This is an optimization exercise on Yosys and OpenROAD, whose aim is small area, not a production implementation.
RTL that was checked went through simulation tests only; none was proved equivalent to the original.
Not every run is shown, and edits may drop behaviour that the tests do not exercise.
No functional check of the RTL was part of runs 9 and 14.
The clock port is modelled as an ideal driver; clocking choices that lean on that would not hold on a real chip.
Power figures rest on the tool's default switching activity, not on a simulated workload.

==> flow/design.v <==
module keyscan(
  input         clk,
  input         rst,
  input         psel,
  input         pwrite,
  input         penable,
  input  [5:0]  paddr,
  input  [31:0] pwdata,
  output [31:0] prdata,
  output        irq,
  input  [7:0]  ks_in,
  output [17:0] ks_out,
  output [17:0] ks_oe
);
  localparam [2:0] S_IDLE = 3'd0, S_SINT = 3'd1, S_ROW = 3'd2, S_DEB = 3'd3, S_WAIT = 3'd4;
  wire wr_en = psel & penable & pwrite;
  wire rd_en = psel & ~penable & ~pwrite;
  wire a0 = paddr == 6'd0;
  wire a1 = paddr == 6'd1;
  wire a2 = paddr == 6'd2;
  wire a3 = paddr == 6'd3;
  wire a4 = paddr == 6'd4;
  wire a5 = paddr == 6'd5;
  wire a6 = paddr == 6'd6;
  wire a7 = paddr == 6'd7;
  wire a8 = paddr == 6'd8;
  wire wr0 = wr_en & a0;
  wire wr1 = wr_en & a1;
  wire wr2 = wr_en & a2;
  wire wr3 = wr_en & a3;
  reg        ks_en, wk_en, int_en, ksf, ksif, pol, clr_key;
  reg [17:0] ksoe;
  reg [7:0]  ksie;
  reg [3:0]  sint_v, rint_v, deb_v;
  reg        irq_r;
  always @(posedge clk) begin
    if (rst) begin
      ks_en <= 1'b0;
      wk_en <= 1'b0;
      ksoe <= 18'h0;
      ksie <= 8'h0;
      int_en <= 1'b0;
      ksf <= 1'b0;
      ksif <= 1'b0;
      pol <= 1'b0;
      clr_key <= 1'b0;
      sint_v <= 4'h8;
      rint_v <= 4'h0;
      deb_v <= 4'h4;
    end else begin
      if (wr0) begin
        ks_en <= pwdata[0];
        wk_en <= pwdata[1];
      end else if (irq_r & ~wk_en)
        ks_en <= 1'b0;
      if (wr1) begin
        ksoe <= pwdata[25:8];
        ksie <= pwdata[7:0];
      end
      if (wr2) int_en <= pwdata[0];
      if (wr2 & pwdata[1]) ksf <= 1'b0;
      else ksf <= ksf | irq_r;
      if (wr2 & pwdata[2]) ksif <= 1'b0;
      else if (irq_r) ksif <= int_en;
      if (wr3) begin
        pol <= pwdata[13];
        sint_v <= pwdata[11:8];
        rint_v <= pwdata[7:4];
        deb_v <= pwdata[3:0];
      end
      clr_key <= wr3 & pwdata[12];
    end
  end
  reg  [2:0]  st;
  reg  [4:0]  idx;         
  reg  [15:0] cnt;         
  reg         from_deb;    
  reg  [7:0]  ks_in_d, ks_in_dd;
  reg  [7:0]  cur_d;
  reg  [7:0]  key_curinfo;
  reg         key_vld;
  reg         int_trig;
  reg  [1:0]  int_dly;
  reg         oe_hot, out_hot, out_bg;
  reg  [143:0] rows;      
  reg [1:0] m_st, s_st;
  reg       m_ack_s, m_ack_ss, req_s, req_ss;
  reg       vld_d, vld_dd, key_ack;
  wire      m_ack = (m_st == 2'd2) & m_ack_ss;
  wire      s_vld = (s_st == 2'd2) | ((s_st == 2'd1) & req_ss);
  wire      kvr = vld_d & ~vld_dd;
  wire s0 = st == S_IDLE;
  wire s1 = st == S_SINT;
  wire s2 = st == S_ROW;
  wire s3 = st == S_DEB;
  wire s4 = st == S_WAIT;
  wire [7:0] inp = pol ? ks_in_dd : ~ks_in_dd;
  wire [17:0] hit;
  genvar gi;
  generate
    for (gi = 0; gi < 16; gi = gi + 1) begin : g_hit
      assign hit[gi] = ~idx[4] & (idx[3:0] == gi);
    end
  endgenerate
  assign hit[16] = idx[4] & ~idx[0];
  assign hit[17] = idx[4] & idx[0];
  wire       oe_sel = idx[4] ? (idx[0] ? ksoe[17] : ksoe[16]) : ksoe[idx[3:0]];
  wire [7:0] key_cur_st = oe_sel ? (ksie & inp) : 8'h0;
  wire [7:0] row_sel = idx[4] ? (idx[0] ? rows[143:136] : rows[135:128]) : rows[idx[3:0]*8 +: 8];
  wire       neq_pre = oe_sel & |((row_sel ^ inp) & ksie);
  wire [15:0] smax = 16'h1 << sint_v;
  wire [15:0] dmax = 16'h1 << deb_v;
  wire        s_fin = cnt == smax;
  wire        step_max = cnt[1];
  wire        deb_act = s3 | (s4 & from_deb);
  wire        key_pulse = s3 & (key_cur_st != cur_d);
  wire        valid_change = deb_act & (cnt == dmax) & ~key_pulse & neq_pre;
  wire [3:0]  rcnt = (s4 & from_deb) ? 4'h0 : cnt[3:0];
  wire        r_fin = rcnt == rint_v;
  wire        cnt_complt = idx == 5'd17;
  reg [2:0] n;
  always @(*) begin
    n = S_IDLE;
    if (ks_en) begin
      case (st)
        S_IDLE: n = S_SINT;
        S_SINT: n = s_fin ? S_ROW : S_SINT;
        S_ROW:  n = step_max ? (neq_pre ? S_DEB : S_WAIT) : S_ROW;
        S_DEB:  n = (key_pulse | valid_change) ? S_WAIT : S_DEB;
        S_WAIT: n = key_vld ? S_WAIT : cnt_complt ? S_SINT : r_fin ? S_ROW : S_WAIT;
        default: n = S_IDLE;
      endcase
    end
  end
  wire go_sint = n == S_SINT;
  wire go_row = n == S_ROW;
  wire load = (s1 | s4) & go_row;
  wire cnt_run = ks_en & ((s1 & ~s_fin) | (s2 & ~step_max) | (s3 & ~valid_change) |
                          (s4 & ~r_fin & ~go_sint));
  wire [15:0] cnt_in = {cnt[15:4], rcnt};
  always @(posedge clk) begin
    if (rst) begin
      st <= S_IDLE;
      idx <= 5'd0;
      cnt <= 16'h0;
      from_deb <= 1'b0;
      key_vld <= 1'b0;
      int_trig <= 1'b0;
      int_dly <= 2'd0;
    end else begin
      st <= n;
      if (s0 | (s1 & ~go_sint)) idx <= 5'd0;
      else if (s1) idx <= 5'd17;
      else if (s4 & go_row) idx <= idx + 5'd1;
      cnt <= cnt_run ? cnt_in + 16'h1 : 16'h0;
      from_deb <= s3;
      key_vld <= (valid_change & ~wk_en) | (key_vld & ~m_ack);
      int_trig <= (s3 & valid_change) | (int_trig & ~(s0 | s1));
      if (s1 & int_trig) int_dly <= 2'd1;
      else if (int_dly != 2'd0) int_dly <= int_dly + 2'd1;
    end
  end
  always @(posedge clk) begin
    ks_in_d <= ks_in;
    ks_in_dd <= ks_in_d;
    cur_d <= key_cur_st;
    if (valid_change) key_curinfo <= key_cur_st;
  end
  wire [17:0] ksoe_next = {ksoe[0], ksoe[17:1]};
  wire        oe_new = s1 ? ksoe[0] :
                          idx[4] ? (idx[0] ? ksoe_next[17] : ksoe_next[16]) : ksoe_next[idx[3:0]];
  always @(posedge clk or posedge rst) begin
    if (rst) begin
      oe_hot <= 1'b0;
      out_hot <= 1'b0;
      out_bg <= 1'b0;
      irq_r <= 1'b0;
    end else begin
      irq_r <= int_dly == 2'd3;
      if (load) begin
        oe_hot <= oe_new;
        out_hot <= oe_new;
        out_bg <= ~pol;
      end else if (go_sint | n == S_IDLE) begin
        oe_hot <= 1'b0;
        out_hot <= 1'b0;
        out_bg <= ~pol;
      end else if (n == S_WAIT)
        oe_hot <= 1'b0;
    end
  end
  assign ks_oe = {18{oe_hot}} & hit;
  assign ks_out = {18{out_bg}} ^ ({18{out_hot}} & hit);
  always @(posedge clk) begin
    m_ack_s <= (s_st == 2'd3) & req_ss;
    m_ack_ss <= m_ack_s;
    req_s <= ((m_st == 2'd1) & key_vld) | ((m_st == 2'd2) & ~m_ack_ss);
    req_ss <= req_s;
    vld_d <= s_vld;
    vld_dd <= vld_d;
  end
  always @(posedge clk) begin
    if (rst) begin
      m_st <= 2'd0;
      s_st <= 2'd0;
      key_ack <= 1'b0;
    end else begin
      case (m_st)
        2'd0: m_st <= 2'd1;
        2'd1: if (key_vld) m_st <= 2'd2;
        2'd2: if (~key_vld) m_st <= 2'd1; else if (m_ack_ss) m_st <= 2'd3;
        default: if (~m_ack_ss) m_st <= 2'd1;
      endcase
      case (s_st)
        2'd0: s_st <= 2'd1;
        2'd1: if (req_ss) s_st <= 2'd2;
        2'd2: if (key_ack) s_st <= 2'd3;
        default: if (~req_ss) s_st <= 2'd1;
      endcase
      key_ack <= kvr;
    end
  end
  wire       clr = clr_key | rst;
  wire [7:0] wdat = clr ? 8'h0 : key_curinfo;
  integer ri;
  always @(posedge clk) begin
    for (ri = 0; ri < 18; ri = ri + 1)
      if (clr | (kvr & hit[ri])) rows[ri*8 +: 8] <= wdat;
  end
  reg [31:0] rsel;
  always @(*) begin
    rsel = 32'h0;
    if (a0) rsel = {30'h0, wk_en, ks_en};
    if (a1) rsel = {6'h0, ksoe, ksie};
    if (a2) rsel = {29'h0, ksif, ksf, int_en};
    if (a3) rsel = {18'h0, pol, clr_key, sint_v, rint_v, deb_v};
    if (a4) rsel = {rows[31:24], rows[23:16], rows[15:8], rows[7:0]};
    if (a5) rsel = {rows[63:56], rows[55:48], rows[47:40], rows[39:32]};
    if (a6) rsel = {rows[95:88], rows[87:80], rows[79:72], rows[71:64]};
    if (a7) rsel = {rows[127:120], rows[119:112], rows[111:104], rows[103:96]};
    if (a8) rsel = {16'h0, rows[143:136], rows[135:128]};
  end
  reg [31:0] prdata_r;
  always @(posedge clk or posedge rst) begin
    if (rst) prdata_r <= 32'h0;
    else if (rd_en) prdata_r <= rsel;
  end
  assign prdata = prdata_r;
  assign irq = irq_r;
endmodule
==> flow/run.sh <==
#!/bin/bash
# synth_recipe.tcl (not shown) runs the flow's synth.tcl, then flattens the netlist and writes it again
# the make line also repeats each setting of config.mk as NAME=value (left out here)
make -C /OpenROAD-flow-scripts/flow DESIGN_CONFIG=/design/flow/config.mk WORK_HOME=/design/flow/orfs CLKGATE_MAP_FILE= SYNTH_SCRIPT=/design/flow/synth_recipe.tcl finish
==> flow/config.mk <==
export PLATFORM = sky130hd
export DESIGN_NAME = keyscan
export DESIGN_NICKNAME = keyscan
export VERILOG_FILES = /design/flow/design.v
export SDC_FILE = /design/flow/constraint.sdc
export NUM_CORES = 4
export LEC_CHECK = 0
export CAP_MARGIN = 20
export CORE_MARGIN = 2
export CORE_UTILIZATION = 40
export SLEW_MARGIN = 20
==> flow/constraint.sdc <==
create_clock -name core_clock -period 10.0 [get_ports {clk}]
set_input_delay 2.0000 -clock core_clock [delete_from_list [all_inputs] [get_ports {clk}]]
set_output_delay 2.0000 -clock core_clock [all_outputs]
set_load 0.01 [all_outputs]
==> flow_metrics.env, run 1 <==
export IMPL_outcome="finished clean"
export IMPL_setup_viol=0
export IMPL_power_leader="sequential cells"
export IMPL_min_period_ps=5940
export IMPL_syn_nets=1491
export IMPL_insertion_delay_ps=550
export IMPL_power_w=0.00279
export IMPL_overflow=0
export IMPL_ys_seq_area_frac=0.507
export IMPL_vias=11700
export IMPL_layout_common_cells="206 x nand2_1, 152 x edfxtp_1, 111 x clkdlybuf4s50_1, 108 x dfxtp_1, 94 x a21oi_1"
export IMPL_finalWirelength_um=46200
export IMPL_stdcell_count=2020
export IMPL_netlist_instances=1423
export IMPL_path_cells="buf_4 -> ha_1 -> and3_1 -> ha_1 -> nand2_1 -> xnor2_1 -> clkdlybuf4s50_1"
export IMPL_cts_htree_levels=2
export IMPL_place_area_sq_um=16500
export IMPL_clock_area_frac=0.0610
export IMPL_ir_drop_v=0.0000935
export IMPL_cts_made_buffers=35
export IMPL_wl_per_cell_um=22.9
export IMPL_maxSlewViolCount=0
export IMPL_p_sw_w=0.000676
export IMPL_synth_top_cells_by_count="206 x nand2_1, 152 x edfxtp_1, 109 x dfxtp_1, 95 x nor2_1, 94 x a21oi_1"
export IMPL_crit_path_start="idx[0]"
export IMPL_hold_ws_ps=325
export IMPL_ctsResizeCount=0
export IMPL_cpPeakStageDelay_ps=750
export IMPL_drc=0
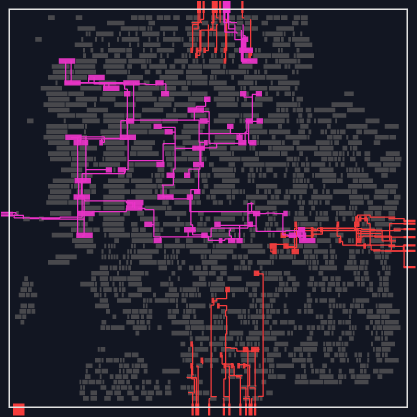
(run_1/io_fan.png)
Drawn at 2 px/um.
pwdata: marked red, direction input, edge 17 south, 8 north, 7 east, end cells 45, buffers 26, wire 1110 um. paddr: marked magenta, direction input, edge 4 north, 2 west, end cells 71, buffers 8, wire 1360 um.
Top Ports: 120
Port-buffer cells: 113

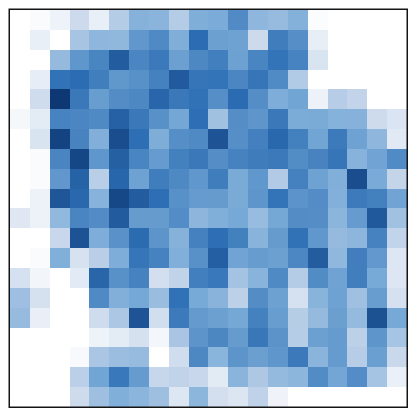
(run_1/cell_density.png)
Drawn at 2 px/um. 20 x 20 tiles, from white (low) to dark blue (high), 0 to 100% covered.
15% of the tiles are nearly empty. The mean over all tiles is 43%. 8.3% of the tiles are over 75% full. The fullest tile reaches 97%.

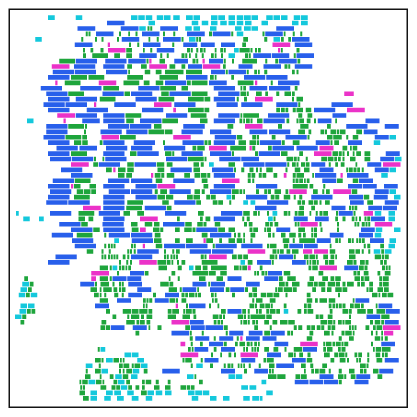
(run_1/placement_by_type.png)
Drawn at 2 px/um.
sequential cells: marked blue, cells 297, share of their area 45%. remaining buffers and delay cells: marked cyan, cells 128, share of their area 7.3%. combinational and other logic: marked green, cells 1020, share of their area 41%. clock drivers and dummy loads: marked magenta, cells 64, share of their area 6.3%.
Placeable Area: 37400 sq um
Design Area, Final: 17600 sq um
standard-cell rows: 71
Core Util, Final: 0.471
sequential cell area share: 0.435

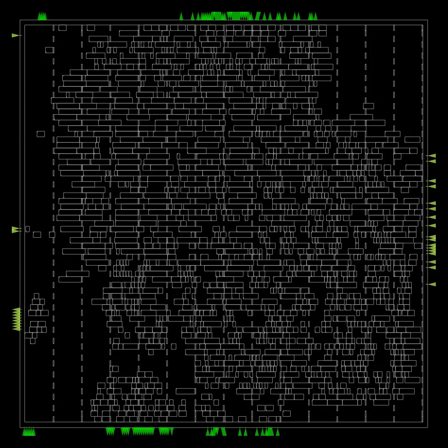
(run_1/placement.png)
n_taps: 511
layout filler cell count: 3439
FF+latch count: 297

--- run 2 (diff from run 1) ---
--- a/flow/config.mk
+++ b/flow/config.mk
@@ -5,7 +5,9 @@
 export SDC_FILE = /design/flow/constraint.sdc
 export NUM_CORES = 4
 export LEC_CHECK = 0
+export ABC_AREA = 1
 export CAP_MARGIN = 20
 export CORE_MARGIN = 2
-export CORE_UTILIZATION = 40
+export CORE_UTILIZATION = 60
+export CTS_BUF_LIST = sky130_fd_sc_hd__clkbuf_4
 export SLEW_MARGIN = 20
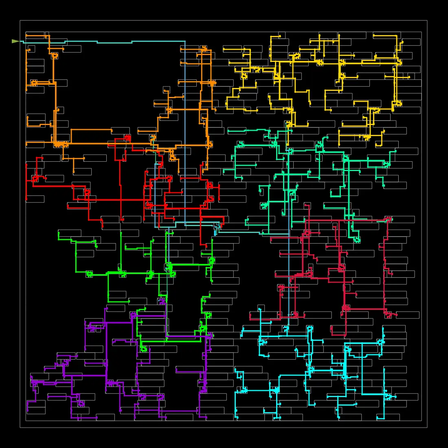
(run_2/clock_tree.png)
clock sinks: 297
htree depth: 3
CTS buffer count: 79
CTS Root Cell: clkbuf_4

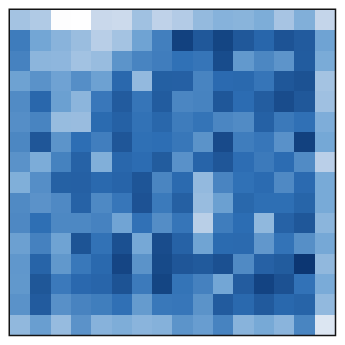
(run_2/cell_density.png)
Drawn at 2 px/um. 16 x 16 tiles, from white (low) to dark blue (high), 0 to 100% covered.
0.80% of the tiles are nearly empty. The mean over all tiles is 65%. The emptiest ninth of the die: north-west. 34% of the tiles are over 75% full. The fullest tile reaches 98%.
Core Util, Final: 0.715
Starting Density: 0.615
Placeable Area: 24500 sq um

==> run 2 against run 1 <==
  * Setup slack better by 420 ps
  * Critical path depth up 2
  * Clock-buffer cell count up 61
  * Register-to-register slack gained 960 ps
  * Cell count is 18% higher
  * Synthesized area fell by 0.35%
  * Hold slack better by 1.6 ps
  * Routed wire length is 0.28% higher
  * Clock skew rose by 26 ps
  * Cell area decreased by 0.69%
  * Combinational power grew 17%
  * Critical endpoint is now ks_out[11]
  * Sequential cell count unchanged
==> flow_metrics.env, run 2 <==
export IMPL_path_cells="buf_4 -> ha_1 -> inv_1 -> nor2_1 -> inv_1 -> nor2_1 -> nand2_1 -> xor2_1 -> clkdlybuf4s50_1"
export IMPL_ir_drop_v=0.000125
export IMPL_met2_usage=0.524
export IMPL_ys_seq_area_frac=0.508
export IMPL_drc=0
export IMPL_slowest_stage="buf_4"
export IMPL_synth_top_family_by_area="simple AND/OR/NAND/NOR gates"
export IMPL_top_usage_layer="met2"
export IMPL_finalNetCount=2067
export IMPL_fill_cells=1969
export IMPL_vias=13600
export IMPL_io_buffers=113
export IMPL_synth_fa_ha_area_frac=0.0141
export IMPL_taps=324
export IMPL_setup_viol=0
export IMPL_numSequentialCells=297
export IMPL_wl_met2_um=19600
export IMPL_synth_edf_count=152
export IMPL_yosys_register_bits=297
export IMPL_min_period_ps=5520
export IMPL_cts_tree="done"
export IMPL_fin_area_sq_um=17500
export IMPL_yosys_warnings=1
export IMPL_insertion_delay_ps=700
export IMPL_syn_nets=1920
export IMPL_ctsResizeCount=0
export IMPL_wl_per_cell_um=19.4
export IMPL_place_area_sq_um=16400
export IMPL_overflow=0
export IMPL_synth_top_cells_by_count="417 x nand2_1, 265 x inv_1, 191 x nor2_1, 152 x edfxtp_1, 143 x o21ai_0"
export IMPL_io_pins=120
export IMPL_maxSlewViolCount=0
export IMPL_netlist_instances=1852
export IMPL_power_w=0.00272
export IMPL_outcome="finished clean"
export IMPL_power_leader="sequential cells"
export IMPL_cpPeakStageDelay_ps=800
export IMPL_p_sw_w=0.000718
export IMPL_crit_path_start="idx[0]"
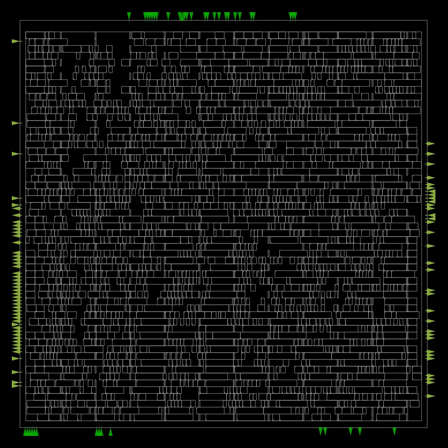
(run_2/placement.png)
sequential cell area share: 0.438
non-filler instance count after layout: 2389

==> run 3: a larger rewrite; changed files in full <==
removed: flow/run.sh
==> flow/design.v <==
module keyscan(
  input         clk,
  input         rst,
  input         psel,
  input         pwrite,
  input         penable,
  input  [5:0]  paddr,
  input  [31:0] pwdata,
  output [31:0] prdata,
  output        irq,
  input  [7:0]  ks_in,
  output [17:0] ks_out,
  output [17:0] ks_oe
);
  localparam [2:0] S_IDLE = 3'd0, S_SINT = 3'd1, S_ROW = 3'd2, S_DEB = 3'd3, S_WAIT = 3'd4;
  wire wr_en = psel & penable & pwrite;
  wire rd_en = psel & ~penable & ~pwrite;
  wire a0 = paddr == 6'd0;
  wire a1 = paddr == 6'd1;
  wire a2 = paddr == 6'd2;
  wire a3 = paddr == 6'd3;
  wire a4 = paddr == 6'd4;
  wire a5 = paddr == 6'd5;
  wire a6 = paddr == 6'd6;
  wire a7 = paddr == 6'd7;
  wire a8 = paddr == 6'd8;
  wire wr0 = wr_en & a0;
  wire wr1 = wr_en & a1;
  wire wr2 = wr_en & a2;
  wire wr3 = wr_en & a3;
  reg        ks_en, wk_en, int_en, ksf, ksif, pol, clr_key;
  reg [17:0] ksoe;
  reg [7:0]  ksie;
  reg [3:0]  sint_v, rint_v, deb_v;
  reg        irq_r;
  always @(posedge clk) begin
    if (rst) begin
      ks_en <= 1'b0;
      wk_en <= 1'b0;
      ksoe <= 18'h0;
      ksie <= 8'h0;
      int_en <= 1'b0;
      ksf <= 1'b0;
      ksif <= 1'b0;
      pol <= 1'b0;
      clr_key <= 1'b0;
      sint_v <= 4'h8;
      rint_v <= 4'h0;
      deb_v <= 4'h4;
    end else begin
      if (wr0) begin
        ks_en <= pwdata[0];
        wk_en <= pwdata[1];
      end else if (irq_r & ~wk_en)
        ks_en <= 1'b0;
      if (wr1) begin
        ksoe <= pwdata[25:8];
        ksie <= pwdata[7:0];
      end
      if (wr2) int_en <= pwdata[0];
      if (wr2 & pwdata[1]) ksf <= 1'b0;
      else ksf <= ksf | irq_r;
      if (wr2 & pwdata[2]) ksif <= 1'b0;
      else if (irq_r) ksif <= int_en;
      if (wr3) begin
        pol <= pwdata[13];
        sint_v <= pwdata[11:8];
        rint_v <= pwdata[7:4];
        deb_v <= pwdata[3:0];
      end
      clr_key <= wr3 & pwdata[12];
    end
  end
  reg  [2:0]  st;
  reg  [4:0]  idx;         
  reg  [15:0] cnt;         
  reg         from_deb;    
  reg  [7:0]  ks_in_d, ks_in_dd;
  reg  [7:0]  cur_d;
  reg  [7:0]  key_curinfo;
  reg         key_vld;
  reg         int_trig;
  reg  [1:0]  int_dly;
  reg         oe_hot, out_hot, out_bg;
  reg  [143:0] rows;      
  reg  [3:0]  hs_ph;
  wire        m_ack = hs_ph == 4'd8;
  wire        kvr = hs_ph == 4'd4;
  wire s0 = st == S_IDLE;
  wire s1 = st == S_SINT;
  wire s2 = st == S_ROW;
  wire s3 = st == S_DEB;
  wire s4 = st == S_WAIT;
  wire [7:0] inp = pol ? ks_in_dd : ~ks_in_dd;
  wire [17:0] hit;
  genvar gi;
  generate
    for (gi = 0; gi < 16; gi = gi + 1) begin : g_hit
      assign hit[gi] = ~idx[4] & (idx[3:0] == gi);
    end
  endgenerate
  assign hit[16] = idx[4] & ~idx[0];
  assign hit[17] = idx[4] & idx[0];
  wire       oe_sel = |(hit & ksoe);
  wire [7:0] key_cur_st = oe_sel ? (ksie & inp) : 8'h0;
  reg  [7:0] row_sel;
  integer si;
  always @(*) begin
    row_sel = 8'h0;
    for (si = 0; si < 18; si = si + 1)
      row_sel = row_sel | ({8{hit[si]}} & rows[si*8 +: 8]);
  end
  wire       neq_pre = oe_sel & |((row_sel ^ inp) & ksie);
  wire [3:0]  lim_v = s1 ? sint_v : deb_v;
  wire        at_lim = cnt == (16'h1 << lim_v);
  wire        s_fin = at_lim;
  wire        step_max = cnt[1];
  wire        deb_act = s3 | (s4 & from_deb);
  wire        key_pulse = s3 & (key_cur_st != cur_d);
  wire        valid_change = deb_act & at_lim & ~key_pulse & neq_pre;
  wire [3:0]  rcnt = (s4 & from_deb) ? 4'h0 : cnt[3:0];
  wire        r_fin = rcnt == rint_v;
  wire        cnt_complt = idx == 5'd17;
  reg [2:0] n;
  always @(*) begin
    n = S_IDLE;
    if (ks_en) begin
      case (st)
        S_IDLE: n = S_SINT;
        S_SINT: n = s_fin ? S_ROW : S_SINT;
        S_ROW:  n = step_max ? (neq_pre ? S_DEB : S_WAIT) : S_ROW;
        S_DEB:  n = (key_pulse | valid_change) ? S_WAIT : S_DEB;
        S_WAIT: n = key_vld ? S_WAIT : cnt_complt ? S_SINT : r_fin ? S_ROW : S_WAIT;
        default: n = S_IDLE;
      endcase
    end
  end
  wire go_sint = n == S_SINT;
  wire go_row = n == S_ROW;
  wire load = (s1 | s4) & go_row;
  wire cnt_run = ks_en & ((s1 & ~s_fin) | (s2 & ~step_max) | (s3 & ~valid_change) |
                          (s4 & ~r_fin & ~go_sint));
  wire [15:0] cnt_in = {cnt[15:4], rcnt};
  always @(posedge clk) begin
    if (rst) begin
      st <= S_IDLE;
      idx <= 5'd0;
      cnt <= 16'h0;
      from_deb <= 1'b0;
      key_vld <= 1'b0;
      int_trig <= 1'b0;
      int_dly <= 2'd0;
    end else begin
      st <= n;
      if (s0 | (s1 & ~go_sint)) idx <= 5'd0;
      else if (s1) idx <= 5'd17;
      else if (s4 & go_row) idx <= idx + 5'd1;
      cnt <= cnt_run ? cnt_in + 16'h1 : 16'h0;
      from_deb <= s3;
      key_vld <= key_vld_nx;
      int_trig <= (s3 & valid_change) | (int_trig & ~(s0 | s1));
      if (s1 & int_trig) int_dly <= 2'd1;
      else if (int_dly != 2'd0) int_dly <= int_dly + 2'd1;
    end
  end
  always @(posedge clk) begin
    ks_in_d <= ks_in;
    ks_in_dd <= ks_in_d;
    cur_d <= key_cur_st;
    if (valid_change) key_curinfo <= key_cur_st;
  end
  wire [17:0] ksoe_next = {ksoe[0], ksoe[17:1]};
  wire        oe_new = s1 ? ksoe[0] : |(hit & ksoe_next);
  always @(posedge clk or posedge rst) begin
    if (rst) begin
      oe_hot <= 1'b0;
      out_hot <= 1'b0;
      out_bg <= 1'b0;
      irq_r <= 1'b0;
    end else begin
      irq_r <= int_dly == 2'd3;
      if (load) begin
        oe_hot <= oe_new;
        out_hot <= oe_new;
        out_bg <= ~pol;
      end else if (go_sint | n == S_IDLE) begin
        oe_hot <= 1'b0;
        out_hot <= 1'b0;
        out_bg <= ~pol;
      end else if (n == S_WAIT)
        oe_hot <= 1'b0;
    end
  end
  assign ks_oe = {18{oe_hot}} & hit;
  assign ks_out = {18{out_bg}} ^ ({18{out_hot}} & hit);
  wire key_vld_nx = (valid_change & ~wk_en) | (key_vld & ~m_ack);
  always @(posedge clk) begin
    if (rst) hs_ph <= 4'd0;
    else if (hs_ph == 4'd0) hs_ph <= {3'd0, key_vld_nx};
    else if (hs_ph == 4'd11) hs_ph <= key_vld_nx ? 4'd12 : 4'd0;
    else if (hs_ph == 4'd12) hs_ph <= 4'd1;
    else hs_ph <= hs_ph + 4'd1;
  end
  wire       clr = clr_key | rst;
  wire [7:0] wdat = clr ? 8'h0 : key_curinfo;
  integer ri;
  always @(posedge clk) begin
    for (ri = 0; ri < 18; ri = ri + 1)
      if (clr | (kvr & hit[ri])) rows[ri*8 +: 8] <= wdat;
  end
  wire [31:0] rsel =
    ({32{a0}} & {30'h0, wk_en, ks_en}) |
    ({32{a1}} & {6'h0, ksoe, ksie}) |
    ({32{a2}} & {29'h0, ksif, ksf, int_en}) |
    ({32{a3}} & {18'h0, pol, clr_key, sint_v, rint_v, deb_v}) |
    ({32{a4}} & rows[31:0]) |
    ({32{a5}} & rows[63:32]) |
    ({32{a6}} & rows[95:64]) |
    ({32{a7}} & rows[127:96]) |
    ({32{a8}} & {16'h0, rows[143:128]});
  reg [31:0] prdata_r;
  always @(posedge clk or posedge rst) begin
    if (rst) prdata_r <= 32'h0;
    else if (rd_en) prdata_r <= rsel;
  end
  assign prdata = prdata_r;
  assign irq = irq_r;
endmodule
==> flow/flow/run.sh <==
#!/bin/bash
# The standard layout (standard.sh) with three changes:
#  - synthesis maps the logic with an area-oriented ABC script,
#  - the port buffers use the smallest buffer cell,
#  - the clock tree uses clkbuf_8 buffers on clusters of at most 20 sinks.
set -euo pipefail
W=$PWD
export AREA_ABC_SCRIPT=$W/flow/area.abc
export BUFFER_PORTS_ARGS="-buffer_cell sky130_fd_sc_hd__buf_1"
export CTS_ARGS="-sink_clustering_enable -repair_clock_nets -sink_clustering_size 20 -sink_clustering_max_diameter 60 -buf_list sky130_fd_sc_hd__clkbuf_8 -root_buf sky130_fd_sc_hd__clkbuf_8 -dont_use_dummy_load"
sed "s#SYNTH_SCRIPT=[^ ]*#SYNTH_SCRIPT=$W/flow/synth.tcl#" standard.sh > flow_standard.sh
grep -q "SYNTH_SCRIPT=$W/flow/synth.tcl" flow_standard.sh
bash flow_standard.sh > standard.log 2>&1
==> flow/flow/area.abc <==
strash
balance
rewrite
refactor
balance
rewrite
rewrite -z
balance
refactor -z
rewrite -z
balance
balance
rewrite
refactor
balance
rewrite
rewrite -z
balance
refactor -z
rewrite -z
balance
dch -f
map -a
strash
dch -f
map -a
topo
dnsize -c
==> flow/flow/synth.tcl <==
# synth_recipe.tcl with one change: Yosys's abc pass maps the logic with an
# area-oriented ABC script (flow/area.abc) instead of ORFS's own script.
proc synth {args} { yosys synth -nofsm -noshare {*}$args }
proc abc {args} {
  set i [lsearch -exact $args -script]
  if { $i >= 0 } { lset args [expr {$i + 1}] $::env(AREA_ABC_SCRIPT) }
  yosys abc {*}$args
}
source $::env(SCRIPTS_DIR)/synth.tcl
# left out here: clear keep_hierarchy, flatten, clean up, hide names made inside functions, write 1_2_yosys.v
==> flow/standard.sh <==
#!/bin/bash
# synth_recipe.tcl (not shown) runs the flow's synth.tcl, then flattens the netlist and writes it again
# the make line also repeats each setting of config.mk as NAME=value (left out here)
make -C /OpenROAD-flow-scripts/flow DESIGN_CONFIG=/design/flow/config.mk WORK_HOME=/design/flow/orfs CLKGATE_MAP_FILE= SYNTH_SCRIPT=/design/flow/synth_recipe.tcl "${@:-finish}"
==> flow/config.mk <==
export PLATFORM = sky130hd
export DESIGN_NAME = keyscan
export DESIGN_NICKNAME = keyscan
export VERILOG_FILES = /design/flow/design.v
export SDC_FILE = /design/flow/constraint.sdc
export NUM_CORES = 4
export LEC_CHECK = 0
export CAP_MARGIN = 20
export CORE_MARGIN = 2
export CORE_UTILIZATION = 80
export SLEW_MARGIN = 20
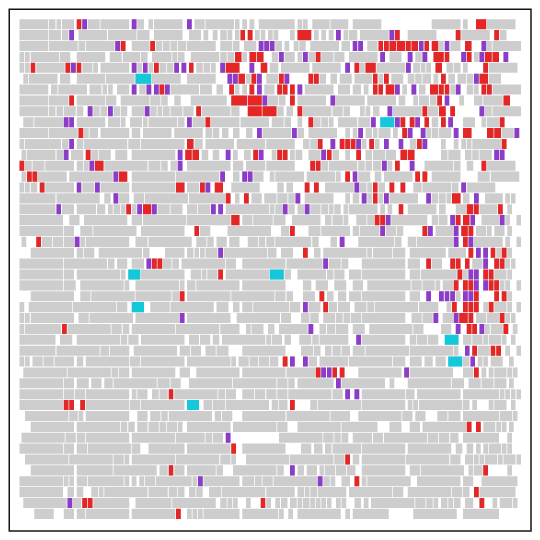
(run_3/logic_types.png)
Drawn at 4 px/um.
inv cells: marked purple, cells 158. nor cells: marked red, cells 213, where all over the die. non-inverting ao/oa cells: marked cyan, cells 8.
non-filler instance count after layout: 1642
commonest non-fill, non-tap cell in the layout: nor2_1
multi-input combinational area share: 0.337

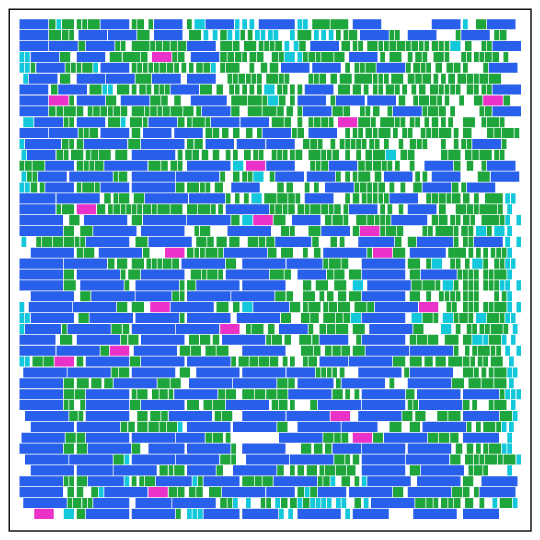
(run_3/placement_by_type.png)
Drawn at 4 px/um.
clock drivers: marked magenta, cells 19, share of their area 1.9%. combinational and other logic: marked green, cells 979, share of their area 39%. remaining buffers and delay cells: marked cyan, cells 138, share of their area 4.5%. sequential cells: marked blue, cells 290, share of their area 55%.
Placeable Area: 15700 sq um
standard-cell rows: 46
Design Area, Final: 13900 sq um
Core Util, Final: 0.887
sequential cell area share: 0.539

==> run 3 against run 2 <==
  * Sequential cell count decreased by 7
  * Global-route usage increased by 15 points
  * Cell area decreased by 20%
  * Clock power decreased by 52%
  * Routed wire length decreased by 7.1%
  * Utilization increased by 17 points
  * Synthesized area decreased by 16%
  * Non-clock buffer count decreased by 3
  * Hold slack improved by 16 ps
==> flow_metrics.env, run 3 <==
export IMPL_ir_drop_v=0.000199
export IMPL_cpPeakStageDelay_ps=960
export IMPL_slowest_stage="nor2_1"
export IMPL_met2_usage=0.737
export IMPL_finalNetCount=1489
export IMPL_insertion_delay_ps=570
export IMPL_clock_area_frac=0.0188
export IMPL_netlist_instances=1269
export IMPL_ctsResizeCount=0
export IMPL_crit_path_start="idx[2]"
export IMPL_top_usage_layer="met2"
export IMPL_outcome="finished clean"
export IMPL_power_w=0.00205
export IMPL_drc=0
export IMPL_wl_per_cell_um=26.2
export IMPL_layout_common_cells="167 x nor2_1, 157 x clkinv_1, 152 x edfxtp_1, 115 x nand2_1, 113 x buf_1"
export IMPL_initial_core_util=0.809
export IMPL_yosys_warnings=1
export IMPL_synth_fa_ha_area_frac=0.00984
export IMPL_wl_met2_um=18400
export IMPL_min_period_ps=6350
export IMPL_synth_edf_count=152
export IMPL_syn_nets=1330
export IMPL_taps=216
export IMPL_fill_cells=751
export IMPL_ys_seq_area_frac=0.591
export IMPL_synth_top_family_by_area="compound AO/OA/AOI/OAI gates"
export IMPL_maxSlewViolCount=0
export IMPL_synth_top_cells_by_count="175 x nor2_1, 158 x clkinv_1, 152 x edfxtp_1, 115 x nand2_1, 106 x a22oi_1"
export IMPL_p_sw_w=0.000507
export IMPL_io_pins=120
export IMPL_finalWirelength_um=43000
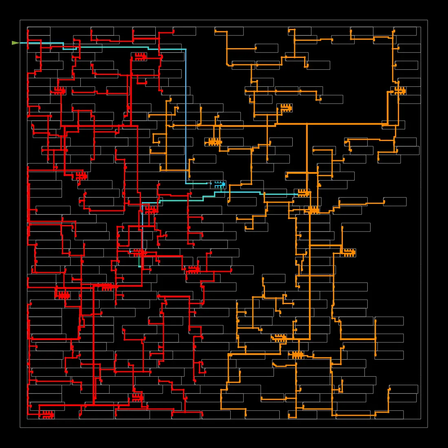
(run_3/clock_tree.png)
clock sinks: 290
FF+latch count: 290
htree depth: 1
CTS buffer count: 19
CTS Root Cell: clkbuf_8

--- run 4 (diff from run 3) ---
==> flow/flow/run.sh (replaced) <==
#!/bin/bash
# The standard layout (standard.sh) with three changes:
#  - synthesis maps the logic with an area-oriented ABC script,
#  - the port buffers use the smallest buffer cell,
#  - the clock tree uses clkbuf_8 buffers on clusters of at most 16 sinks.
set -euo pipefail
W=$PWD
export AREA_ABC_SCRIPT=$W/flow/area.abc
export BUFFER_PORTS_ARGS="-buffer_cell sky130_fd_sc_hd__buf_1"
export CTS_ARGS="-sink_clustering_enable -repair_clock_nets -sink_clustering_size 16 -sink_clustering_max_diameter 60 -buf_list sky130_fd_sc_hd__clkbuf_8 -root_buf sky130_fd_sc_hd__clkbuf_8 -dont_use_dummy_load"
sed "s#SYNTH_SCRIPT=[^ ]*#SYNTH_SCRIPT=$W/flow/synth.tcl#" standard.sh > flow_standard.sh
grep -q "SYNTH_SCRIPT=$W/flow/synth.tcl" flow_standard.sh
bash flow_standard.sh > standard.log 2>&1
--- a/flow/config.mk
+++ b/flow/config.mk
@@ -7,5 +7,5 @@
 export LEC_CHECK = 0
 export CAP_MARGIN = 20
 export CORE_MARGIN = 2
-export CORE_UTILIZATION = 80
+export CORE_UTILIZATION = 60
 export SLEW_MARGIN = 20
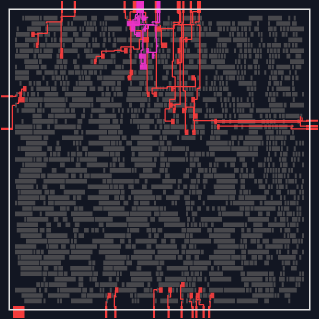
(run_4/io_fan.png)
Drawn at 2 px/um.
paddr: marked magenta, direction input, edge north, end cells 13, buffers 6, wire 134 um. pwdata: marked red, direction input, edge 15 south, 12 north, 3 east, 2 west, end cells 43, buffers 26, wire 896 um.

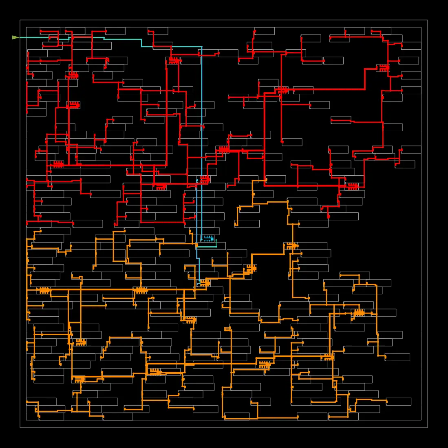
(run_4/clock_tree.png)
CTS buffer count: 23

==> run 4 against run 3 <==
  * Synthesized area stayed put
  * Clock power is 9.0% higher
  * Critical endpoint is now cnt[11]
  * Highest routed layer unchanged
  * Still clean on timing, DRC and antenna
  * Routed wire length is 1.8% lower
  * Global-route usage is 13 points lower
  * Critical path type unchanged
==> flow_metrics.env, run 4 <==
export IMPL_outcome="finished clean"
export IMPL_taps=275
export IMPL_fill_cells=1753
export IMPL_finalNetCount=1508
export IMPL_initial_core_util=0.609
export IMPL_ctsResizeCount=0
export IMPL_crit_path_start="idx[3]"
export IMPL_slowest_stage="nor2_1"
export IMPL_io_buffers=113
export IMPL_netlist_instances=1269
export IMPL_io_pins=120
export IMPL_p_sw_w=0.000511
export IMPL_syn_nets=1330
export IMPL_clock_sinks=290
export IMPL_synth_top_family_by_area="compound AO/OA/AOI/OAI gates"
export IMPL_power_leader="sequential cells"
export IMPL_ir_drop_v=0.000163
export IMPL_power_w=0.00209
export IMPL_met2_usage=0.566
export IMPL_stdcell_count=1720
export IMPL_min_period_ps=6260
export IMPL_synth_top_cells_by_count="175 x nor2_1, 158 x clkinv_1, 152 x edfxtp_1, 115 x nand2_1, 106 x a22oi_1"
export IMPL_overflow=0
export IMPL_insertion_delay_ps=570
export IMPL_wl_per_cell_um=24.6
export IMPL_finalWirelength_um=42300
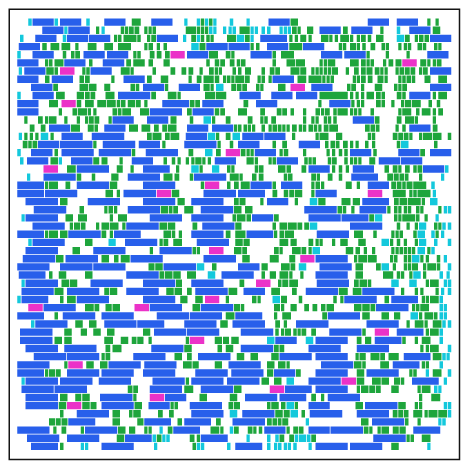
(run_4/placement_by_type.png)
Drawn at 3 px/um.
clock drivers: marked magenta, cells 23, share of their area 2.3%. sequential cells: marked blue, cells 290, share of their area 54%. combinational and other logic: marked green, cells 979, share of their area 38%. remaining buffers and delay cells: marked cyan, cells 153, share of their area 5.2%.
Core Util, Final: 0.678
Placeable Area: 20900 sq um

--- run 5 (diff from run 4) ---
--- a/flow/flow/area.abc
+++ b/flow/flow/area.abc
@@ -19,10 +19,10 @@
 refactor -z
 rewrite -z
 balance
-dch -f
-map -a
-strash
-dch -f
-map -a
+&get -n
+&st
+&dch -f
+&nf -a
+&put
 topo
 dnsize -c
--- a/flow/config.mk
+++ b/flow/config.mk
@@ -7,5 +7,5 @@
 export LEC_CHECK = 0
 export CAP_MARGIN = 20
 export CORE_MARGIN = 2
-export CORE_UTILIZATION = 60
+export CORE_UTILIZATION = 70
 export SLEW_MARGIN = 20
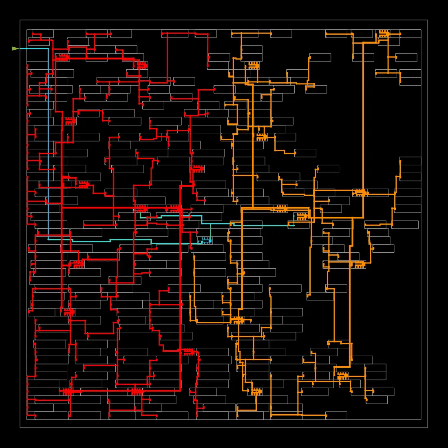
(run_5/clock_tree.png)

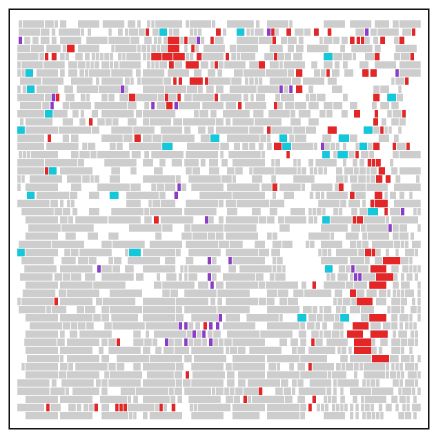
(run_5/logic_types.png)
Drawn at 3 px/um.
nor cells: marked red, cells 118, where all over the die. non-inverting ao/oa cells: marked cyan, cells 27. inv cells: marked purple, cells 36, where all over the die.
non-filler instance count after layout: 1546
multi-input combinational area share: 0.373
commonest non-fill, non-tap cell in the layout: edfxtp_1

==> run 5 against run 4 <==
  * Critical path depth is 5 lower
  * Register-to-register slack better by 170 ps
  * Highest routed layer unchanged
  * Sequential cell count stayed put
  * Critical endpoint is now cnt[7]
  * Die area is 13% lower
  * Maximum frequency is 2.7% higher
  * Global-route usage is 4.3 points higher
==> flow_metrics.env, run 5 <==
export IMPL_cpPeakStageDelay_ps=880
export IMPL_path_cells="clkinv_1 -> ha_1 -> a222oi_1 -> nand3_1 -> or3_1 -> and3_1 -> xor2_1 -> nor4_1 -> nor3b_1 -> a21boi_0 -> o31ai_1 -> a41o_1 -> nor3_1"
export IMPL_io_pins=120
export IMPL_fin_area_sq_um=14200
export IMPL_coreArea_sq_um=18000
export IMPL_wl_met2_um=18500
export IMPL_clock_area_frac=0.0223
export IMPL_top_usage_layer="met2"
export IMPL_cts_made_buffers=23
export IMPL_std_cell_rows=49
export IMPL_cts_root_buf="clkbuf_8"
export IMPL_ys_seq_area_frac=0.586
export IMPL_crit_path_start="idx[4]"
export IMPL_fill_cells=1121
export IMPL_finalNetCount=1380
export IMPL_met2_usage=0.655
export IMPL_yosys_warnings=1
export IMPL_yosys_register_bits=290
export IMPL_power_w=0.00200
export IMPL_vias=11300
export IMPL_ir_drop_v=0.000160
export IMPL_post_route_util=0.792
export IMPL_netlist_instances=1148
export IMPL_numSequentialCells=290
export IMPL_finalWirelength_um=41400
export IMPL_p_sw_w=0.000466
export IMPL_place_area_sq_um=13900
export IMPL_initial_core_util=0.713
export IMPL_synth_fa_ha_area_frac=0.00976
export IMPL_outcome="finished clean"
export IMPL_min_period_ps=6100
export IMPL_maxSlewViolCount=0
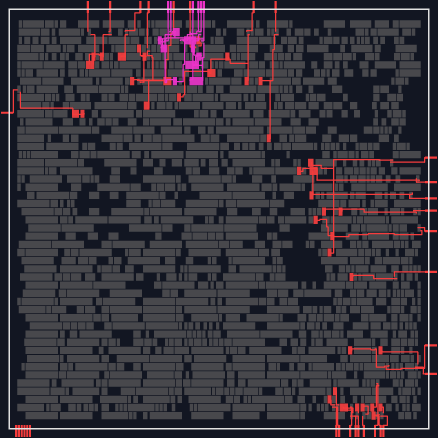
(run_5/io_fan.png)
Drawn at 3 px/um.
paddr: marked magenta, direction input, edge north, end cells 10, buffers 6, wire 181 um. pwdata: marked red, direction input, edge 15 south, 8 north, 8 east, 1 west, end cells 42, buffers 26, wire 788 um.

--- run 6 (diff from run 5) ---
--- a/flow/flow/area.abc
+++ b/flow/flow/area.abc
@@ -19,10 +19,10 @@
 refactor -z
 rewrite -z
 balance
-&get -n
-&st
-&dch -f
-&nf -a
-&put
+dch -f
+map -a
+strash
+dch -f
+map -a
 topo
 dnsize -c
--- a/flow/config.mk
+++ b/flow/config.mk
@@ -8,4 +8,5 @@
 export CAP_MARGIN = 20
 export CORE_MARGIN = 2
 export CORE_UTILIZATION = 70
+export GPL_TIMING_DRIVEN = 0
 export SLEW_MARGIN = 20
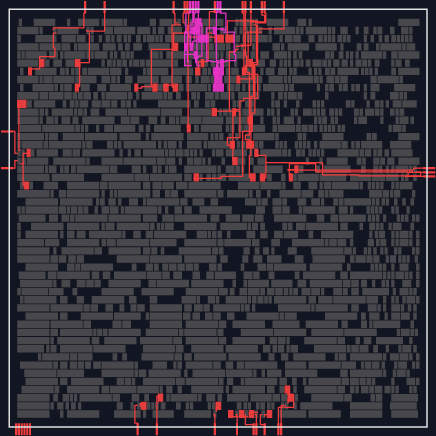
(run_6/io_fan.png)
Drawn at 3 px/um.
paddr: marked magenta, direction input, edge north, end cells 13, buffers 6, wire 191 um. pwdata: marked red, direction input, edge 15 south, 12 north, 3 east, 2 west, end cells 43, buffers 26, wire 925 um.

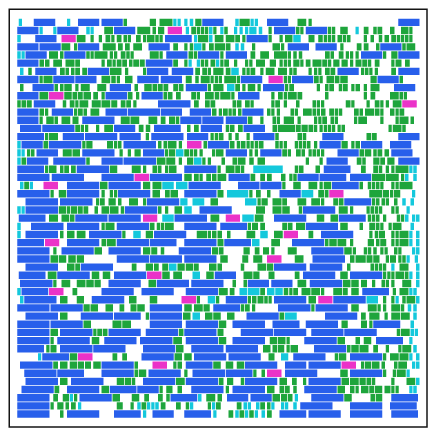
(run_6/placement_by_type.png)
Drawn at 3 px/um.
sequential cells: marked blue, cells 290, share of their area 54%. combinational and other logic: marked green, cells 979, share of their area 38%. remaining buffers and delay cells: marked cyan, cells 145, share of their area 5.3%. clock drivers: marked magenta, cells 22, share of their area 2.2%.
Design Area, Final: 14200 sq um
Placeable Area: 17900 sq um
standard-cell rows: 49
Core Util, Final: 0.791

==> run 6 against run 5 <==
  * Clock power fell by 0.9%
  * Synthesized cell count is 11% higher
  * Hold slack improved by 6.8 ps
  * Via count increased by 2.0%
  * Cell area decreased by 0.46%
  * Largest cell class unchanged
==> flow_metrics.env, run 6 <==
export IMPL_path_cells="ha_1 -> clkinv_1 -> nor2_1 -> clkinv_1 -> nor2_2 -> clkinv_1 -> o22ai_1 -> a2111oi_0 -> nand3_1 -> clkinv_1 -> nor3_1 -> xnor2_1 -> nand3_1 -> nor3_1 -> nor2_1 -> nor2_1 -> nor2_1 -> o311ai_2 -> buf_4 -> nor3b_1"
export IMPL_yosys_register_bits=290
export IMPL_taps=229
export IMPL_ys_seq_area_frac=0.591
export IMPL_yosys_warnings=1
export IMPL_ir_drop_v=0.000148
export IMPL_synth_top_cells_by_count="175 x nor2_1, 158 x clkinv_1, 152 x edfxtp_1, 115 x nand2_1, 106 x a22oi_1"
export IMPL_p_sw_w=0.000511
export IMPL_drc=0
export IMPL_numSequentialCells=290
export IMPL_synth_edf_count=152
export IMPL_maxSlewViolCount=0
export IMPL_outcome="finished clean"
export IMPL_place_area_sq_um=13800
export IMPL_power_leader="sequential cells"
export IMPL_vias=11600
export IMPL_synth_top_family_by_area="compound AO/OA/AOI/OAI gates"
export IMPL_setup_viol=0
export IMPL_ctsResizeCount=0
export IMPL_netlist_instances=1269
export IMPL_syn_nets=1330
export IMPL_insertion_delay_ps=590
export IMPL_io_pins=120
export IMPL_cts_htree_levels=1
export IMPL_top_usage_layer="met2"
export IMPL_synth_fa_ha_area_frac=0.00984
export IMPL_multi_input_area_share=0.334
export IMPL_finalWirelength_um=41800
export IMPL_finalNetCount=1499
export IMPL_wl_per_cell_um=25.1
export IMPL_cpPeakStageDelay_ps=840
export IMPL_layout_common_cells="160 x nor2_1, 156 x clkinv_1, 152 x edfxtp_1, 115 x nand2_1, 113 x buf_1"
export IMPL_overflow=0
export IMPL_cts_root_buf="clkbuf_8"
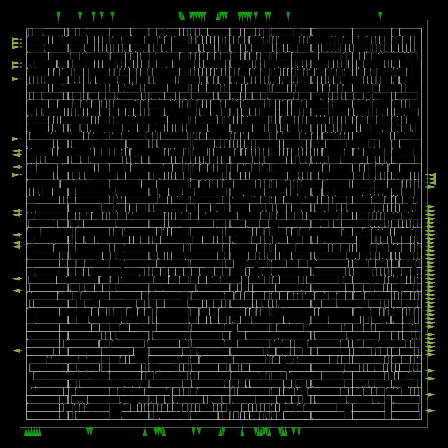
(run_6/placement.png)
non-filler instance count after layout: 1665
sequential cell area share: 0.530
layout filler cell count: 1202

--- run 7 (diff from run 6) ---
--- a/flow/config.mk
+++ b/flow/config.mk
@@ -8,5 +8,4 @@
 export CAP_MARGIN = 20
 export CORE_MARGIN = 2
 export CORE_UTILIZATION = 70
-export GPL_TIMING_DRIVEN = 0
 export SLEW_MARGIN = 20
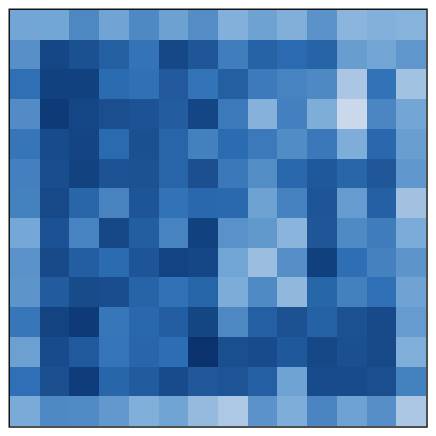
(run_7/cell_density.png)
Drawn at 3 px/um. 14 x 14 tiles, from white (low) to dark blue (high), 0 to 100% covered.
The mean over all tiles is 71%. 48% of the tiles are over 75% full. The fullest tile reaches 99%. The emptiest ninth of the die: north-east.
Starting Density: 0.710
Core Util, Final: 0.782

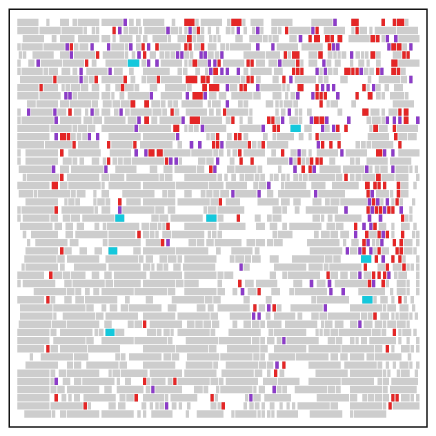
(run_7/logic_types.png)
Drawn at 3 px/um.
nor cells: marked red, cells 213. inv cells: marked purple, cells 158. non-inverting ao/oa cells: marked cyan, cells 8.
commonest non-fill, non-tap cell in the layout: nor2_1
multi-input combinational area share: 0.335
non-filler instance count after layout: 1658

==> run 7 against run 6 <==
  * Still clean
  * First-iteration DRC count down 11%
  * Sequential cell count unchanged
  * Utilization down 0.92 points
  * Clock-buffer cell count unchanged
  * Die area unchanged
  * Critical endpoint is now cnt[6]
  * Highest routed layer unchanged
==> flow_metrics.env, run 7 <==
export IMPL_yosys_warnings=1
export IMPL_outcome="finished clean"
export IMPL_wl_met2_um=18300
export IMPL_power_w=0.00208
export IMPL_hold_ws_ps=326
export IMPL_overflow=0
export IMPL_coreArea_sq_um=17900
export IMPL_maxSlewViolCount=0
export IMPL_clock_sinks=290
export IMPL_synth_top_cells_by_count="175 x nor2_1, 158 x clkinv_1, 152 x edfxtp_1, 115 x nand2_1, 106 x a22oi_1"
export IMPL_cts_htree_levels=1
export IMPL_finalWirelength_um=41600
export IMPL_vias=11500
export IMPL_cts_root_buf="clkbuf_8"
export IMPL_cpPeakStageDelay_ps=890
export IMPL_syn_nets=1330
export IMPL_io_pins=120
export IMPL_slowest_stage="nor2_1"
export IMPL_synth_edf_count=152
export IMPL_clock_area_frac=0.0216
export IMPL_ir_drop_v=0.000175
export IMPL_wl_per_cell_um=25.1
export IMPL_numSequentialCells=290
export IMPL_std_cell_rows=49
export IMPL_path_cells="nor2_1 -> clkinv_1 -> nor2_1 -> clkinv_1 -> o22ai_1 -> a2111oi_0 -> nand3_1 -> clkinv_1 -> nor3_1 -> xnor2_1 -> nand3_1 -> nor3_1 -> nor2_1 -> nor2_1 -> nor2_1 -> o311ai_2 -> buf_4 -> nor3b_1"
export IMPL_place_area_sq_um=13700
export IMPL_p_sw_w=0.000506
export IMPL_crit_path_start="idx[3]"
export IMPL_cts_made_buffers=22
export IMPL_insertion_delay_ps=600
export IMPL_finalNetCount=1492
export IMPL_layout_common_cells="169 x nor2_1, 157 x clkinv_1, 152 x edfxtp_1, 115 x nand2_1, 113 x buf_1"
export IMPL_power_leader="sequential cells"
export IMPL_top_usage_layer="met2"
export IMPL_yosys_register_bits=290
export IMPL_fin_area_sq_um=14000
export IMPL_min_period_ps=6220
export IMPL_ys_seq_area_frac=0.591
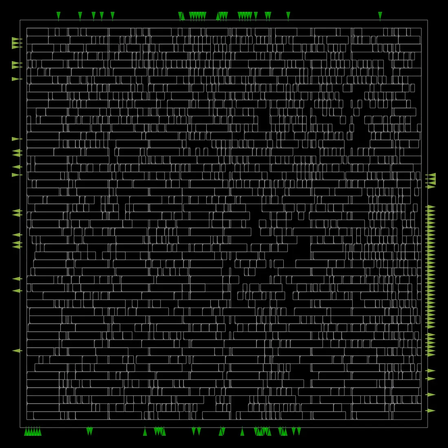
(run_7/placement.png)
sequential cell area share: 0.536
n_taps: 229
layout filler cell count: 1234

--- run 8 (diff from run 7) ---
--- a/flow/flow/area.abc
+++ b/flow/flow/area.abc
@@ -24,5 +24,6 @@
 strash
 dch -f
 map -a
+buffer -c
 topo
 dnsize -c
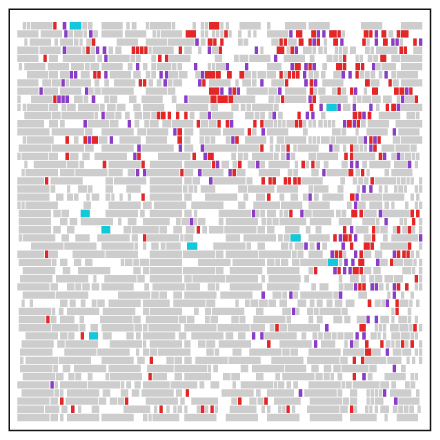
(run_8/logic_types.png)
Drawn at 3 px/um.
inv cells: marked purple, cells 158, where all over the die. nor cells: marked red, cells 213, where all over the die. non-inverting ao/oa cells: marked cyan, cells 8.

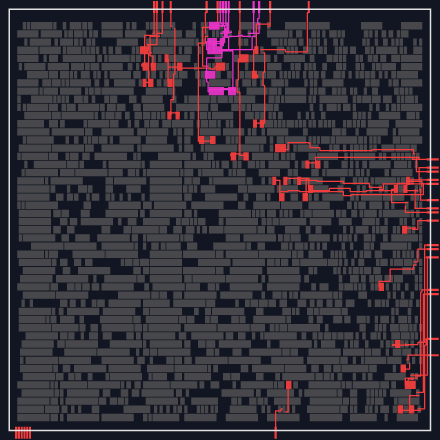
(run_8/io_fan.png)
Drawn at 3 px/um.
pwdata: marked red, direction input, edge 16 east, 9 north, 7 south, end cells 43, buffers 26, wire 1010 um. paddr: marked magenta, direction input, edge north, end cells 13, buffers 6, wire 167 um.

==> run 8 against run 7 <==
  * Clock power grew 4.4%
  * Sequential cell count stayed put
  * Largest power group unchanged
  * Highest routed layer unchanged
  * First-iteration DRC count fell by 5.2%
  * Critical path depth increased by 4
  * Combinational power shrank 6%
  * Critical path type unchanged
  * Non-clock buffer count shrank 1
  * Largest cell class unchanged
  * Cell area about the same
  * Routed wire length decreased by 1.8%
  * Still clean
==> flow_metrics.env, run 8 <==
export IMPL_outcome="finished clean"
export IMPL_wl_met2_um=18200
export IMPL_ys_seq_area_frac=0.581
export IMPL_ctsResizeCount=0
export IMPL_taps=229
export IMPL_vias=11200
export IMPL_netlist_instances=1323
export IMPL_clock_area_frac=0.0236
export IMPL_stdcell_count=1659
export IMPL_top_usage_layer="met2"
export IMPL_numSequentialCells=290
export IMPL_fill_cells=1268
export IMPL_num_antenna_cells=0
export IMPL_crit_path_start="idx[0]"
export IMPL_dp_hpwl_um=28800
export IMPL_syn_nets=1384
export IMPL_fin_area_sq_um=14000
export IMPL_insertion_delay_ps=590
export IMPL_synth_edf_count=152
export IMPL_synth_top_cells_by_count="171 x nor2_1, 156 x inv_1, 152 x edfxtp_1, 115 x nand2_1, 106 x a22oi_1"
export IMPL_synth_top_family_by_area="compound AO/OA/AOI/OAI gates"
export IMPL_multi_input_area_share=0.334
export IMPL_std_cell_rows=49
export IMPL_io_buffers=113
export IMPL_slowest_stage="nor2_1"
export IMPL_synth_fa_ha_area_frac=0.00968
export IMPL_p_sw_w=0.000507
export IMPL_first_pass_iters=8
export IMPL_finalNetCount=1493
export IMPL_initial_core_util=0.717
export IMPL_final_common_cell="nor2_1"
export IMPL_synth_most_common_cell="nor2_1"
export IMPL_finalWirelength_um=40900
export IMPL_top_area_cell_class="registers"
export IMPL_clk_pin_slew_ps=90
export IMPL_setup_viol=0
export IMPL_p_seq_frac=0.656
export IMPL_io_pins=120
export IMPL_power_leader="sequential cells"
export IMPL_layout_common_cells="167 x nor2_1, 154 x inv_1, 152 x edfxtp_1, 115 x nand2_1, 113 x buf_1"
export IMPL_yosys_register_bits=290
export IMPL_overflow=0
export IMPL_hold_ws_ps=333
export IMPL_met2_usage=0.639
export IMPL_wl_per_cell_um=24.6
export IMPL_maxSlewViolCount=0
export IMPL_place_area_sq_um=13700
export IMPL_path_cells="inv_1 -> ha_1 -> nand2_1 -> nor2_1 -> inv_1 -> o22ai_1 -> a221oi_1 -> nand3_1 -> inv_1 -> nor3_1 -> xnor2_1 -> nand3_1 -> nor3_1 -> nand3_1 -> o2111ai_1 -> nor2_1 -> a21oi_1 -> a21oi_1 -> nor2_1 -> a31oi_1 -> o311ai_4 -> nor3b_1"
export IMPL_power_w=0.00209
export IMPL_clock_sinks=290
export IMPL_cts_root_buf="clkbuf_8"
export IMPL_cts_made_buffers=24
export IMPL_cts_htree_levels=1
export IMPL_min_period_ps=6240
export IMPL_cpPeakStageDelay_ps=890
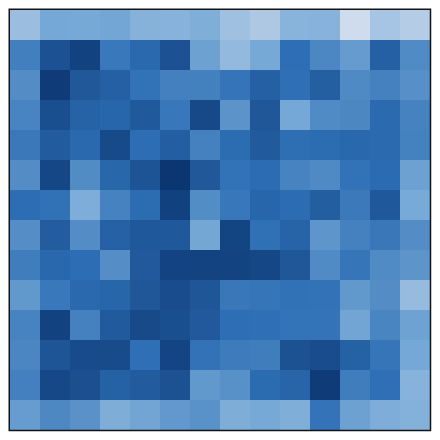
(run_8/cell_density.png)
Drawn at 3 px/um. 14 x 14 tiles, from white (low) to dark blue (high), 0 to 100% covered.
The densest ninth of the die: centre. The fullest tile reaches 98%. 41% of the tiles are over 75% full. The mean over all tiles is 70%.
Placeable Area: 18000 sq um
Core Util, Final: 0.777

--- run 9 (diff from run 8) ---
--- a/flow/design.v
+++ b/flow/design.v
@@ -77,7 +77,7 @@
   reg         from_deb;    
   reg  [7:0]  ks_in_d, ks_in_dd;
   reg  [7:0]  cur_d;
-  reg  [7:0]  key_curinfo;
+  reg  [7:0]  key_curinfo_n;   
   reg         key_vld;
   reg         int_trig;
   reg  [1:0]  int_dly;
@@ -167,7 +167,7 @@
     ks_in_d <= ks_in;
     ks_in_dd <= ks_in_d;
     cur_d <= key_cur_st;
-    if (valid_change) key_curinfo <= key_cur_st;
+    if (valid_change) key_curinfo_n <= ~key_cur_st;
   end
   wire [17:0] ksoe_next = {ksoe[0], ksoe[17:1]};
   wire        oe_new = s1 ? ksoe[0] : |(hit & ksoe_next);
@@ -202,7 +202,7 @@
     else hs_ph <= hs_ph + 4'd1;
   end
   wire       clr = clr_key | rst;
-  wire [7:0] wdat = clr ? 8'h0 : key_curinfo;
+  wire [7:0] wdat = ~({8{clr}} | key_curinfo_n);
   integer ri;
   always @(posedge clk) begin
     for (ri = 0; ri < 18; ri = ri + 1)
--- a/flow/flow/area.abc
+++ b/flow/flow/area.abc
@@ -24,6 +24,5 @@
 strash
 dch -f
 map -a
-buffer -c
 topo
 dnsize -c
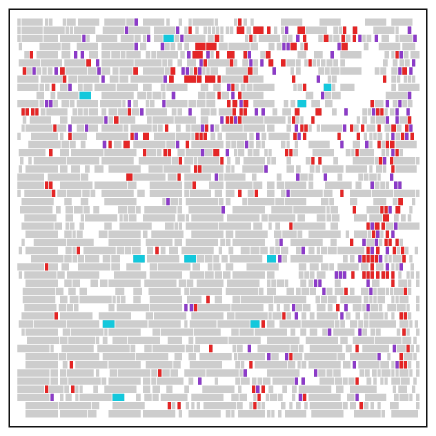
(run_9/logic_types.png)
Drawn at 3 px/um.
non-inverting ao/oa cells: marked cyan, cells 10. nor cells: marked red, cells 201, where all over the die. inv cells: marked purple, cells 148, where all over the die.
non-filler instance count after layout: 1661
multi-input combinational area share: 0.334

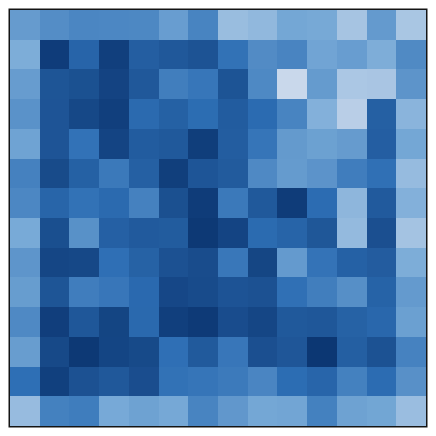
(run_9/cell_density.png)
Drawn at 3 px/um. 14 x 14 tiles, from white (low) to dark blue (high), 0 to 100% covered.
49% of the tiles are over 75% full. The fullest tile reaches 97%. The emptiest ninth of the die: north-east. The mean over all tiles is 71%. The densest ninth of the die: centre.

==> run 9 against run 8 <==
  * Still clean on timing, DRC and antenna
  * Routed wire length down 1.5%
  * Sequential power about the same
  * Clock power down 3%
  * Global-route usage down 0.61 points
  * Combinational power about the same
  * Setup slack worse by 650 ps
  * Clock skew down 24 ps
  * Non-clock buffer count up 9
  * Total power down 1.3%
  * Hold slack worse by 4.9 ps
  * Cell area up 0.15%
  * Critical path type unchanged
==> flow_metrics.env, run 9 <==
export IMPL_outcome="finished clean"
export IMPL_synth_fa_ha_area_frac=0.00986
export IMPL_p_sw_w=0.000497
export IMPL_min_period_ps=6890
export IMPL_first_pass_iters=6
export IMPL_fin_area_sq_um=14000
export IMPL_coreArea_sq_um=17900
export IMPL_top_area_cell_class="registers"
export IMPL_setup_viol=0
export IMPL_initial_core_util=0.709
export IMPL_fill_cells=1236
export IMPL_yosys_warnings=1
export IMPL_clk_pin_slew_ps=100
export IMPL_post_route_util=0.783
export IMPL_dp_hpwl_um=28600
export IMPL_io_pins=120
export IMPL_cts_made_buffers=23
export IMPL_place_area_sq_um=13700
export IMPL_cpPeakStageDelay_ps=750
export IMPL_ys_seq_area_frac=0.591
export IMPL_syn_nets=1324
export IMPL_seq_share=0.535
export IMPL_ir_drop_v=0.000183
export IMPL_top_usage_layer="met2"
export IMPL_drc=0
export IMPL_antenna_found_initial=2
export IMPL_final_common_cell="nor2_1"
export IMPL_clkPwrFrac=0.270
export IMPL_cts_htree_levels=1
export IMPL_io_buffers=113
export IMPL_synth_most_common_cell="nor2_1"
export IMPL_cts_tree="done"
export IMPL_wl_met2_um=17700
export IMPL_yosys_register_bits=290
export IMPL_wl_per_cell_um=24.2
export IMPL_layout_common_cells="160 x nor2_1, 152 x edfxtp_1, 147 x clkinv_1, 117 x nand2_1, 113 x buf_1"
export IMPL_slowest_stage="nor2_1"
export IMPL_numSequentialCells=290
export IMPL_finalWirelength_um=40200
export IMPL_power_w=0.00207
export IMPL_synth_top_family_by_area="compound AO/OA/AOI/OAI gates"
export IMPL_crit_path_start="idx[0]"
export IMPL_overflow=0
export IMPL_netlist_instances=1263
export IMPL_synth_top_cells_by_count="165 x nor2_1, 152 x edfxtp_1, 148 x clkinv_1, 117 x nand2_1"
export IMPL_ctsResizeCount=0
export IMPL_met2_usage=0.624
export IMPL_num_antenna_cells=0
export IMPL_taps=229
export IMPL_clock_sinks=290
export IMPL_p_seq_frac=0.659
export IMPL_initialDrtViolationCount=1950
export IMPL_num_multi_input_gates=825
export IMPL_rr_worst_depth=22
export IMPL_hold_ws_ps=328
export IMPL_die_y_um=139
export IMPL_vias=11400
export IMPL_synth_edf_count=152
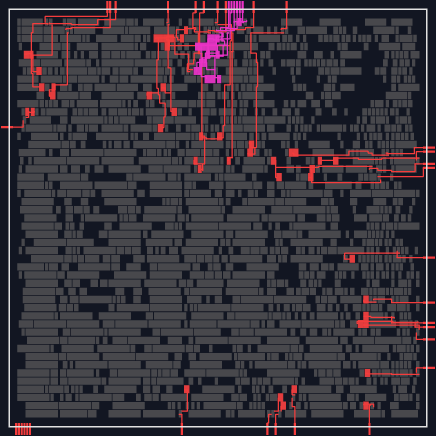
(run_9/io_fan.png)
Drawn at 3 px/um.
pwdata: marked red, direction input, edge 11 south, 10 north, 10 east, 1 west, end cells 43, buffers 26, wire 1010 um. paddr: marked magenta, direction input, edge north, end cells 13, buffers 6, wire 167 um.

--- run 10 (diff from run 9) ---
--- a/flow/design.v
+++ b/flow/design.v
@@ -77,7 +77,7 @@
   reg         from_deb;    
   reg  [7:0]  ks_in_d, ks_in_dd;
   reg  [7:0]  cur_d;
-  reg  [7:0]  key_curinfo_n;   
+  reg  [7:0]  key_curinfo;
   reg         key_vld;
   reg         int_trig;
   reg  [1:0]  int_dly;
@@ -167,7 +167,7 @@
     ks_in_d <= ks_in;
     ks_in_dd <= ks_in_d;
     cur_d <= key_cur_st;
-    if (valid_change) key_curinfo_n <= ~key_cur_st;
+    if (valid_change) key_curinfo <= key_cur_st;
   end
   wire [17:0] ksoe_next = {ksoe[0], ksoe[17:1]};
   wire        oe_new = s1 ? ksoe[0] : |(hit & ksoe_next);
@@ -202,7 +202,7 @@
     else hs_ph <= hs_ph + 4'd1;
   end
   wire       clr = clr_key | rst;
-  wire [7:0] wdat = ~({8{clr}} | key_curinfo_n);
+  wire [7:0] wdat = clr ? 8'h0 : key_curinfo;
   integer ri;
   always @(posedge clk) begin
     for (ri = 0; ri < 18; ri = ri + 1)
==> flow/flow/run.sh (replaced) <==
#!/bin/bash
# The standard layout (standard.sh) with three changes:
#  - synthesis maps the logic with an area-oriented ABC script,
#  - the port buffers use the smallest buffer cell,
#  - the clock tree uses clkbuf_8 buffers on clusters of at most 16 sinks.
set -euo pipefail
W=$PWD
export AREA_ABC_SCRIPT=$W/flow/area.abc
export BUFFER_PORTS_ARGS="-buffer_cell sky130_fd_sc_hd__buf_1"
export CTS_ARGS="-sink_clustering_enable -repair_clock_nets -buf_list {sky130_fd_sc_hd__clkbuf_4 sky130_fd_sc_hd__clkbuf_8 sky130_fd_sc_hd__clkbuf_16} -dont_use_dummy_load"
sed "s#SYNTH_SCRIPT=[^ ]*#SYNTH_SCRIPT=$W/flow/synth.tcl#" standard.sh > flow_standard.sh
grep -q "SYNTH_SCRIPT=$W/flow/synth.tcl" flow_standard.sh
bash flow_standard.sh > standard.log 2>&1
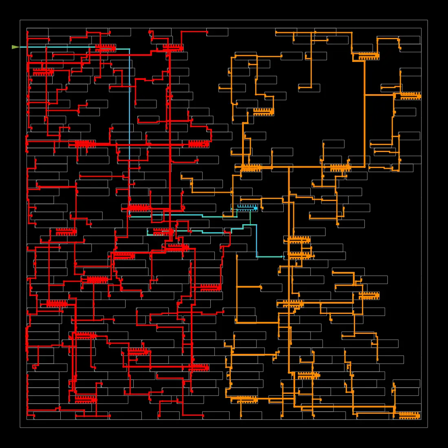
(run_10/clock_tree.png)
CTS Root Cell: clkbuf_16
CTS buffer count: 30

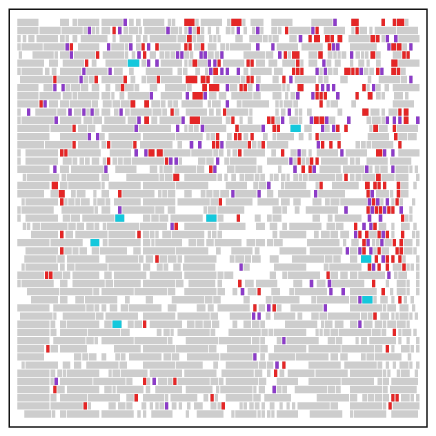
(run_10/logic_types.png)
Drawn at 3 px/um.
inv cells: marked purple, cells 158. nor cells: marked red, cells 213. non-inverting ao/oa cells: marked cyan, cells 8.
multi-input combinational area share: 0.325
non-filler instance count after layout: 1667

==> run 10 against run 9 <==
  * Hold slack about the same
  * Critical path depth down 4
  * Die area up 0.13%
  * Routed wire length up 6.5%
  * Cell count up 0.36%
  * Utilization up 2.4 points
  * Still clean
  * Sequential cell count unchanged
  * Clock power up 67%
  * Highest routed layer is now met4
==> flow_metrics.env, run 10 <==
export IMPL_place_area_sq_um=13700
export IMPL_antenna_found_initial=0
export IMPL_synth_fa_ha_area_frac=0.00984
export IMPL_min_period_ps=6200
export IMPL_finalNetCount=1501
export IMPL_yosys_register_bits=290
export IMPL_fin_area_sq_um=14500
export IMPL_ctsResizeCount=0
export IMPL_die_y_um=139
export IMPL_crit_path_start="idx[0]"
export IMPL_num_multi_input_gates=821
export IMPL_met2_usage=0.661
export IMPL_top_usage_layer="met2"
export IMPL_synth_top_family_by_area="compound AO/OA/AOI/OAI gates"
export IMPL_p_seq_frac=0.558
export IMPL_power_leader="sequential cells"
export IMPL_setup_viol=0
export IMPL_outcome="finished clean"
export IMPL_finalWirelength_um=42900
export IMPL_hold_ws_ps=328
export IMPL_cts_tree="done"
export IMPL_p_sw_w=0.000566
export IMPL_dp_hpwl_um=28900
export IMPL_io_buffers=113
export IMPL_ir_drop_v=0.000187
export IMPL_slowest_stage="nor2_1"
export IMPL_syn_nets=1330
export IMPL_wl_met2_um=18600
export IMPL_wl_per_cell_um=25.7
export IMPL_taps=229
export IMPL_top_area_cell_class="registers"
export IMPL_cpPeakStageDelay_ps=890
export IMPL_clock_area_frac=0.0520
export IMPL_drc=0
export IMPL_clk_pin_slew_ps=60
export IMPL_io_pins=120
export IMPL_synth_most_common_cell="nor2_1"
export IMPL_netlist_instances=1269
export IMPL_std_cell_rows=49
export IMPL_maxSlewViolCount=0
export IMPL_numSequentialCells=290
export IMPL_ys_seq_area_frac=0.591
export IMPL_initialDrtViolationCount=1738
export IMPL_insertion_delay_ps=580
export IMPL_yosys_warnings=1
export IMPL_clkPwrFrac=0.379
export IMPL_path_cells="clkinv_1 -> ha_1 -> nand2_1 -> nor2_1 -> clkinv_1 -> o22ai_1 -> a2111oi_0 -> nand3_1 -> nand3_1 -> xor2_1 -> nand4_1 -> nor3_1 -> nor2_1 -> nor2_1 -> nor2_1 -> o311ai_2 -> buf_4 -> nor3b_1"
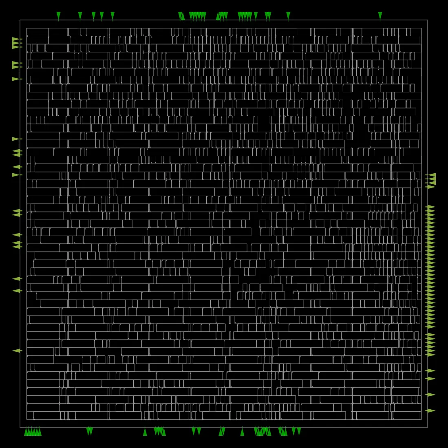
(run_10/placement.png)
layout filler cell count: 1157
Core Util, Final: 0.807
sequential cell area share: 0.520
Placeable Area: 17900 sq um

--- run 11 (diff from run 10) ---
--- a/flow/flow/run.sh
+++ b/flow/flow/run.sh
@@ -7,7 +7,7 @@
 W=$PWD
 export AREA_ABC_SCRIPT=$W/flow/area.abc
 export BUFFER_PORTS_ARGS="-buffer_cell sky130_fd_sc_hd__buf_1"
-export CTS_ARGS="-sink_clustering_enable -repair_clock_nets -buf_list {sky130_fd_sc_hd__clkbuf_4 sky130_fd_sc_hd__clkbuf_8 sky130_fd_sc_hd__clkbuf_16} -dont_use_dummy_load"
+export CTS_ARGS="-sink_clustering_enable -repair_clock_nets -sink_clustering_size 26 -sink_clustering_max_diameter 60 -buf_list sky130_fd_sc_hd__clkbuf_16 -root_buf sky130_fd_sc_hd__clkbuf_16 -dont_use_dummy_load"
 sed "s#SYNTH_SCRIPT=[^ ]*#SYNTH_SCRIPT=$W/flow/synth.tcl#" standard.sh > flow_standard.sh
 grep -q "SYNTH_SCRIPT=$W/flow/synth.tcl" flow_standard.sh
 bash flow_standard.sh > standard.log 2>&1
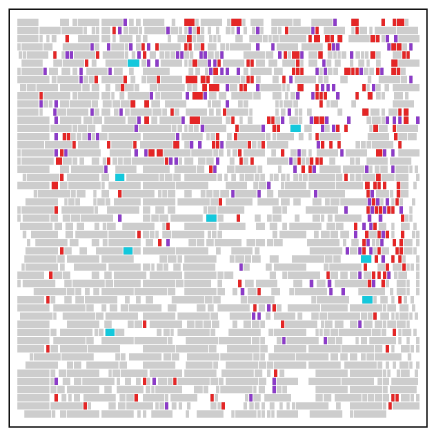
(run_11/logic_types.png)
Drawn at 3 px/um.
non-inverting ao/oa cells: marked cyan, cells 8. nor cells: marked red, cells 213. inv cells: marked purple, cells 158.
multi-input combinational area share: 0.332
non-filler instance count after layout: 1654

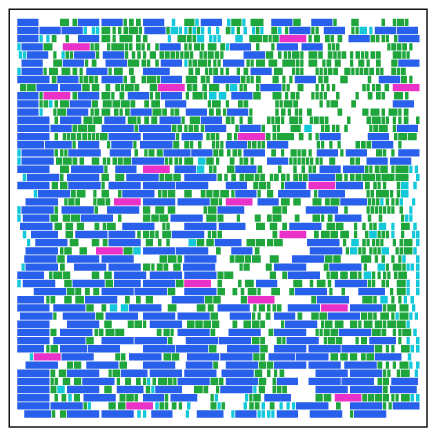
(run_11/placement_by_type.png)
Drawn at 3 px/um.
clock drivers: marked magenta, cells 18, share of their area 3.3%. sequential cells: marked blue, cells 290, share of their area 54%. remaining buffers and delay cells: marked cyan, cells 138, share of their area 4.4%. combinational and other logic: marked green, cells 979, share of their area 38%.

==> run 11 against run 10 <==
  * Still clean on timing, DRC and antenna
  * Cell count is 0.78% lower
  * Clock-buffer cell count is 12 lower
  * Cell area is 2.1% lower
  * Critical endpoint is now cnt[2]
  * Highest routed layer unchanged
==> flow_metrics.env, run 11 <==
export IMPL_outcome="finished clean"
export IMPL_numSequentialCells=290
export IMPL_place_area_sq_um=13700
export IMPL_ys_seq_area_frac=0.591
export IMPL_cts_root_buf="clkbuf_16"
export IMPL_finalNetCount=1488
export IMPL_netlist_instances=1269
export IMPL_layout_common_cells="169 x nor2_1, 157 x clkinv_1, 152 x edfxtp_1, 115 x nand2_1, 113 x buf_1"
export IMPL_num_multi_input_gates=821
export IMPL_synth_fa_ha_area_frac=0.00984
export IMPL_io_buffers=113
export IMPL_synth_most_common_cell="nor2_1"
export IMPL_hold_ws_ps=320
export IMPL_drc=0
export IMPL_first_pass_iters=6
export IMPL_path_cells="clkinv_1 -> ha_1 -> nand2_1 -> nor2_1 -> clkinv_1 -> o22ai_1 -> a2111oi_0 -> nand3_1 -> clkinv_1 -> nor3_1 -> xnor2_1 -> nand3_1 -> nor3_1 -> nor2_1 -> nor2_1 -> nor2_1 -> o311ai_2 -> buf_4 -> nor3b_1"
export IMPL_clk_pin_slew_ps=90
export IMPL_synth_top_family_by_area="compound AO/OA/AOI/OAI gates"
export IMPL_final_common_cell="nor2_1"
export IMPL_clkPwrFrac=0.310
export IMPL_top_usage_layer="met2"
export IMPL_top_area_cell_class="registers"
export IMPL_wl_met2_um=18400
export IMPL_syn_nets=1330
export IMPL_power_leader="sequential cells"
export IMPL_wl_per_cell_um=25.5
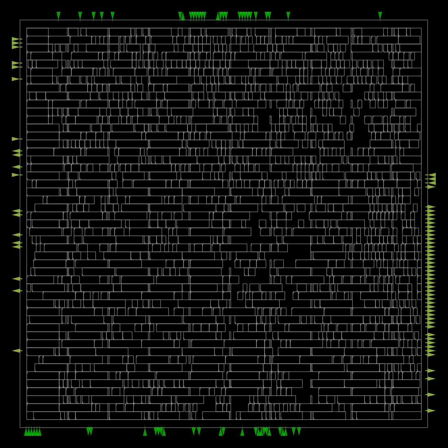
(run_11/placement.png)
sequential cell area share: 0.531
layout filler cell count: 1196
Core Util, Final: 0.790

--- run 12 (diff from run 11) ---
==> flow/flow/run.sh (replaced) <==
#!/bin/bash
# The standard layout (standard.sh) with three changes:
#  - synthesis maps the logic with an area-oriented ABC script,
#  - the port buffers use the smallest buffer cell,
#  - the clock tree uses clkbuf_8 buffers on clusters of at most 16 sinks,
#  - after global routing, gates off the critical paths are downsized (RECOVER_POWER).
set -euo pipefail
W=$PWD
export AREA_ABC_SCRIPT=$W/flow/area.abc
export RECOVER_POWER=100
export BUFFER_PORTS_ARGS="-buffer_cell sky130_fd_sc_hd__buf_1"
export CTS_ARGS="-sink_clustering_enable -repair_clock_nets -sink_clustering_size 16 -sink_clustering_max_diameter 60 -buf_list sky130_fd_sc_hd__clkbuf_8 -root_buf sky130_fd_sc_hd__clkbuf_8 -dont_use_dummy_load"
sed "s#SYNTH_SCRIPT=[^ ]*#SYNTH_SCRIPT=$W/flow/synth.tcl#" standard.sh > flow_standard.sh
grep -q "SYNTH_SCRIPT=$W/flow/synth.tcl" flow_standard.sh
bash flow_standard.sh > standard.log 2>&1
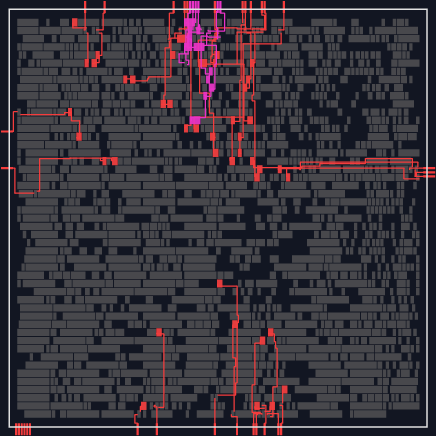
(run_12/io_fan.png)
Drawn at 3 px/um.
pwdata: marked red, direction input, edge 15 south, 12 north, 3 east, 2 west, end cells 43, buffers 26, wire 1080 um. paddr: marked magenta, direction input, edge north, end cells 13, buffers 6, wire 170 um.

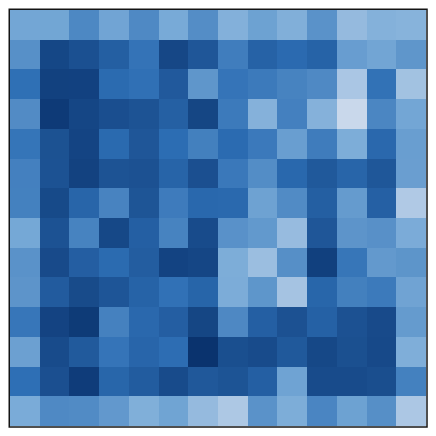
(run_12/cell_density.png)
Drawn at 3 px/um. 14 x 14 tiles, from white (low) to dark blue (high), 0 to 100% covered.
The mean over all tiles is 71%. 47% of the tiles are over 75% full. The emptiest ninth of the die: north-east.

==> run 12 against run 11 <==
  * Via count is 1.1% lower
  * Sequential cell count stayed put
  * Utilization is 1.6 points lower
  * Sequential power hardly changed
  * Non-clock buffer count stayed put
  * The layout now fails its checks (capacitance limit, slew limit)
  * Cell count is 0.24% higher
==> flow_metrics.env, run 12 <==
export IMPL_top_usage_layer="met2"
export IMPL_antenna_found_initial=0
export IMPL_syn_nets=1330
export IMPL_maxSlewViolCount=311
export IMPL_power_w=0.00208
export IMPL_drc=0
export IMPL_path_cells="buf_1 -> clkbuf_1 -> clkinv_1 -> clkbuf_1 -> o311ai_0 -> clkbuf_1 -> nor3b_1"
export IMPL_cts_tree="done"
export IMPL_max_cap_viol_count=19
export IMPL_cts_htree_levels=1
export IMPL_synth_top_family_by_area="compound AO/OA/AOI/OAI gates"
export IMPL_yosys_warnings=1
export IMPL_wl_per_cell_um=25.2
export IMPL_cpPeakStageDelay_ps=2710
export IMPL_place_area_sq_um=13700
export IMPL_dp_hpwl_um=28900
export IMPL_ys_seq_area_frac=0.591
export IMPL_clock_sinks=290
export IMPL_synth_top_cells_by_count="175 x nor2_1, 158 x clkinv_1, 152 x edfxtp_1, 115 x nand2_1, 106 x a22oi_1"
export IMPL_ir_drop_v=0.000175
export IMPL_stdcell_count=1658
export IMPL_wl_met2_um=18300
export IMPL_overflow=0
export IMPL_vias=11400
export IMPL_min_period_ps=6970
export IMPL_finalWirelength_um=41800
export IMPL_layout_common_cells="175 x nor2_1, 158 x clkinv_1, 152 x edfxtp_1, 115 x nand2_1, 113 x buf_1"
export IMPL_fin_area_sq_um=13900
export IMPL_synth_most_common_cell="nor2_1"
export IMPL_p_sw_w=0.000506
export IMPL_fill_cells=1268
export IMPL_outcome="failed layout checks"
export IMPL_check_faults="capacitance limit, slew limit"
export IMPL_netlist_instances=1269
export IMPL_io_pins=120
export IMPL_synth_fa_ha_area_frac=0.00984
export IMPL_num_multi_input_gates=821
export IMPL_clk_pin_slew_ps=90
export IMPL_power_leader="sequential cells"
export IMPL_met2_usage=0.647
export IMPL_taps=229
export IMPL_io_buffers=113
export IMPL_first_pass_iters=8
export IMPL_setup_viol=0
export IMPL_ctsResizeCount=0
export IMPL_seq_share=0.542
export IMPL_final_common_cell="nor2_1"
export IMPL_multi_input_area_share=0.334
export IMPL_slowest_stage="clkbuf_1"
export IMPL_yosys_register_bits=290
export IMPL_die_y_um=139
export IMPL_clkPwrFrac=0.266
export IMPL_synth_edf_count=152
export IMPL_top_area_cell_class="registers"
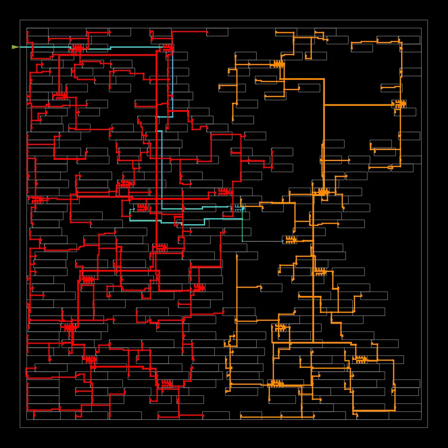
(run_12/clock_tree.png)
CTS buffer count: 22
CTS Root Cell: clkbuf_8

--- run 13 (diff from run 12) ---
==> flow/flow/run.sh (replaced) <==
#!/bin/bash
# The standard layout (standard.sh) with four changes:
#  - synthesis maps the logic with an area-oriented ABC script,
#  - the port buffers use the smallest buffer cell,
#  - the clock tree uses clkbuf_8 buffers on clusters of at most 16 sinks,
#  - after clock tree synthesis, gates off the critical paths are downsized
#    (flow/post_cts.tcl).
set -euo pipefail
W=$PWD
export AREA_ABC_SCRIPT=$W/flow/area.abc
export POST_CTS_TCL=$W/flow/post_cts.tcl
export BUFFER_PORTS_ARGS="-buffer_cell sky130_fd_sc_hd__buf_1"
export CTS_ARGS="-sink_clustering_enable -repair_clock_nets -sink_clustering_size 16 -sink_clustering_max_diameter 60 -buf_list sky130_fd_sc_hd__clkbuf_8 -root_buf sky130_fd_sc_hd__clkbuf_8 -dont_use_dummy_load"
sed "s#SYNTH_SCRIPT=[^ ]*#SYNTH_SCRIPT=$W/flow/synth.tcl#" standard.sh > flow_standard.sh
grep -q "SYNTH_SCRIPT=$W/flow/synth.tcl" flow_standard.sh
bash flow_standard.sh > standard.log 2>&1
==> flow/flow/post_cts.tcl (new file) <==
# Area recovery after clock tree synthesis: downsize gates off the critical
# paths, then repair any slew or capacitance violations this leaves and
# legalise the placement again. Global routing repairs the design once more
# with routed parasitics.
log_cmd estimate_parasitics -placement
log_cmd repair_timing -recover_power 100 -verbose
log_cmd repair_design -slew_margin 20 -cap_margin 20 -verbose
log_cmd detailed_placement
check_placement -verbose
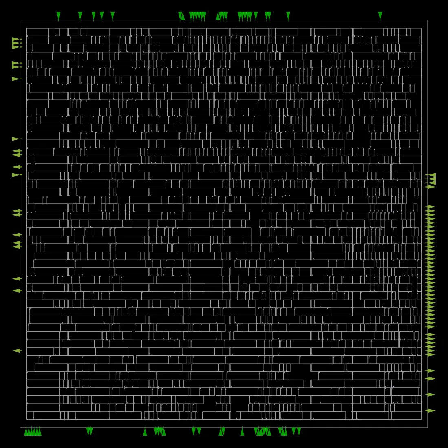
(run_13/placement.png)
sequential cell area share: 0.534
layout filler cell count: 1225
Core Util, Final: 0.785
non-filler instance count after layout: 1673

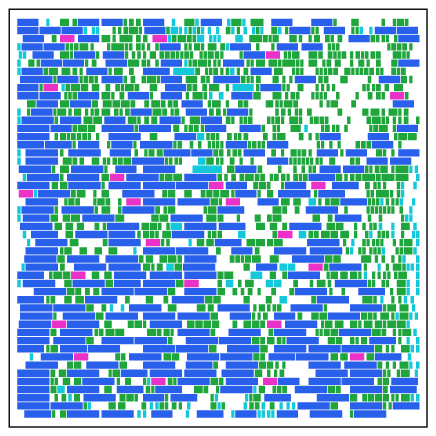
(run_13/placement_by_type.png)
Drawn at 3 px/um.
combinational and other logic: marked green, cells 979, share of their area 38%. clock drivers: marked magenta, cells 22, share of their area 2.2%. sequential cells: marked blue, cells 290, share of their area 55%. remaining buffers and delay cells: marked cyan, cells 153, share of their area 5.1%.

==> run 13 against run 12 <==
  * Now clean on timing, DRC and antenna
  * Total power grew 0.26%
  * Maximum frequency grew 4.1%
  * Critical endpoint unchanged
  * Cell count grew 0.90%
  * Highest routed layer unchanged
  * Clock power is essentially flat
==> flow_metrics.env, run 13 <==
export IMPL_outcome="finished clean"
export IMPL_clock_sinks=290
export IMPL_setup_viol=0
export IMPL_netlist_instances=1269
export IMPL_finalWirelength_um=42200
export IMPL_taps=229
export IMPL_insertion_delay_ps=600
export IMPL_final_common_cell="nor2_1"
export IMPL_power_w=0.00208
export IMPL_yosys_warnings=1
export IMPL_first_pass_iters=11
export IMPL_cts_tree="done"
export IMPL_wl_met2_um=18400
export IMPL_io_buffers=113
export IMPL_finalNetCount=1507
export IMPL_layout_common_cells="169 x nor2_1, 158 x clkinv_1, 152 x edfxtp_1, 115 x nand2_1, 113 x buf_1"
export IMPL_num_multi_input_gates=821
export IMPL_synth_fa_ha_area_frac=0.00984
export IMPL_maxSlewViolCount=0
export IMPL_clkPwrFrac=0.265
export IMPL_synth_edf_count=152
export IMPL_min_period_ps=6690
export IMPL_dp_hpwl_um=28900
export IMPL_max_cap_viol_count=0
export IMPL_synth_top_cells_by_count="175 x nor2_1, 158 x clkinv_1, 152 x edfxtp_1, 115 x nand2_1, 106 x a22oi_1"
export IMPL_io_pins=120
export IMPL_drc=0
export IMPL_clock_area_frac=0.0215
export IMPL_met2_usage=0.655
export IMPL_clk_pin_slew_ps=90
export IMPL_syn_nets=1330
export IMPL_top_usage_layer="met2"
export IMPL_yosys_register_bits=290
export IMPL_num_antenna_cells=0
export IMPL_initialDrtViolationCount=1855
export IMPL_power_leader="sequential cells"
export IMPL_std_cell_rows=49
export IMPL_fin_area_sq_um=14100
export IMPL_wl_per_cell_um=25.2
export IMPL_overflow=0
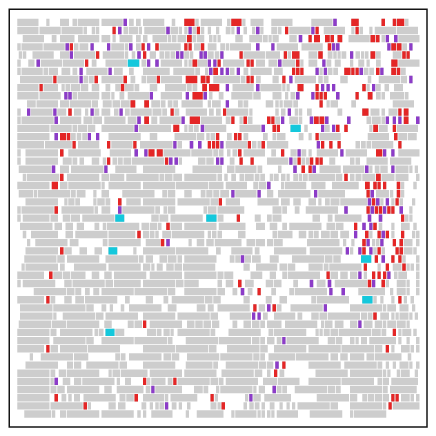
(run_13/logic_types.png)
Drawn at 3 px/um.
inv cells: marked purple, cells 158. nor cells: marked red, cells 213. non-inverting ao/oa cells: marked cyan, cells 8.
multi-input combinational area share: 0.332

--- run 14: outline of the changes from run 13 ---
flow/design.v: 228 -> 1867 lines; modules unchanged: 0
  Hssync: new, 108 lines
  Regfile: new, 650 lines
  Ctl: new, 921 lines
  KeyscanTop: new, 157 lines
  keyscan: edited, 228 -> 31 lines
==> module KeyscanTop as of run 14 <==
module KeyscanTop(
  input         io_global_pclk,
  input         io_global_presetn,
  input         io_global_sclk,
  input         io_global_sresetn,
  input         io_apb_psel,
  input         io_apb_pwrite,
  input         io_apb_penable,
  input  [5:0]  io_apb_paddr,
  input  [31:0] io_apb_pwdata,
  output [31:0] io_apb_prdata,
  output        io_apb_irq,
  input  [7:0]  io_gpio_ks_in,
  output [17:0] io_gpio_ks_out,
  output [17:0] io_gpio_ks_oe
);
  wire  hssync_io_global_pclk;  
  wire  hssync_io_global_presetn;  
  wire  hssync_io_global_sclk;  
  wire  hssync_io_global_sresetn;  
  wire [7:0] hssync_io_master_key_curinfo;  
  wire  hssync_io_master_key_vld;  
  wire  hssync_io_master_key_ack;  
  wire [7:0] hssync_io_slave_key_curinfo;  
  wire  hssync_io_slave_key_vld;  
  wire  hssync_io_slave_key_ack;  
  wire  regfile_clock;  
  wire  regfile_reset;  
  wire  regfile_io_apb_psel;  
  wire  regfile_io_apb_pwrite;  
  wire  regfile_io_apb_penable;  
  wire [5:0] regfile_io_apb_paddr;  
  wire [31:0] regfile_io_apb_pwdata;  
  wire [31:0] regfile_io_apb_prdata;  
  wire  regfile_io_apb_irq;  
  wire [7:0] regfile_io_hs_key_curinfo;  
  wire  regfile_io_hs_key_vld;  
  wire  regfile_io_hs_key_ack;  
  wire  regfile_io_ctl_ksen;  
  wire  regfile_io_ctl_wken;  
  wire [7:0] regfile_io_ctl_key_preinfo;  
  wire [25:0] regfile_io_ctl_ioen;  
  wire  regfile_io_ctl_pol;  
  wire [3:0] regfile_io_ctl_deb_value;  
  wire [3:0] regfile_io_ctl_rintval_value;  
  wire [3:0] regfile_io_ctl_sintval_value;  
  wire [4:0] regfile_io_ctl_cyc_value;  
  wire  regfile_io_ctl_ctl_int;  
  wire  ctl_clock;  
  wire  ctl_reset;  
  wire [7:0] ctl_io_hs_key_curinfo;  
  wire  ctl_io_hs_key_vld;  
  wire  ctl_io_hs_key_ack;  
  wire  ctl_io_regfile_ksen;  
  wire  ctl_io_regfile_wken;  
  wire [7:0] ctl_io_regfile_key_preinfo;  
  wire [25:0] ctl_io_regfile_ioen;  
  wire  ctl_io_regfile_pol;  
  wire [3:0] ctl_io_regfile_deb_value;  
  wire [3:0] ctl_io_regfile_rintval_value;  
  wire [3:0] ctl_io_regfile_sintval_value;  
  wire [4:0] ctl_io_regfile_cyc_value;  
  wire  ctl_io_regfile_ctl_int;  
  wire [7:0] ctl_io_gpio_ks_in;  
  wire [17:0] ctl_io_gpio_ks_out;  
  wire [17:0] ctl_io_gpio_ks_oe;  
  Hssync hssync (  
    .io_global_pclk(hssync_io_global_pclk),
    .io_global_presetn(hssync_io_global_presetn),
    .io_global_sclk(hssync_io_global_sclk),
    .io_global_sresetn(hssync_io_global_sresetn),
    .io_master_key_curinfo(hssync_io_master_key_curinfo),
    .io_master_key_vld(hssync_io_master_key_vld),
    .io_master_key_ack(hssync_io_master_key_ack),
    .io_slave_key_curinfo(hssync_io_slave_key_curinfo),
    .io_slave_key_vld(hssync_io_slave_key_vld),
    .io_slave_key_ack(hssync_io_slave_key_ack)
  );
  Regfile regfile (  
    .clock(regfile_clock),
    .reset(regfile_reset),
    .io_apb_psel(regfile_io_apb_psel),
    .io_apb_pwrite(regfile_io_apb_pwrite),
    .io_apb_penable(regfile_io_apb_penable),
    .io_apb_paddr(regfile_io_apb_paddr),
    .io_apb_pwdata(regfile_io_apb_pwdata),
    .io_apb_prdata(regfile_io_apb_prdata),
    .io_apb_irq(regfile_io_apb_irq),
    .io_hs_key_curinfo(regfile_io_hs_key_curinfo),
    .io_hs_key_vld(regfile_io_hs_key_vld),
    .io_hs_key_ack(regfile_io_hs_key_ack),
    .io_ctl_ksen(regfile_io_ctl_ksen),
    .io_ctl_wken(regfile_io_ctl_wken),
    .io_ctl_key_preinfo(regfile_io_ctl_key_preinfo),
    .io_ctl_ioen(regfile_io_ctl_ioen),
    .io_ctl_pol(regfile_io_ctl_pol),
    .io_ctl_deb_value(regfile_io_ctl_deb_value),
    .io_ctl_rintval_value(regfile_io_ctl_rintval_value),
    .io_ctl_sintval_value(regfile_io_ctl_sintval_value),
    .io_ctl_cyc_value(regfile_io_ctl_cyc_value),
    .io_ctl_ctl_int(regfile_io_ctl_ctl_int)
  );
  Ctl ctl (  
    .clock(ctl_clock),
    .reset(ctl_reset),
    .io_hs_key_curinfo(ctl_io_hs_key_curinfo),
    .io_hs_key_vld(ctl_io_hs_key_vld),
    .io_hs_key_ack(ctl_io_hs_key_ack),
    .io_regfile_ksen(ctl_io_regfile_ksen),
    .io_regfile_wken(ctl_io_regfile_wken),
    .io_regfile_key_preinfo(ctl_io_regfile_key_preinfo),
    .io_regfile_ioen(ctl_io_regfile_ioen),
    .io_regfile_pol(ctl_io_regfile_pol),
    .io_regfile_deb_value(ctl_io_regfile_deb_value),
    .io_regfile_rintval_value(ctl_io_regfile_rintval_value),
    .io_regfile_sintval_value(ctl_io_regfile_sintval_value),
    .io_regfile_cyc_value(ctl_io_regfile_cyc_value),
    .io_regfile_ctl_int(ctl_io_regfile_ctl_int),
    .io_gpio_ks_in(ctl_io_gpio_ks_in),
    .io_gpio_ks_out(ctl_io_gpio_ks_out),
    .io_gpio_ks_oe(ctl_io_gpio_ks_oe)
  );
  assign io_apb_prdata = regfile_io_apb_prdata;  
  assign io_apb_irq = regfile_io_apb_irq;  
  assign io_gpio_ks_out = ctl_io_gpio_ks_out;  
  assign io_gpio_ks_oe = ctl_io_gpio_ks_oe;  
  assign hssync_io_global_pclk = io_global_pclk;  
  assign hssync_io_global_presetn = io_global_presetn;  
  assign hssync_io_global_sclk = io_global_sclk;  
  assign hssync_io_global_sresetn = io_global_sresetn;  
  assign hssync_io_master_key_curinfo = ctl_io_hs_key_curinfo;  
  assign hssync_io_master_key_vld = ctl_io_hs_key_vld;  
  assign hssync_io_slave_key_ack = regfile_io_hs_key_ack;  
  assign regfile_clock = io_global_pclk;
  assign regfile_reset = io_global_presetn;
  assign regfile_io_apb_psel = io_apb_psel;  
  assign regfile_io_apb_pwrite = io_apb_pwrite;  
  assign regfile_io_apb_penable = io_apb_penable;  
  assign regfile_io_apb_paddr = io_apb_paddr;  
  assign regfile_io_apb_pwdata = io_apb_pwdata;  
  assign regfile_io_hs_key_curinfo = hssync_io_slave_key_curinfo;  
  assign regfile_io_hs_key_vld = hssync_io_slave_key_vld;  
  assign regfile_io_ctl_cyc_value = ctl_io_regfile_cyc_value;  
  assign regfile_io_ctl_ctl_int = ctl_io_regfile_ctl_int;  
  assign ctl_clock = io_global_sclk;
  assign ctl_reset = io_global_sresetn;
  assign ctl_io_hs_key_ack = hssync_io_master_key_ack;  
  assign ctl_io_regfile_ksen = regfile_io_ctl_ksen;  
  assign ctl_io_regfile_wken = regfile_io_ctl_wken;  
  assign ctl_io_regfile_key_preinfo = regfile_io_ctl_key_preinfo;  
  assign ctl_io_regfile_ioen = regfile_io_ctl_ioen;  
  assign ctl_io_regfile_pol = regfile_io_ctl_pol;  
  assign ctl_io_regfile_deb_value = regfile_io_ctl_deb_value;  
  assign ctl_io_regfile_rintval_value = regfile_io_ctl_rintval_value;  
  assign ctl_io_regfile_sintval_value = regfile_io_ctl_sintval_value;  
  assign ctl_io_gpio_ks_in = io_gpio_ks_in;  
endmodule
==> module keyscan as of run 14 <==
module keyscan(
  input         clk,
  input         rst,
  input         psel,
  input         pwrite,
  input         penable,
  input  [5:0]  paddr,
  input  [31:0] pwdata,
  output [31:0] prdata,
  output        irq,
  input  [7:0]  ks_in,
  output [17:0] ks_out,
  output [17:0] ks_oe
);
  KeyscanTop u_keyscan (
    .io_global_pclk(clk),
    .io_global_presetn(rst),
    .io_global_sclk(clk),
    .io_global_sresetn(rst),
    .io_apb_psel(psel),
    .io_apb_pwrite(pwrite),
    .io_apb_penable(penable),
    .io_apb_paddr(paddr),
    .io_apb_pwdata(pwdata),
    .io_apb_prdata(prdata),
    .io_apb_irq(irq),
    .io_gpio_ks_in(ks_in),
    .io_gpio_ks_out(ks_out),
    .io_gpio_ks_oe(ks_oe)
  );
endmodule
==> flow/run.sh (new file) <==
#!/bin/bash
# synth_recipe.tcl (not shown) runs the flow's synth.tcl, then flattens the netlist and writes it again
# the make line also repeats each setting of config.mk as NAME=value (left out here)
make -C /OpenROAD-flow-scripts/flow DESIGN_CONFIG=/design/flow/config.mk WORK_HOME=/design/flow/orfs CLKGATE_MAP_FILE= SYNTH_SCRIPT=/design/flow/synth_recipe.tcl finish
--- a/flow/config.mk
+++ b/flow/config.mk
@@ -8,4 +8,4 @@
 export CAP_MARGIN = 20
 export CORE_MARGIN = 2
-export CORE_UTILIZATION = 70
+export CORE_UTILIZATION = 40
 export SLEW_MARGIN = 20
removed: flow/flow/run.sh
removed: flow/flow/area.abc
removed: flow/flow/post_cts.tcl
removed: flow/flow/synth.tcl
removed: flow/standard.sh
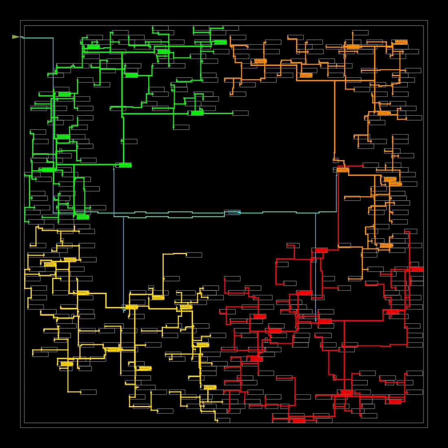
(run_14/clock_tree.png)
clock sinks: 366
CTS Root Cell: clkbuf_16
htree depth: 2
FF+latch count: 366

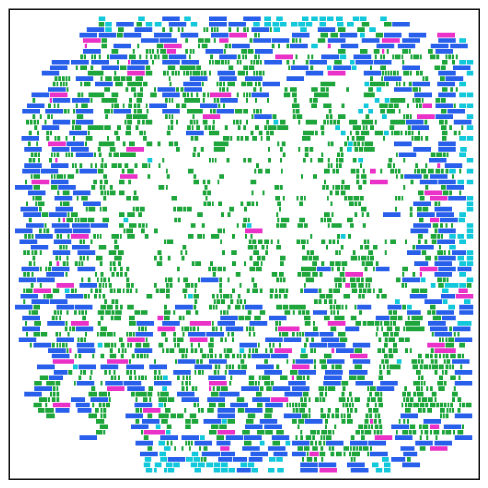
(run_14/placement_by_type.png)
Drawn at 2 px/um.
clock drivers and dummy loads: marked magenta, cells 76, share of their area 6.3%. combinational and other logic: marked green, cells 1911, share of their area 49%. remaining buffers and delay cells: marked cyan, cells 159, share of their area 6.3%. sequential cells: marked blue, cells 366, share of their area 38%.
Design Area, Final: 24400 sq um
sequential cell area share: 0.368
Core Util, Final: 0.465

==> run 14 against run 13 <==
  * Largest power group unchanged
  * Critical endpoint is now u_keyscan.ctl.cyc_cnt[10]
  * Sequential power up 23%
  * Synthesized area up 67%
  * First-iteration DRC count up 18%
==> flow_metrics.env, run 14 <==
export IMPL_outcome="finished clean"
export IMPL_synth_top_cells_by_count="444 x nand2_1, 328 x dfrtp_1, 236 x a21oi_1, 210 x nor2_1, 122 x clkbuf_1"
export IMPL_p_sw_w=0.00155
export IMPL_hold_ws_ps=322
export IMPL_finalNetCount=2546
export IMPL_vias=20400
export IMPL_synth_top_family_by_area="simple AND/OR/NAND/NOR gates"
export IMPL_max_cap_viol_count=0
export IMPL_clock_area_frac=0.0608
export IMPL_first_pass_iters=6
export IMPL_ir_drop_v=0.000110
export IMPL_io_buffers=113
export IMPL_met2_usage=0.513
export IMPL_cpPeakStageDelay_ps=1170
export IMPL_crit_path_start="u_keyscan.ctl.cyc_cnt[5]"
export IMPL_netlist_instances=2451
export IMPL_cts_made_buffers=42
export IMPL_antenna_found_initial=1
export IMPL_num_antenna_cells=0
export IMPL_maxSlewViolCount=0
export IMPL_drc=0
export IMPL_die_y_um=234
export IMPL_wl_met2_um=41100
export IMPL_syn_nets=2517
export IMPL_insertion_delay_ps=580
export IMPL_path_cells="nor4_4 -> buf_4 -> nand2_1 -> a2111oi_2 -> a2111oi_0 -> a211oi_1 -> o211ai_1 -> nand3_1 -> nor4b_4 -> nand3_2 -> nor3_2 -> o41a_4 -> nand2_1 -> o21ai_2"
export IMPL_yosys_warnings=3
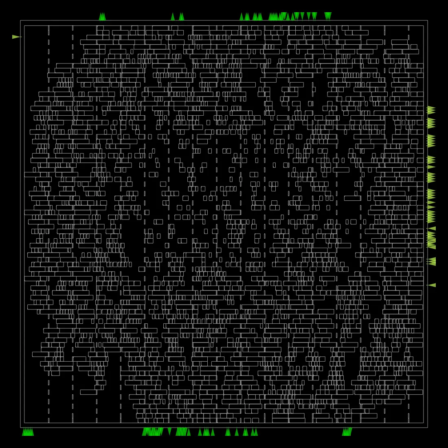
(run_14/placement.png)
n_taps: 688
standard-cell rows: 84
non-filler instance count after layout: 3200
layout filler cell count: 5066


==> notes/layouts.md <==
Pictures saved along the way, in no particular order.

Gate-type map.
image #1
Drawn at 3 px/um.
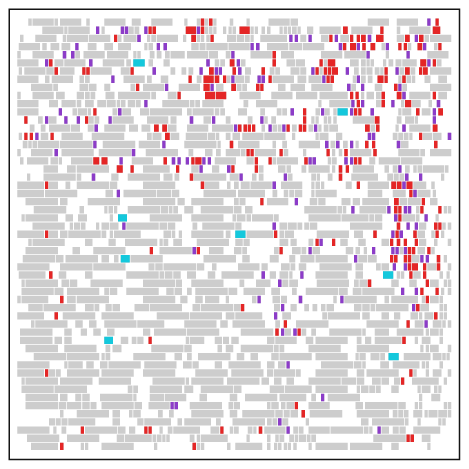
image #2
Drawn at 2 px/um.
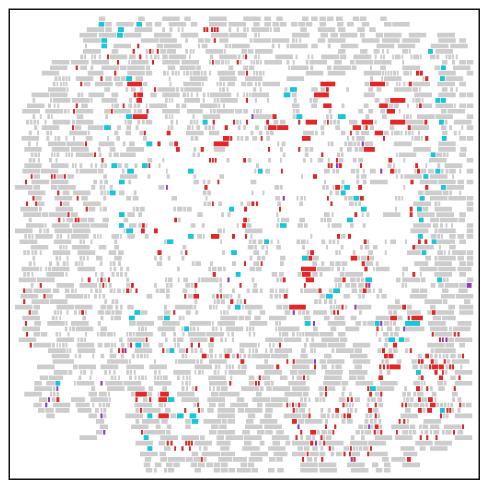
image #3
Drawn at 3 px/um.
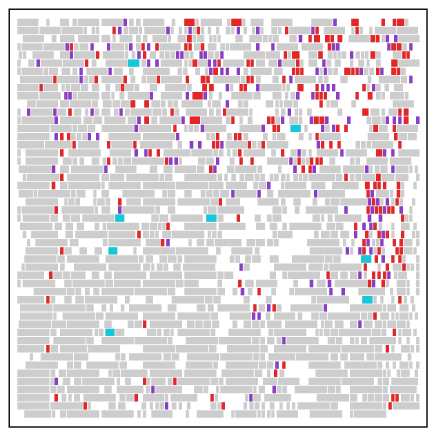
image #4
Drawn at 2 px/um.
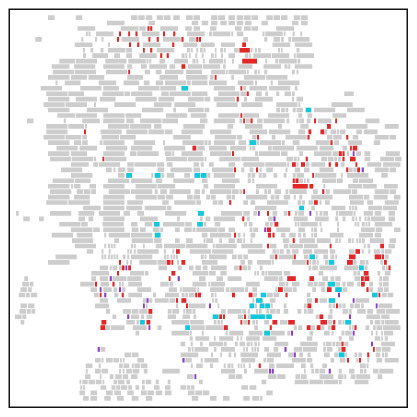
image #5
Drawn at 3 px/um.
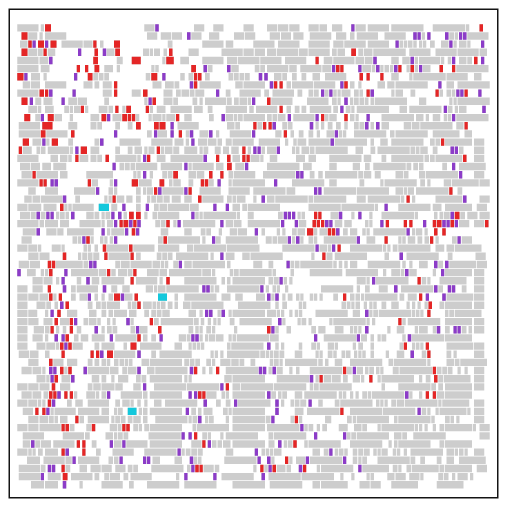
Of these, smallest die: image #3
Of these, largest die: image #2
run 14: image #2
run 1: image #4
run 4: image #1
run 2: image #5
run 12: image #3

Key to image #1:
non-inverting ao/oa cells: marked cyan, cells 8. nor cells: marked red, cells 213. inv cells: marked purple, cells 158.


==> screenshots <==
Cell area per tile.
panel A
Drawn at 2 px/um. 15 x 15 tiles, from white (low) to dark blue (high), 0 to 100% covered.
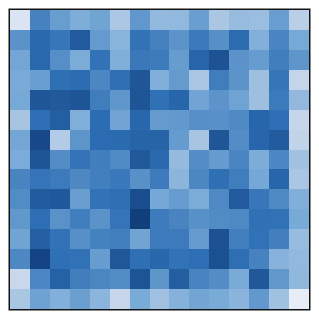
panel B
Drawn at 3 px/um. 14 x 14 tiles, from white (low) to dark blue (high), 0 to 100% covered.
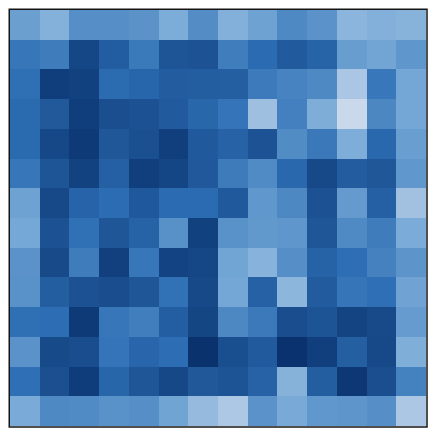
panel C
Drawn at 3 px/um. 14 x 14 tiles, from white (low) to dark blue (high), 0 to 100% covered.
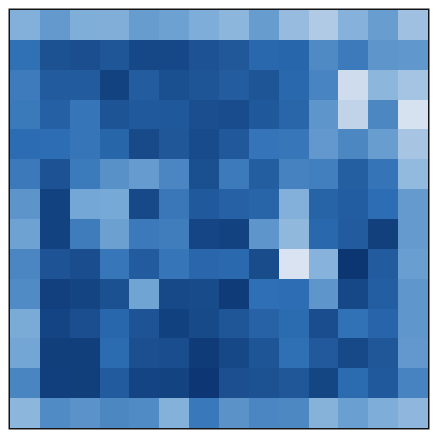
panel D
Drawn at 3 px/um. 13 x 13 tiles, from white (low) to dark blue (high), 0 to 100% covered.
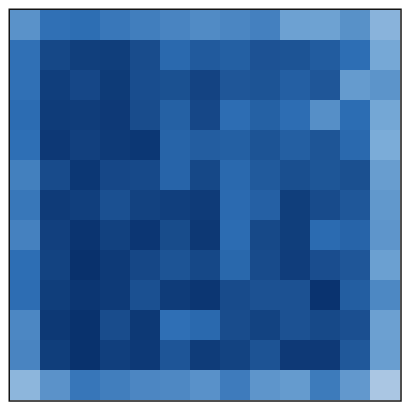
panel E
Drawn at 1.5 px/um. 23 x 23 tiles, from white (low) to dark blue (high), 0 to 100% covered.
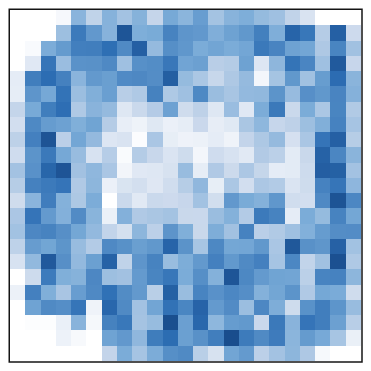
run 5: panel C
run 4: panel A
run 14: panel E
run 11: panel B
run 3: panel D
Of these, largest die: panel E

Key to panel A:
20% of the tiles are over 75% full. The mean over all tiles is 62%. The fullest tile reaches 94%.

## re-timing with driven ports
Ports are ideal in the flow. The routed layouts listed here were re-timed in OpenROAD.
Step 1 assumes that a clkbuf_16 drives the clock port and a buf_2 every other input.
Step 2 adds t to the input delays and takes it off the output delays; t is the mean of the earliest and latest rising clock arrival at the registers after step 1. Input paths then give back, and output paths get back, about the clock's delay inside the block.
Slacks: ideal ports / drivers / drivers and shift; pairs: ideal ports / drivers.
run | t, ns | slack for setup (ns) | worst hold slack (ns) | worst setup path after step 2 | cell pins on the clock port's net
run 1 | 0.589 | 4.064 / 4.011 / 4.217 | 0.325 / 0.325 / 0.325 | input to register | 1
run 2 | 0.724 | 4.482 / 4.438 / 4.425 | 0.326 / 0.326 / 0.326 | input to register | 1
run 3 | 0.574 | 3.652 / 3.652 / 3.652 | 0.342 / 0.342 / 0.342 | register to register | 1
run 4 | 0.591 | 3.736 / 3.736 / 3.736 | 0.335 / 0.335 / 0.335 | register to register | 1
run 5 | 0.592 | 3.902 / 3.902 / 3.902 | 0.330 / 0.330 / 0.330 | register to register | 1
run 6 | 0.592 | 3.538 / 3.538 / 3.538 | 0.337 / 0.337 / 0.337 | register to register | 1
run 7 | 0.595 | 3.783 / 3.783 / 3.783 | 0.326 / 0.326 / 0.326 | register to register | 1
run 8 | 0.594 | 3.757 / 3.757 / 3.757 | 0.333 / 0.333 / 0.333 | register to register | 1
run 9 | 0.581 | 3.105 / 3.105 / 3.105 | 0.328 / 0.328 / 0.328 | register to register | 1
run 10 | 0.593 | 3.804 / 3.804 / 3.804 | 0.328 / 0.328 / 0.328 | register to register | 1
run 11 | 0.547 | 3.749 / 3.749 / 3.749 | 0.320 / 0.320 / 0.320 | register to register | 1
run 12 | 0.590 | 3.030 / 3.053 / 2.463 | 0.328 / 0.328 / 0.328 | input to register | 1
run 13 | 0.585 | 3.306 / 3.306 / 3.306 | 0.330 / 0.330 / 0.330 | register to register | 1
run 14 | 0.630 | 3.692 / 3.692 / 3.692 | 0.322 / 0.322 / 0.322 | register to register | 1
For run 12, which loses most, drivers alone change the setup slack by +0.023 ns; drivers and shift together by -0.567 ns.
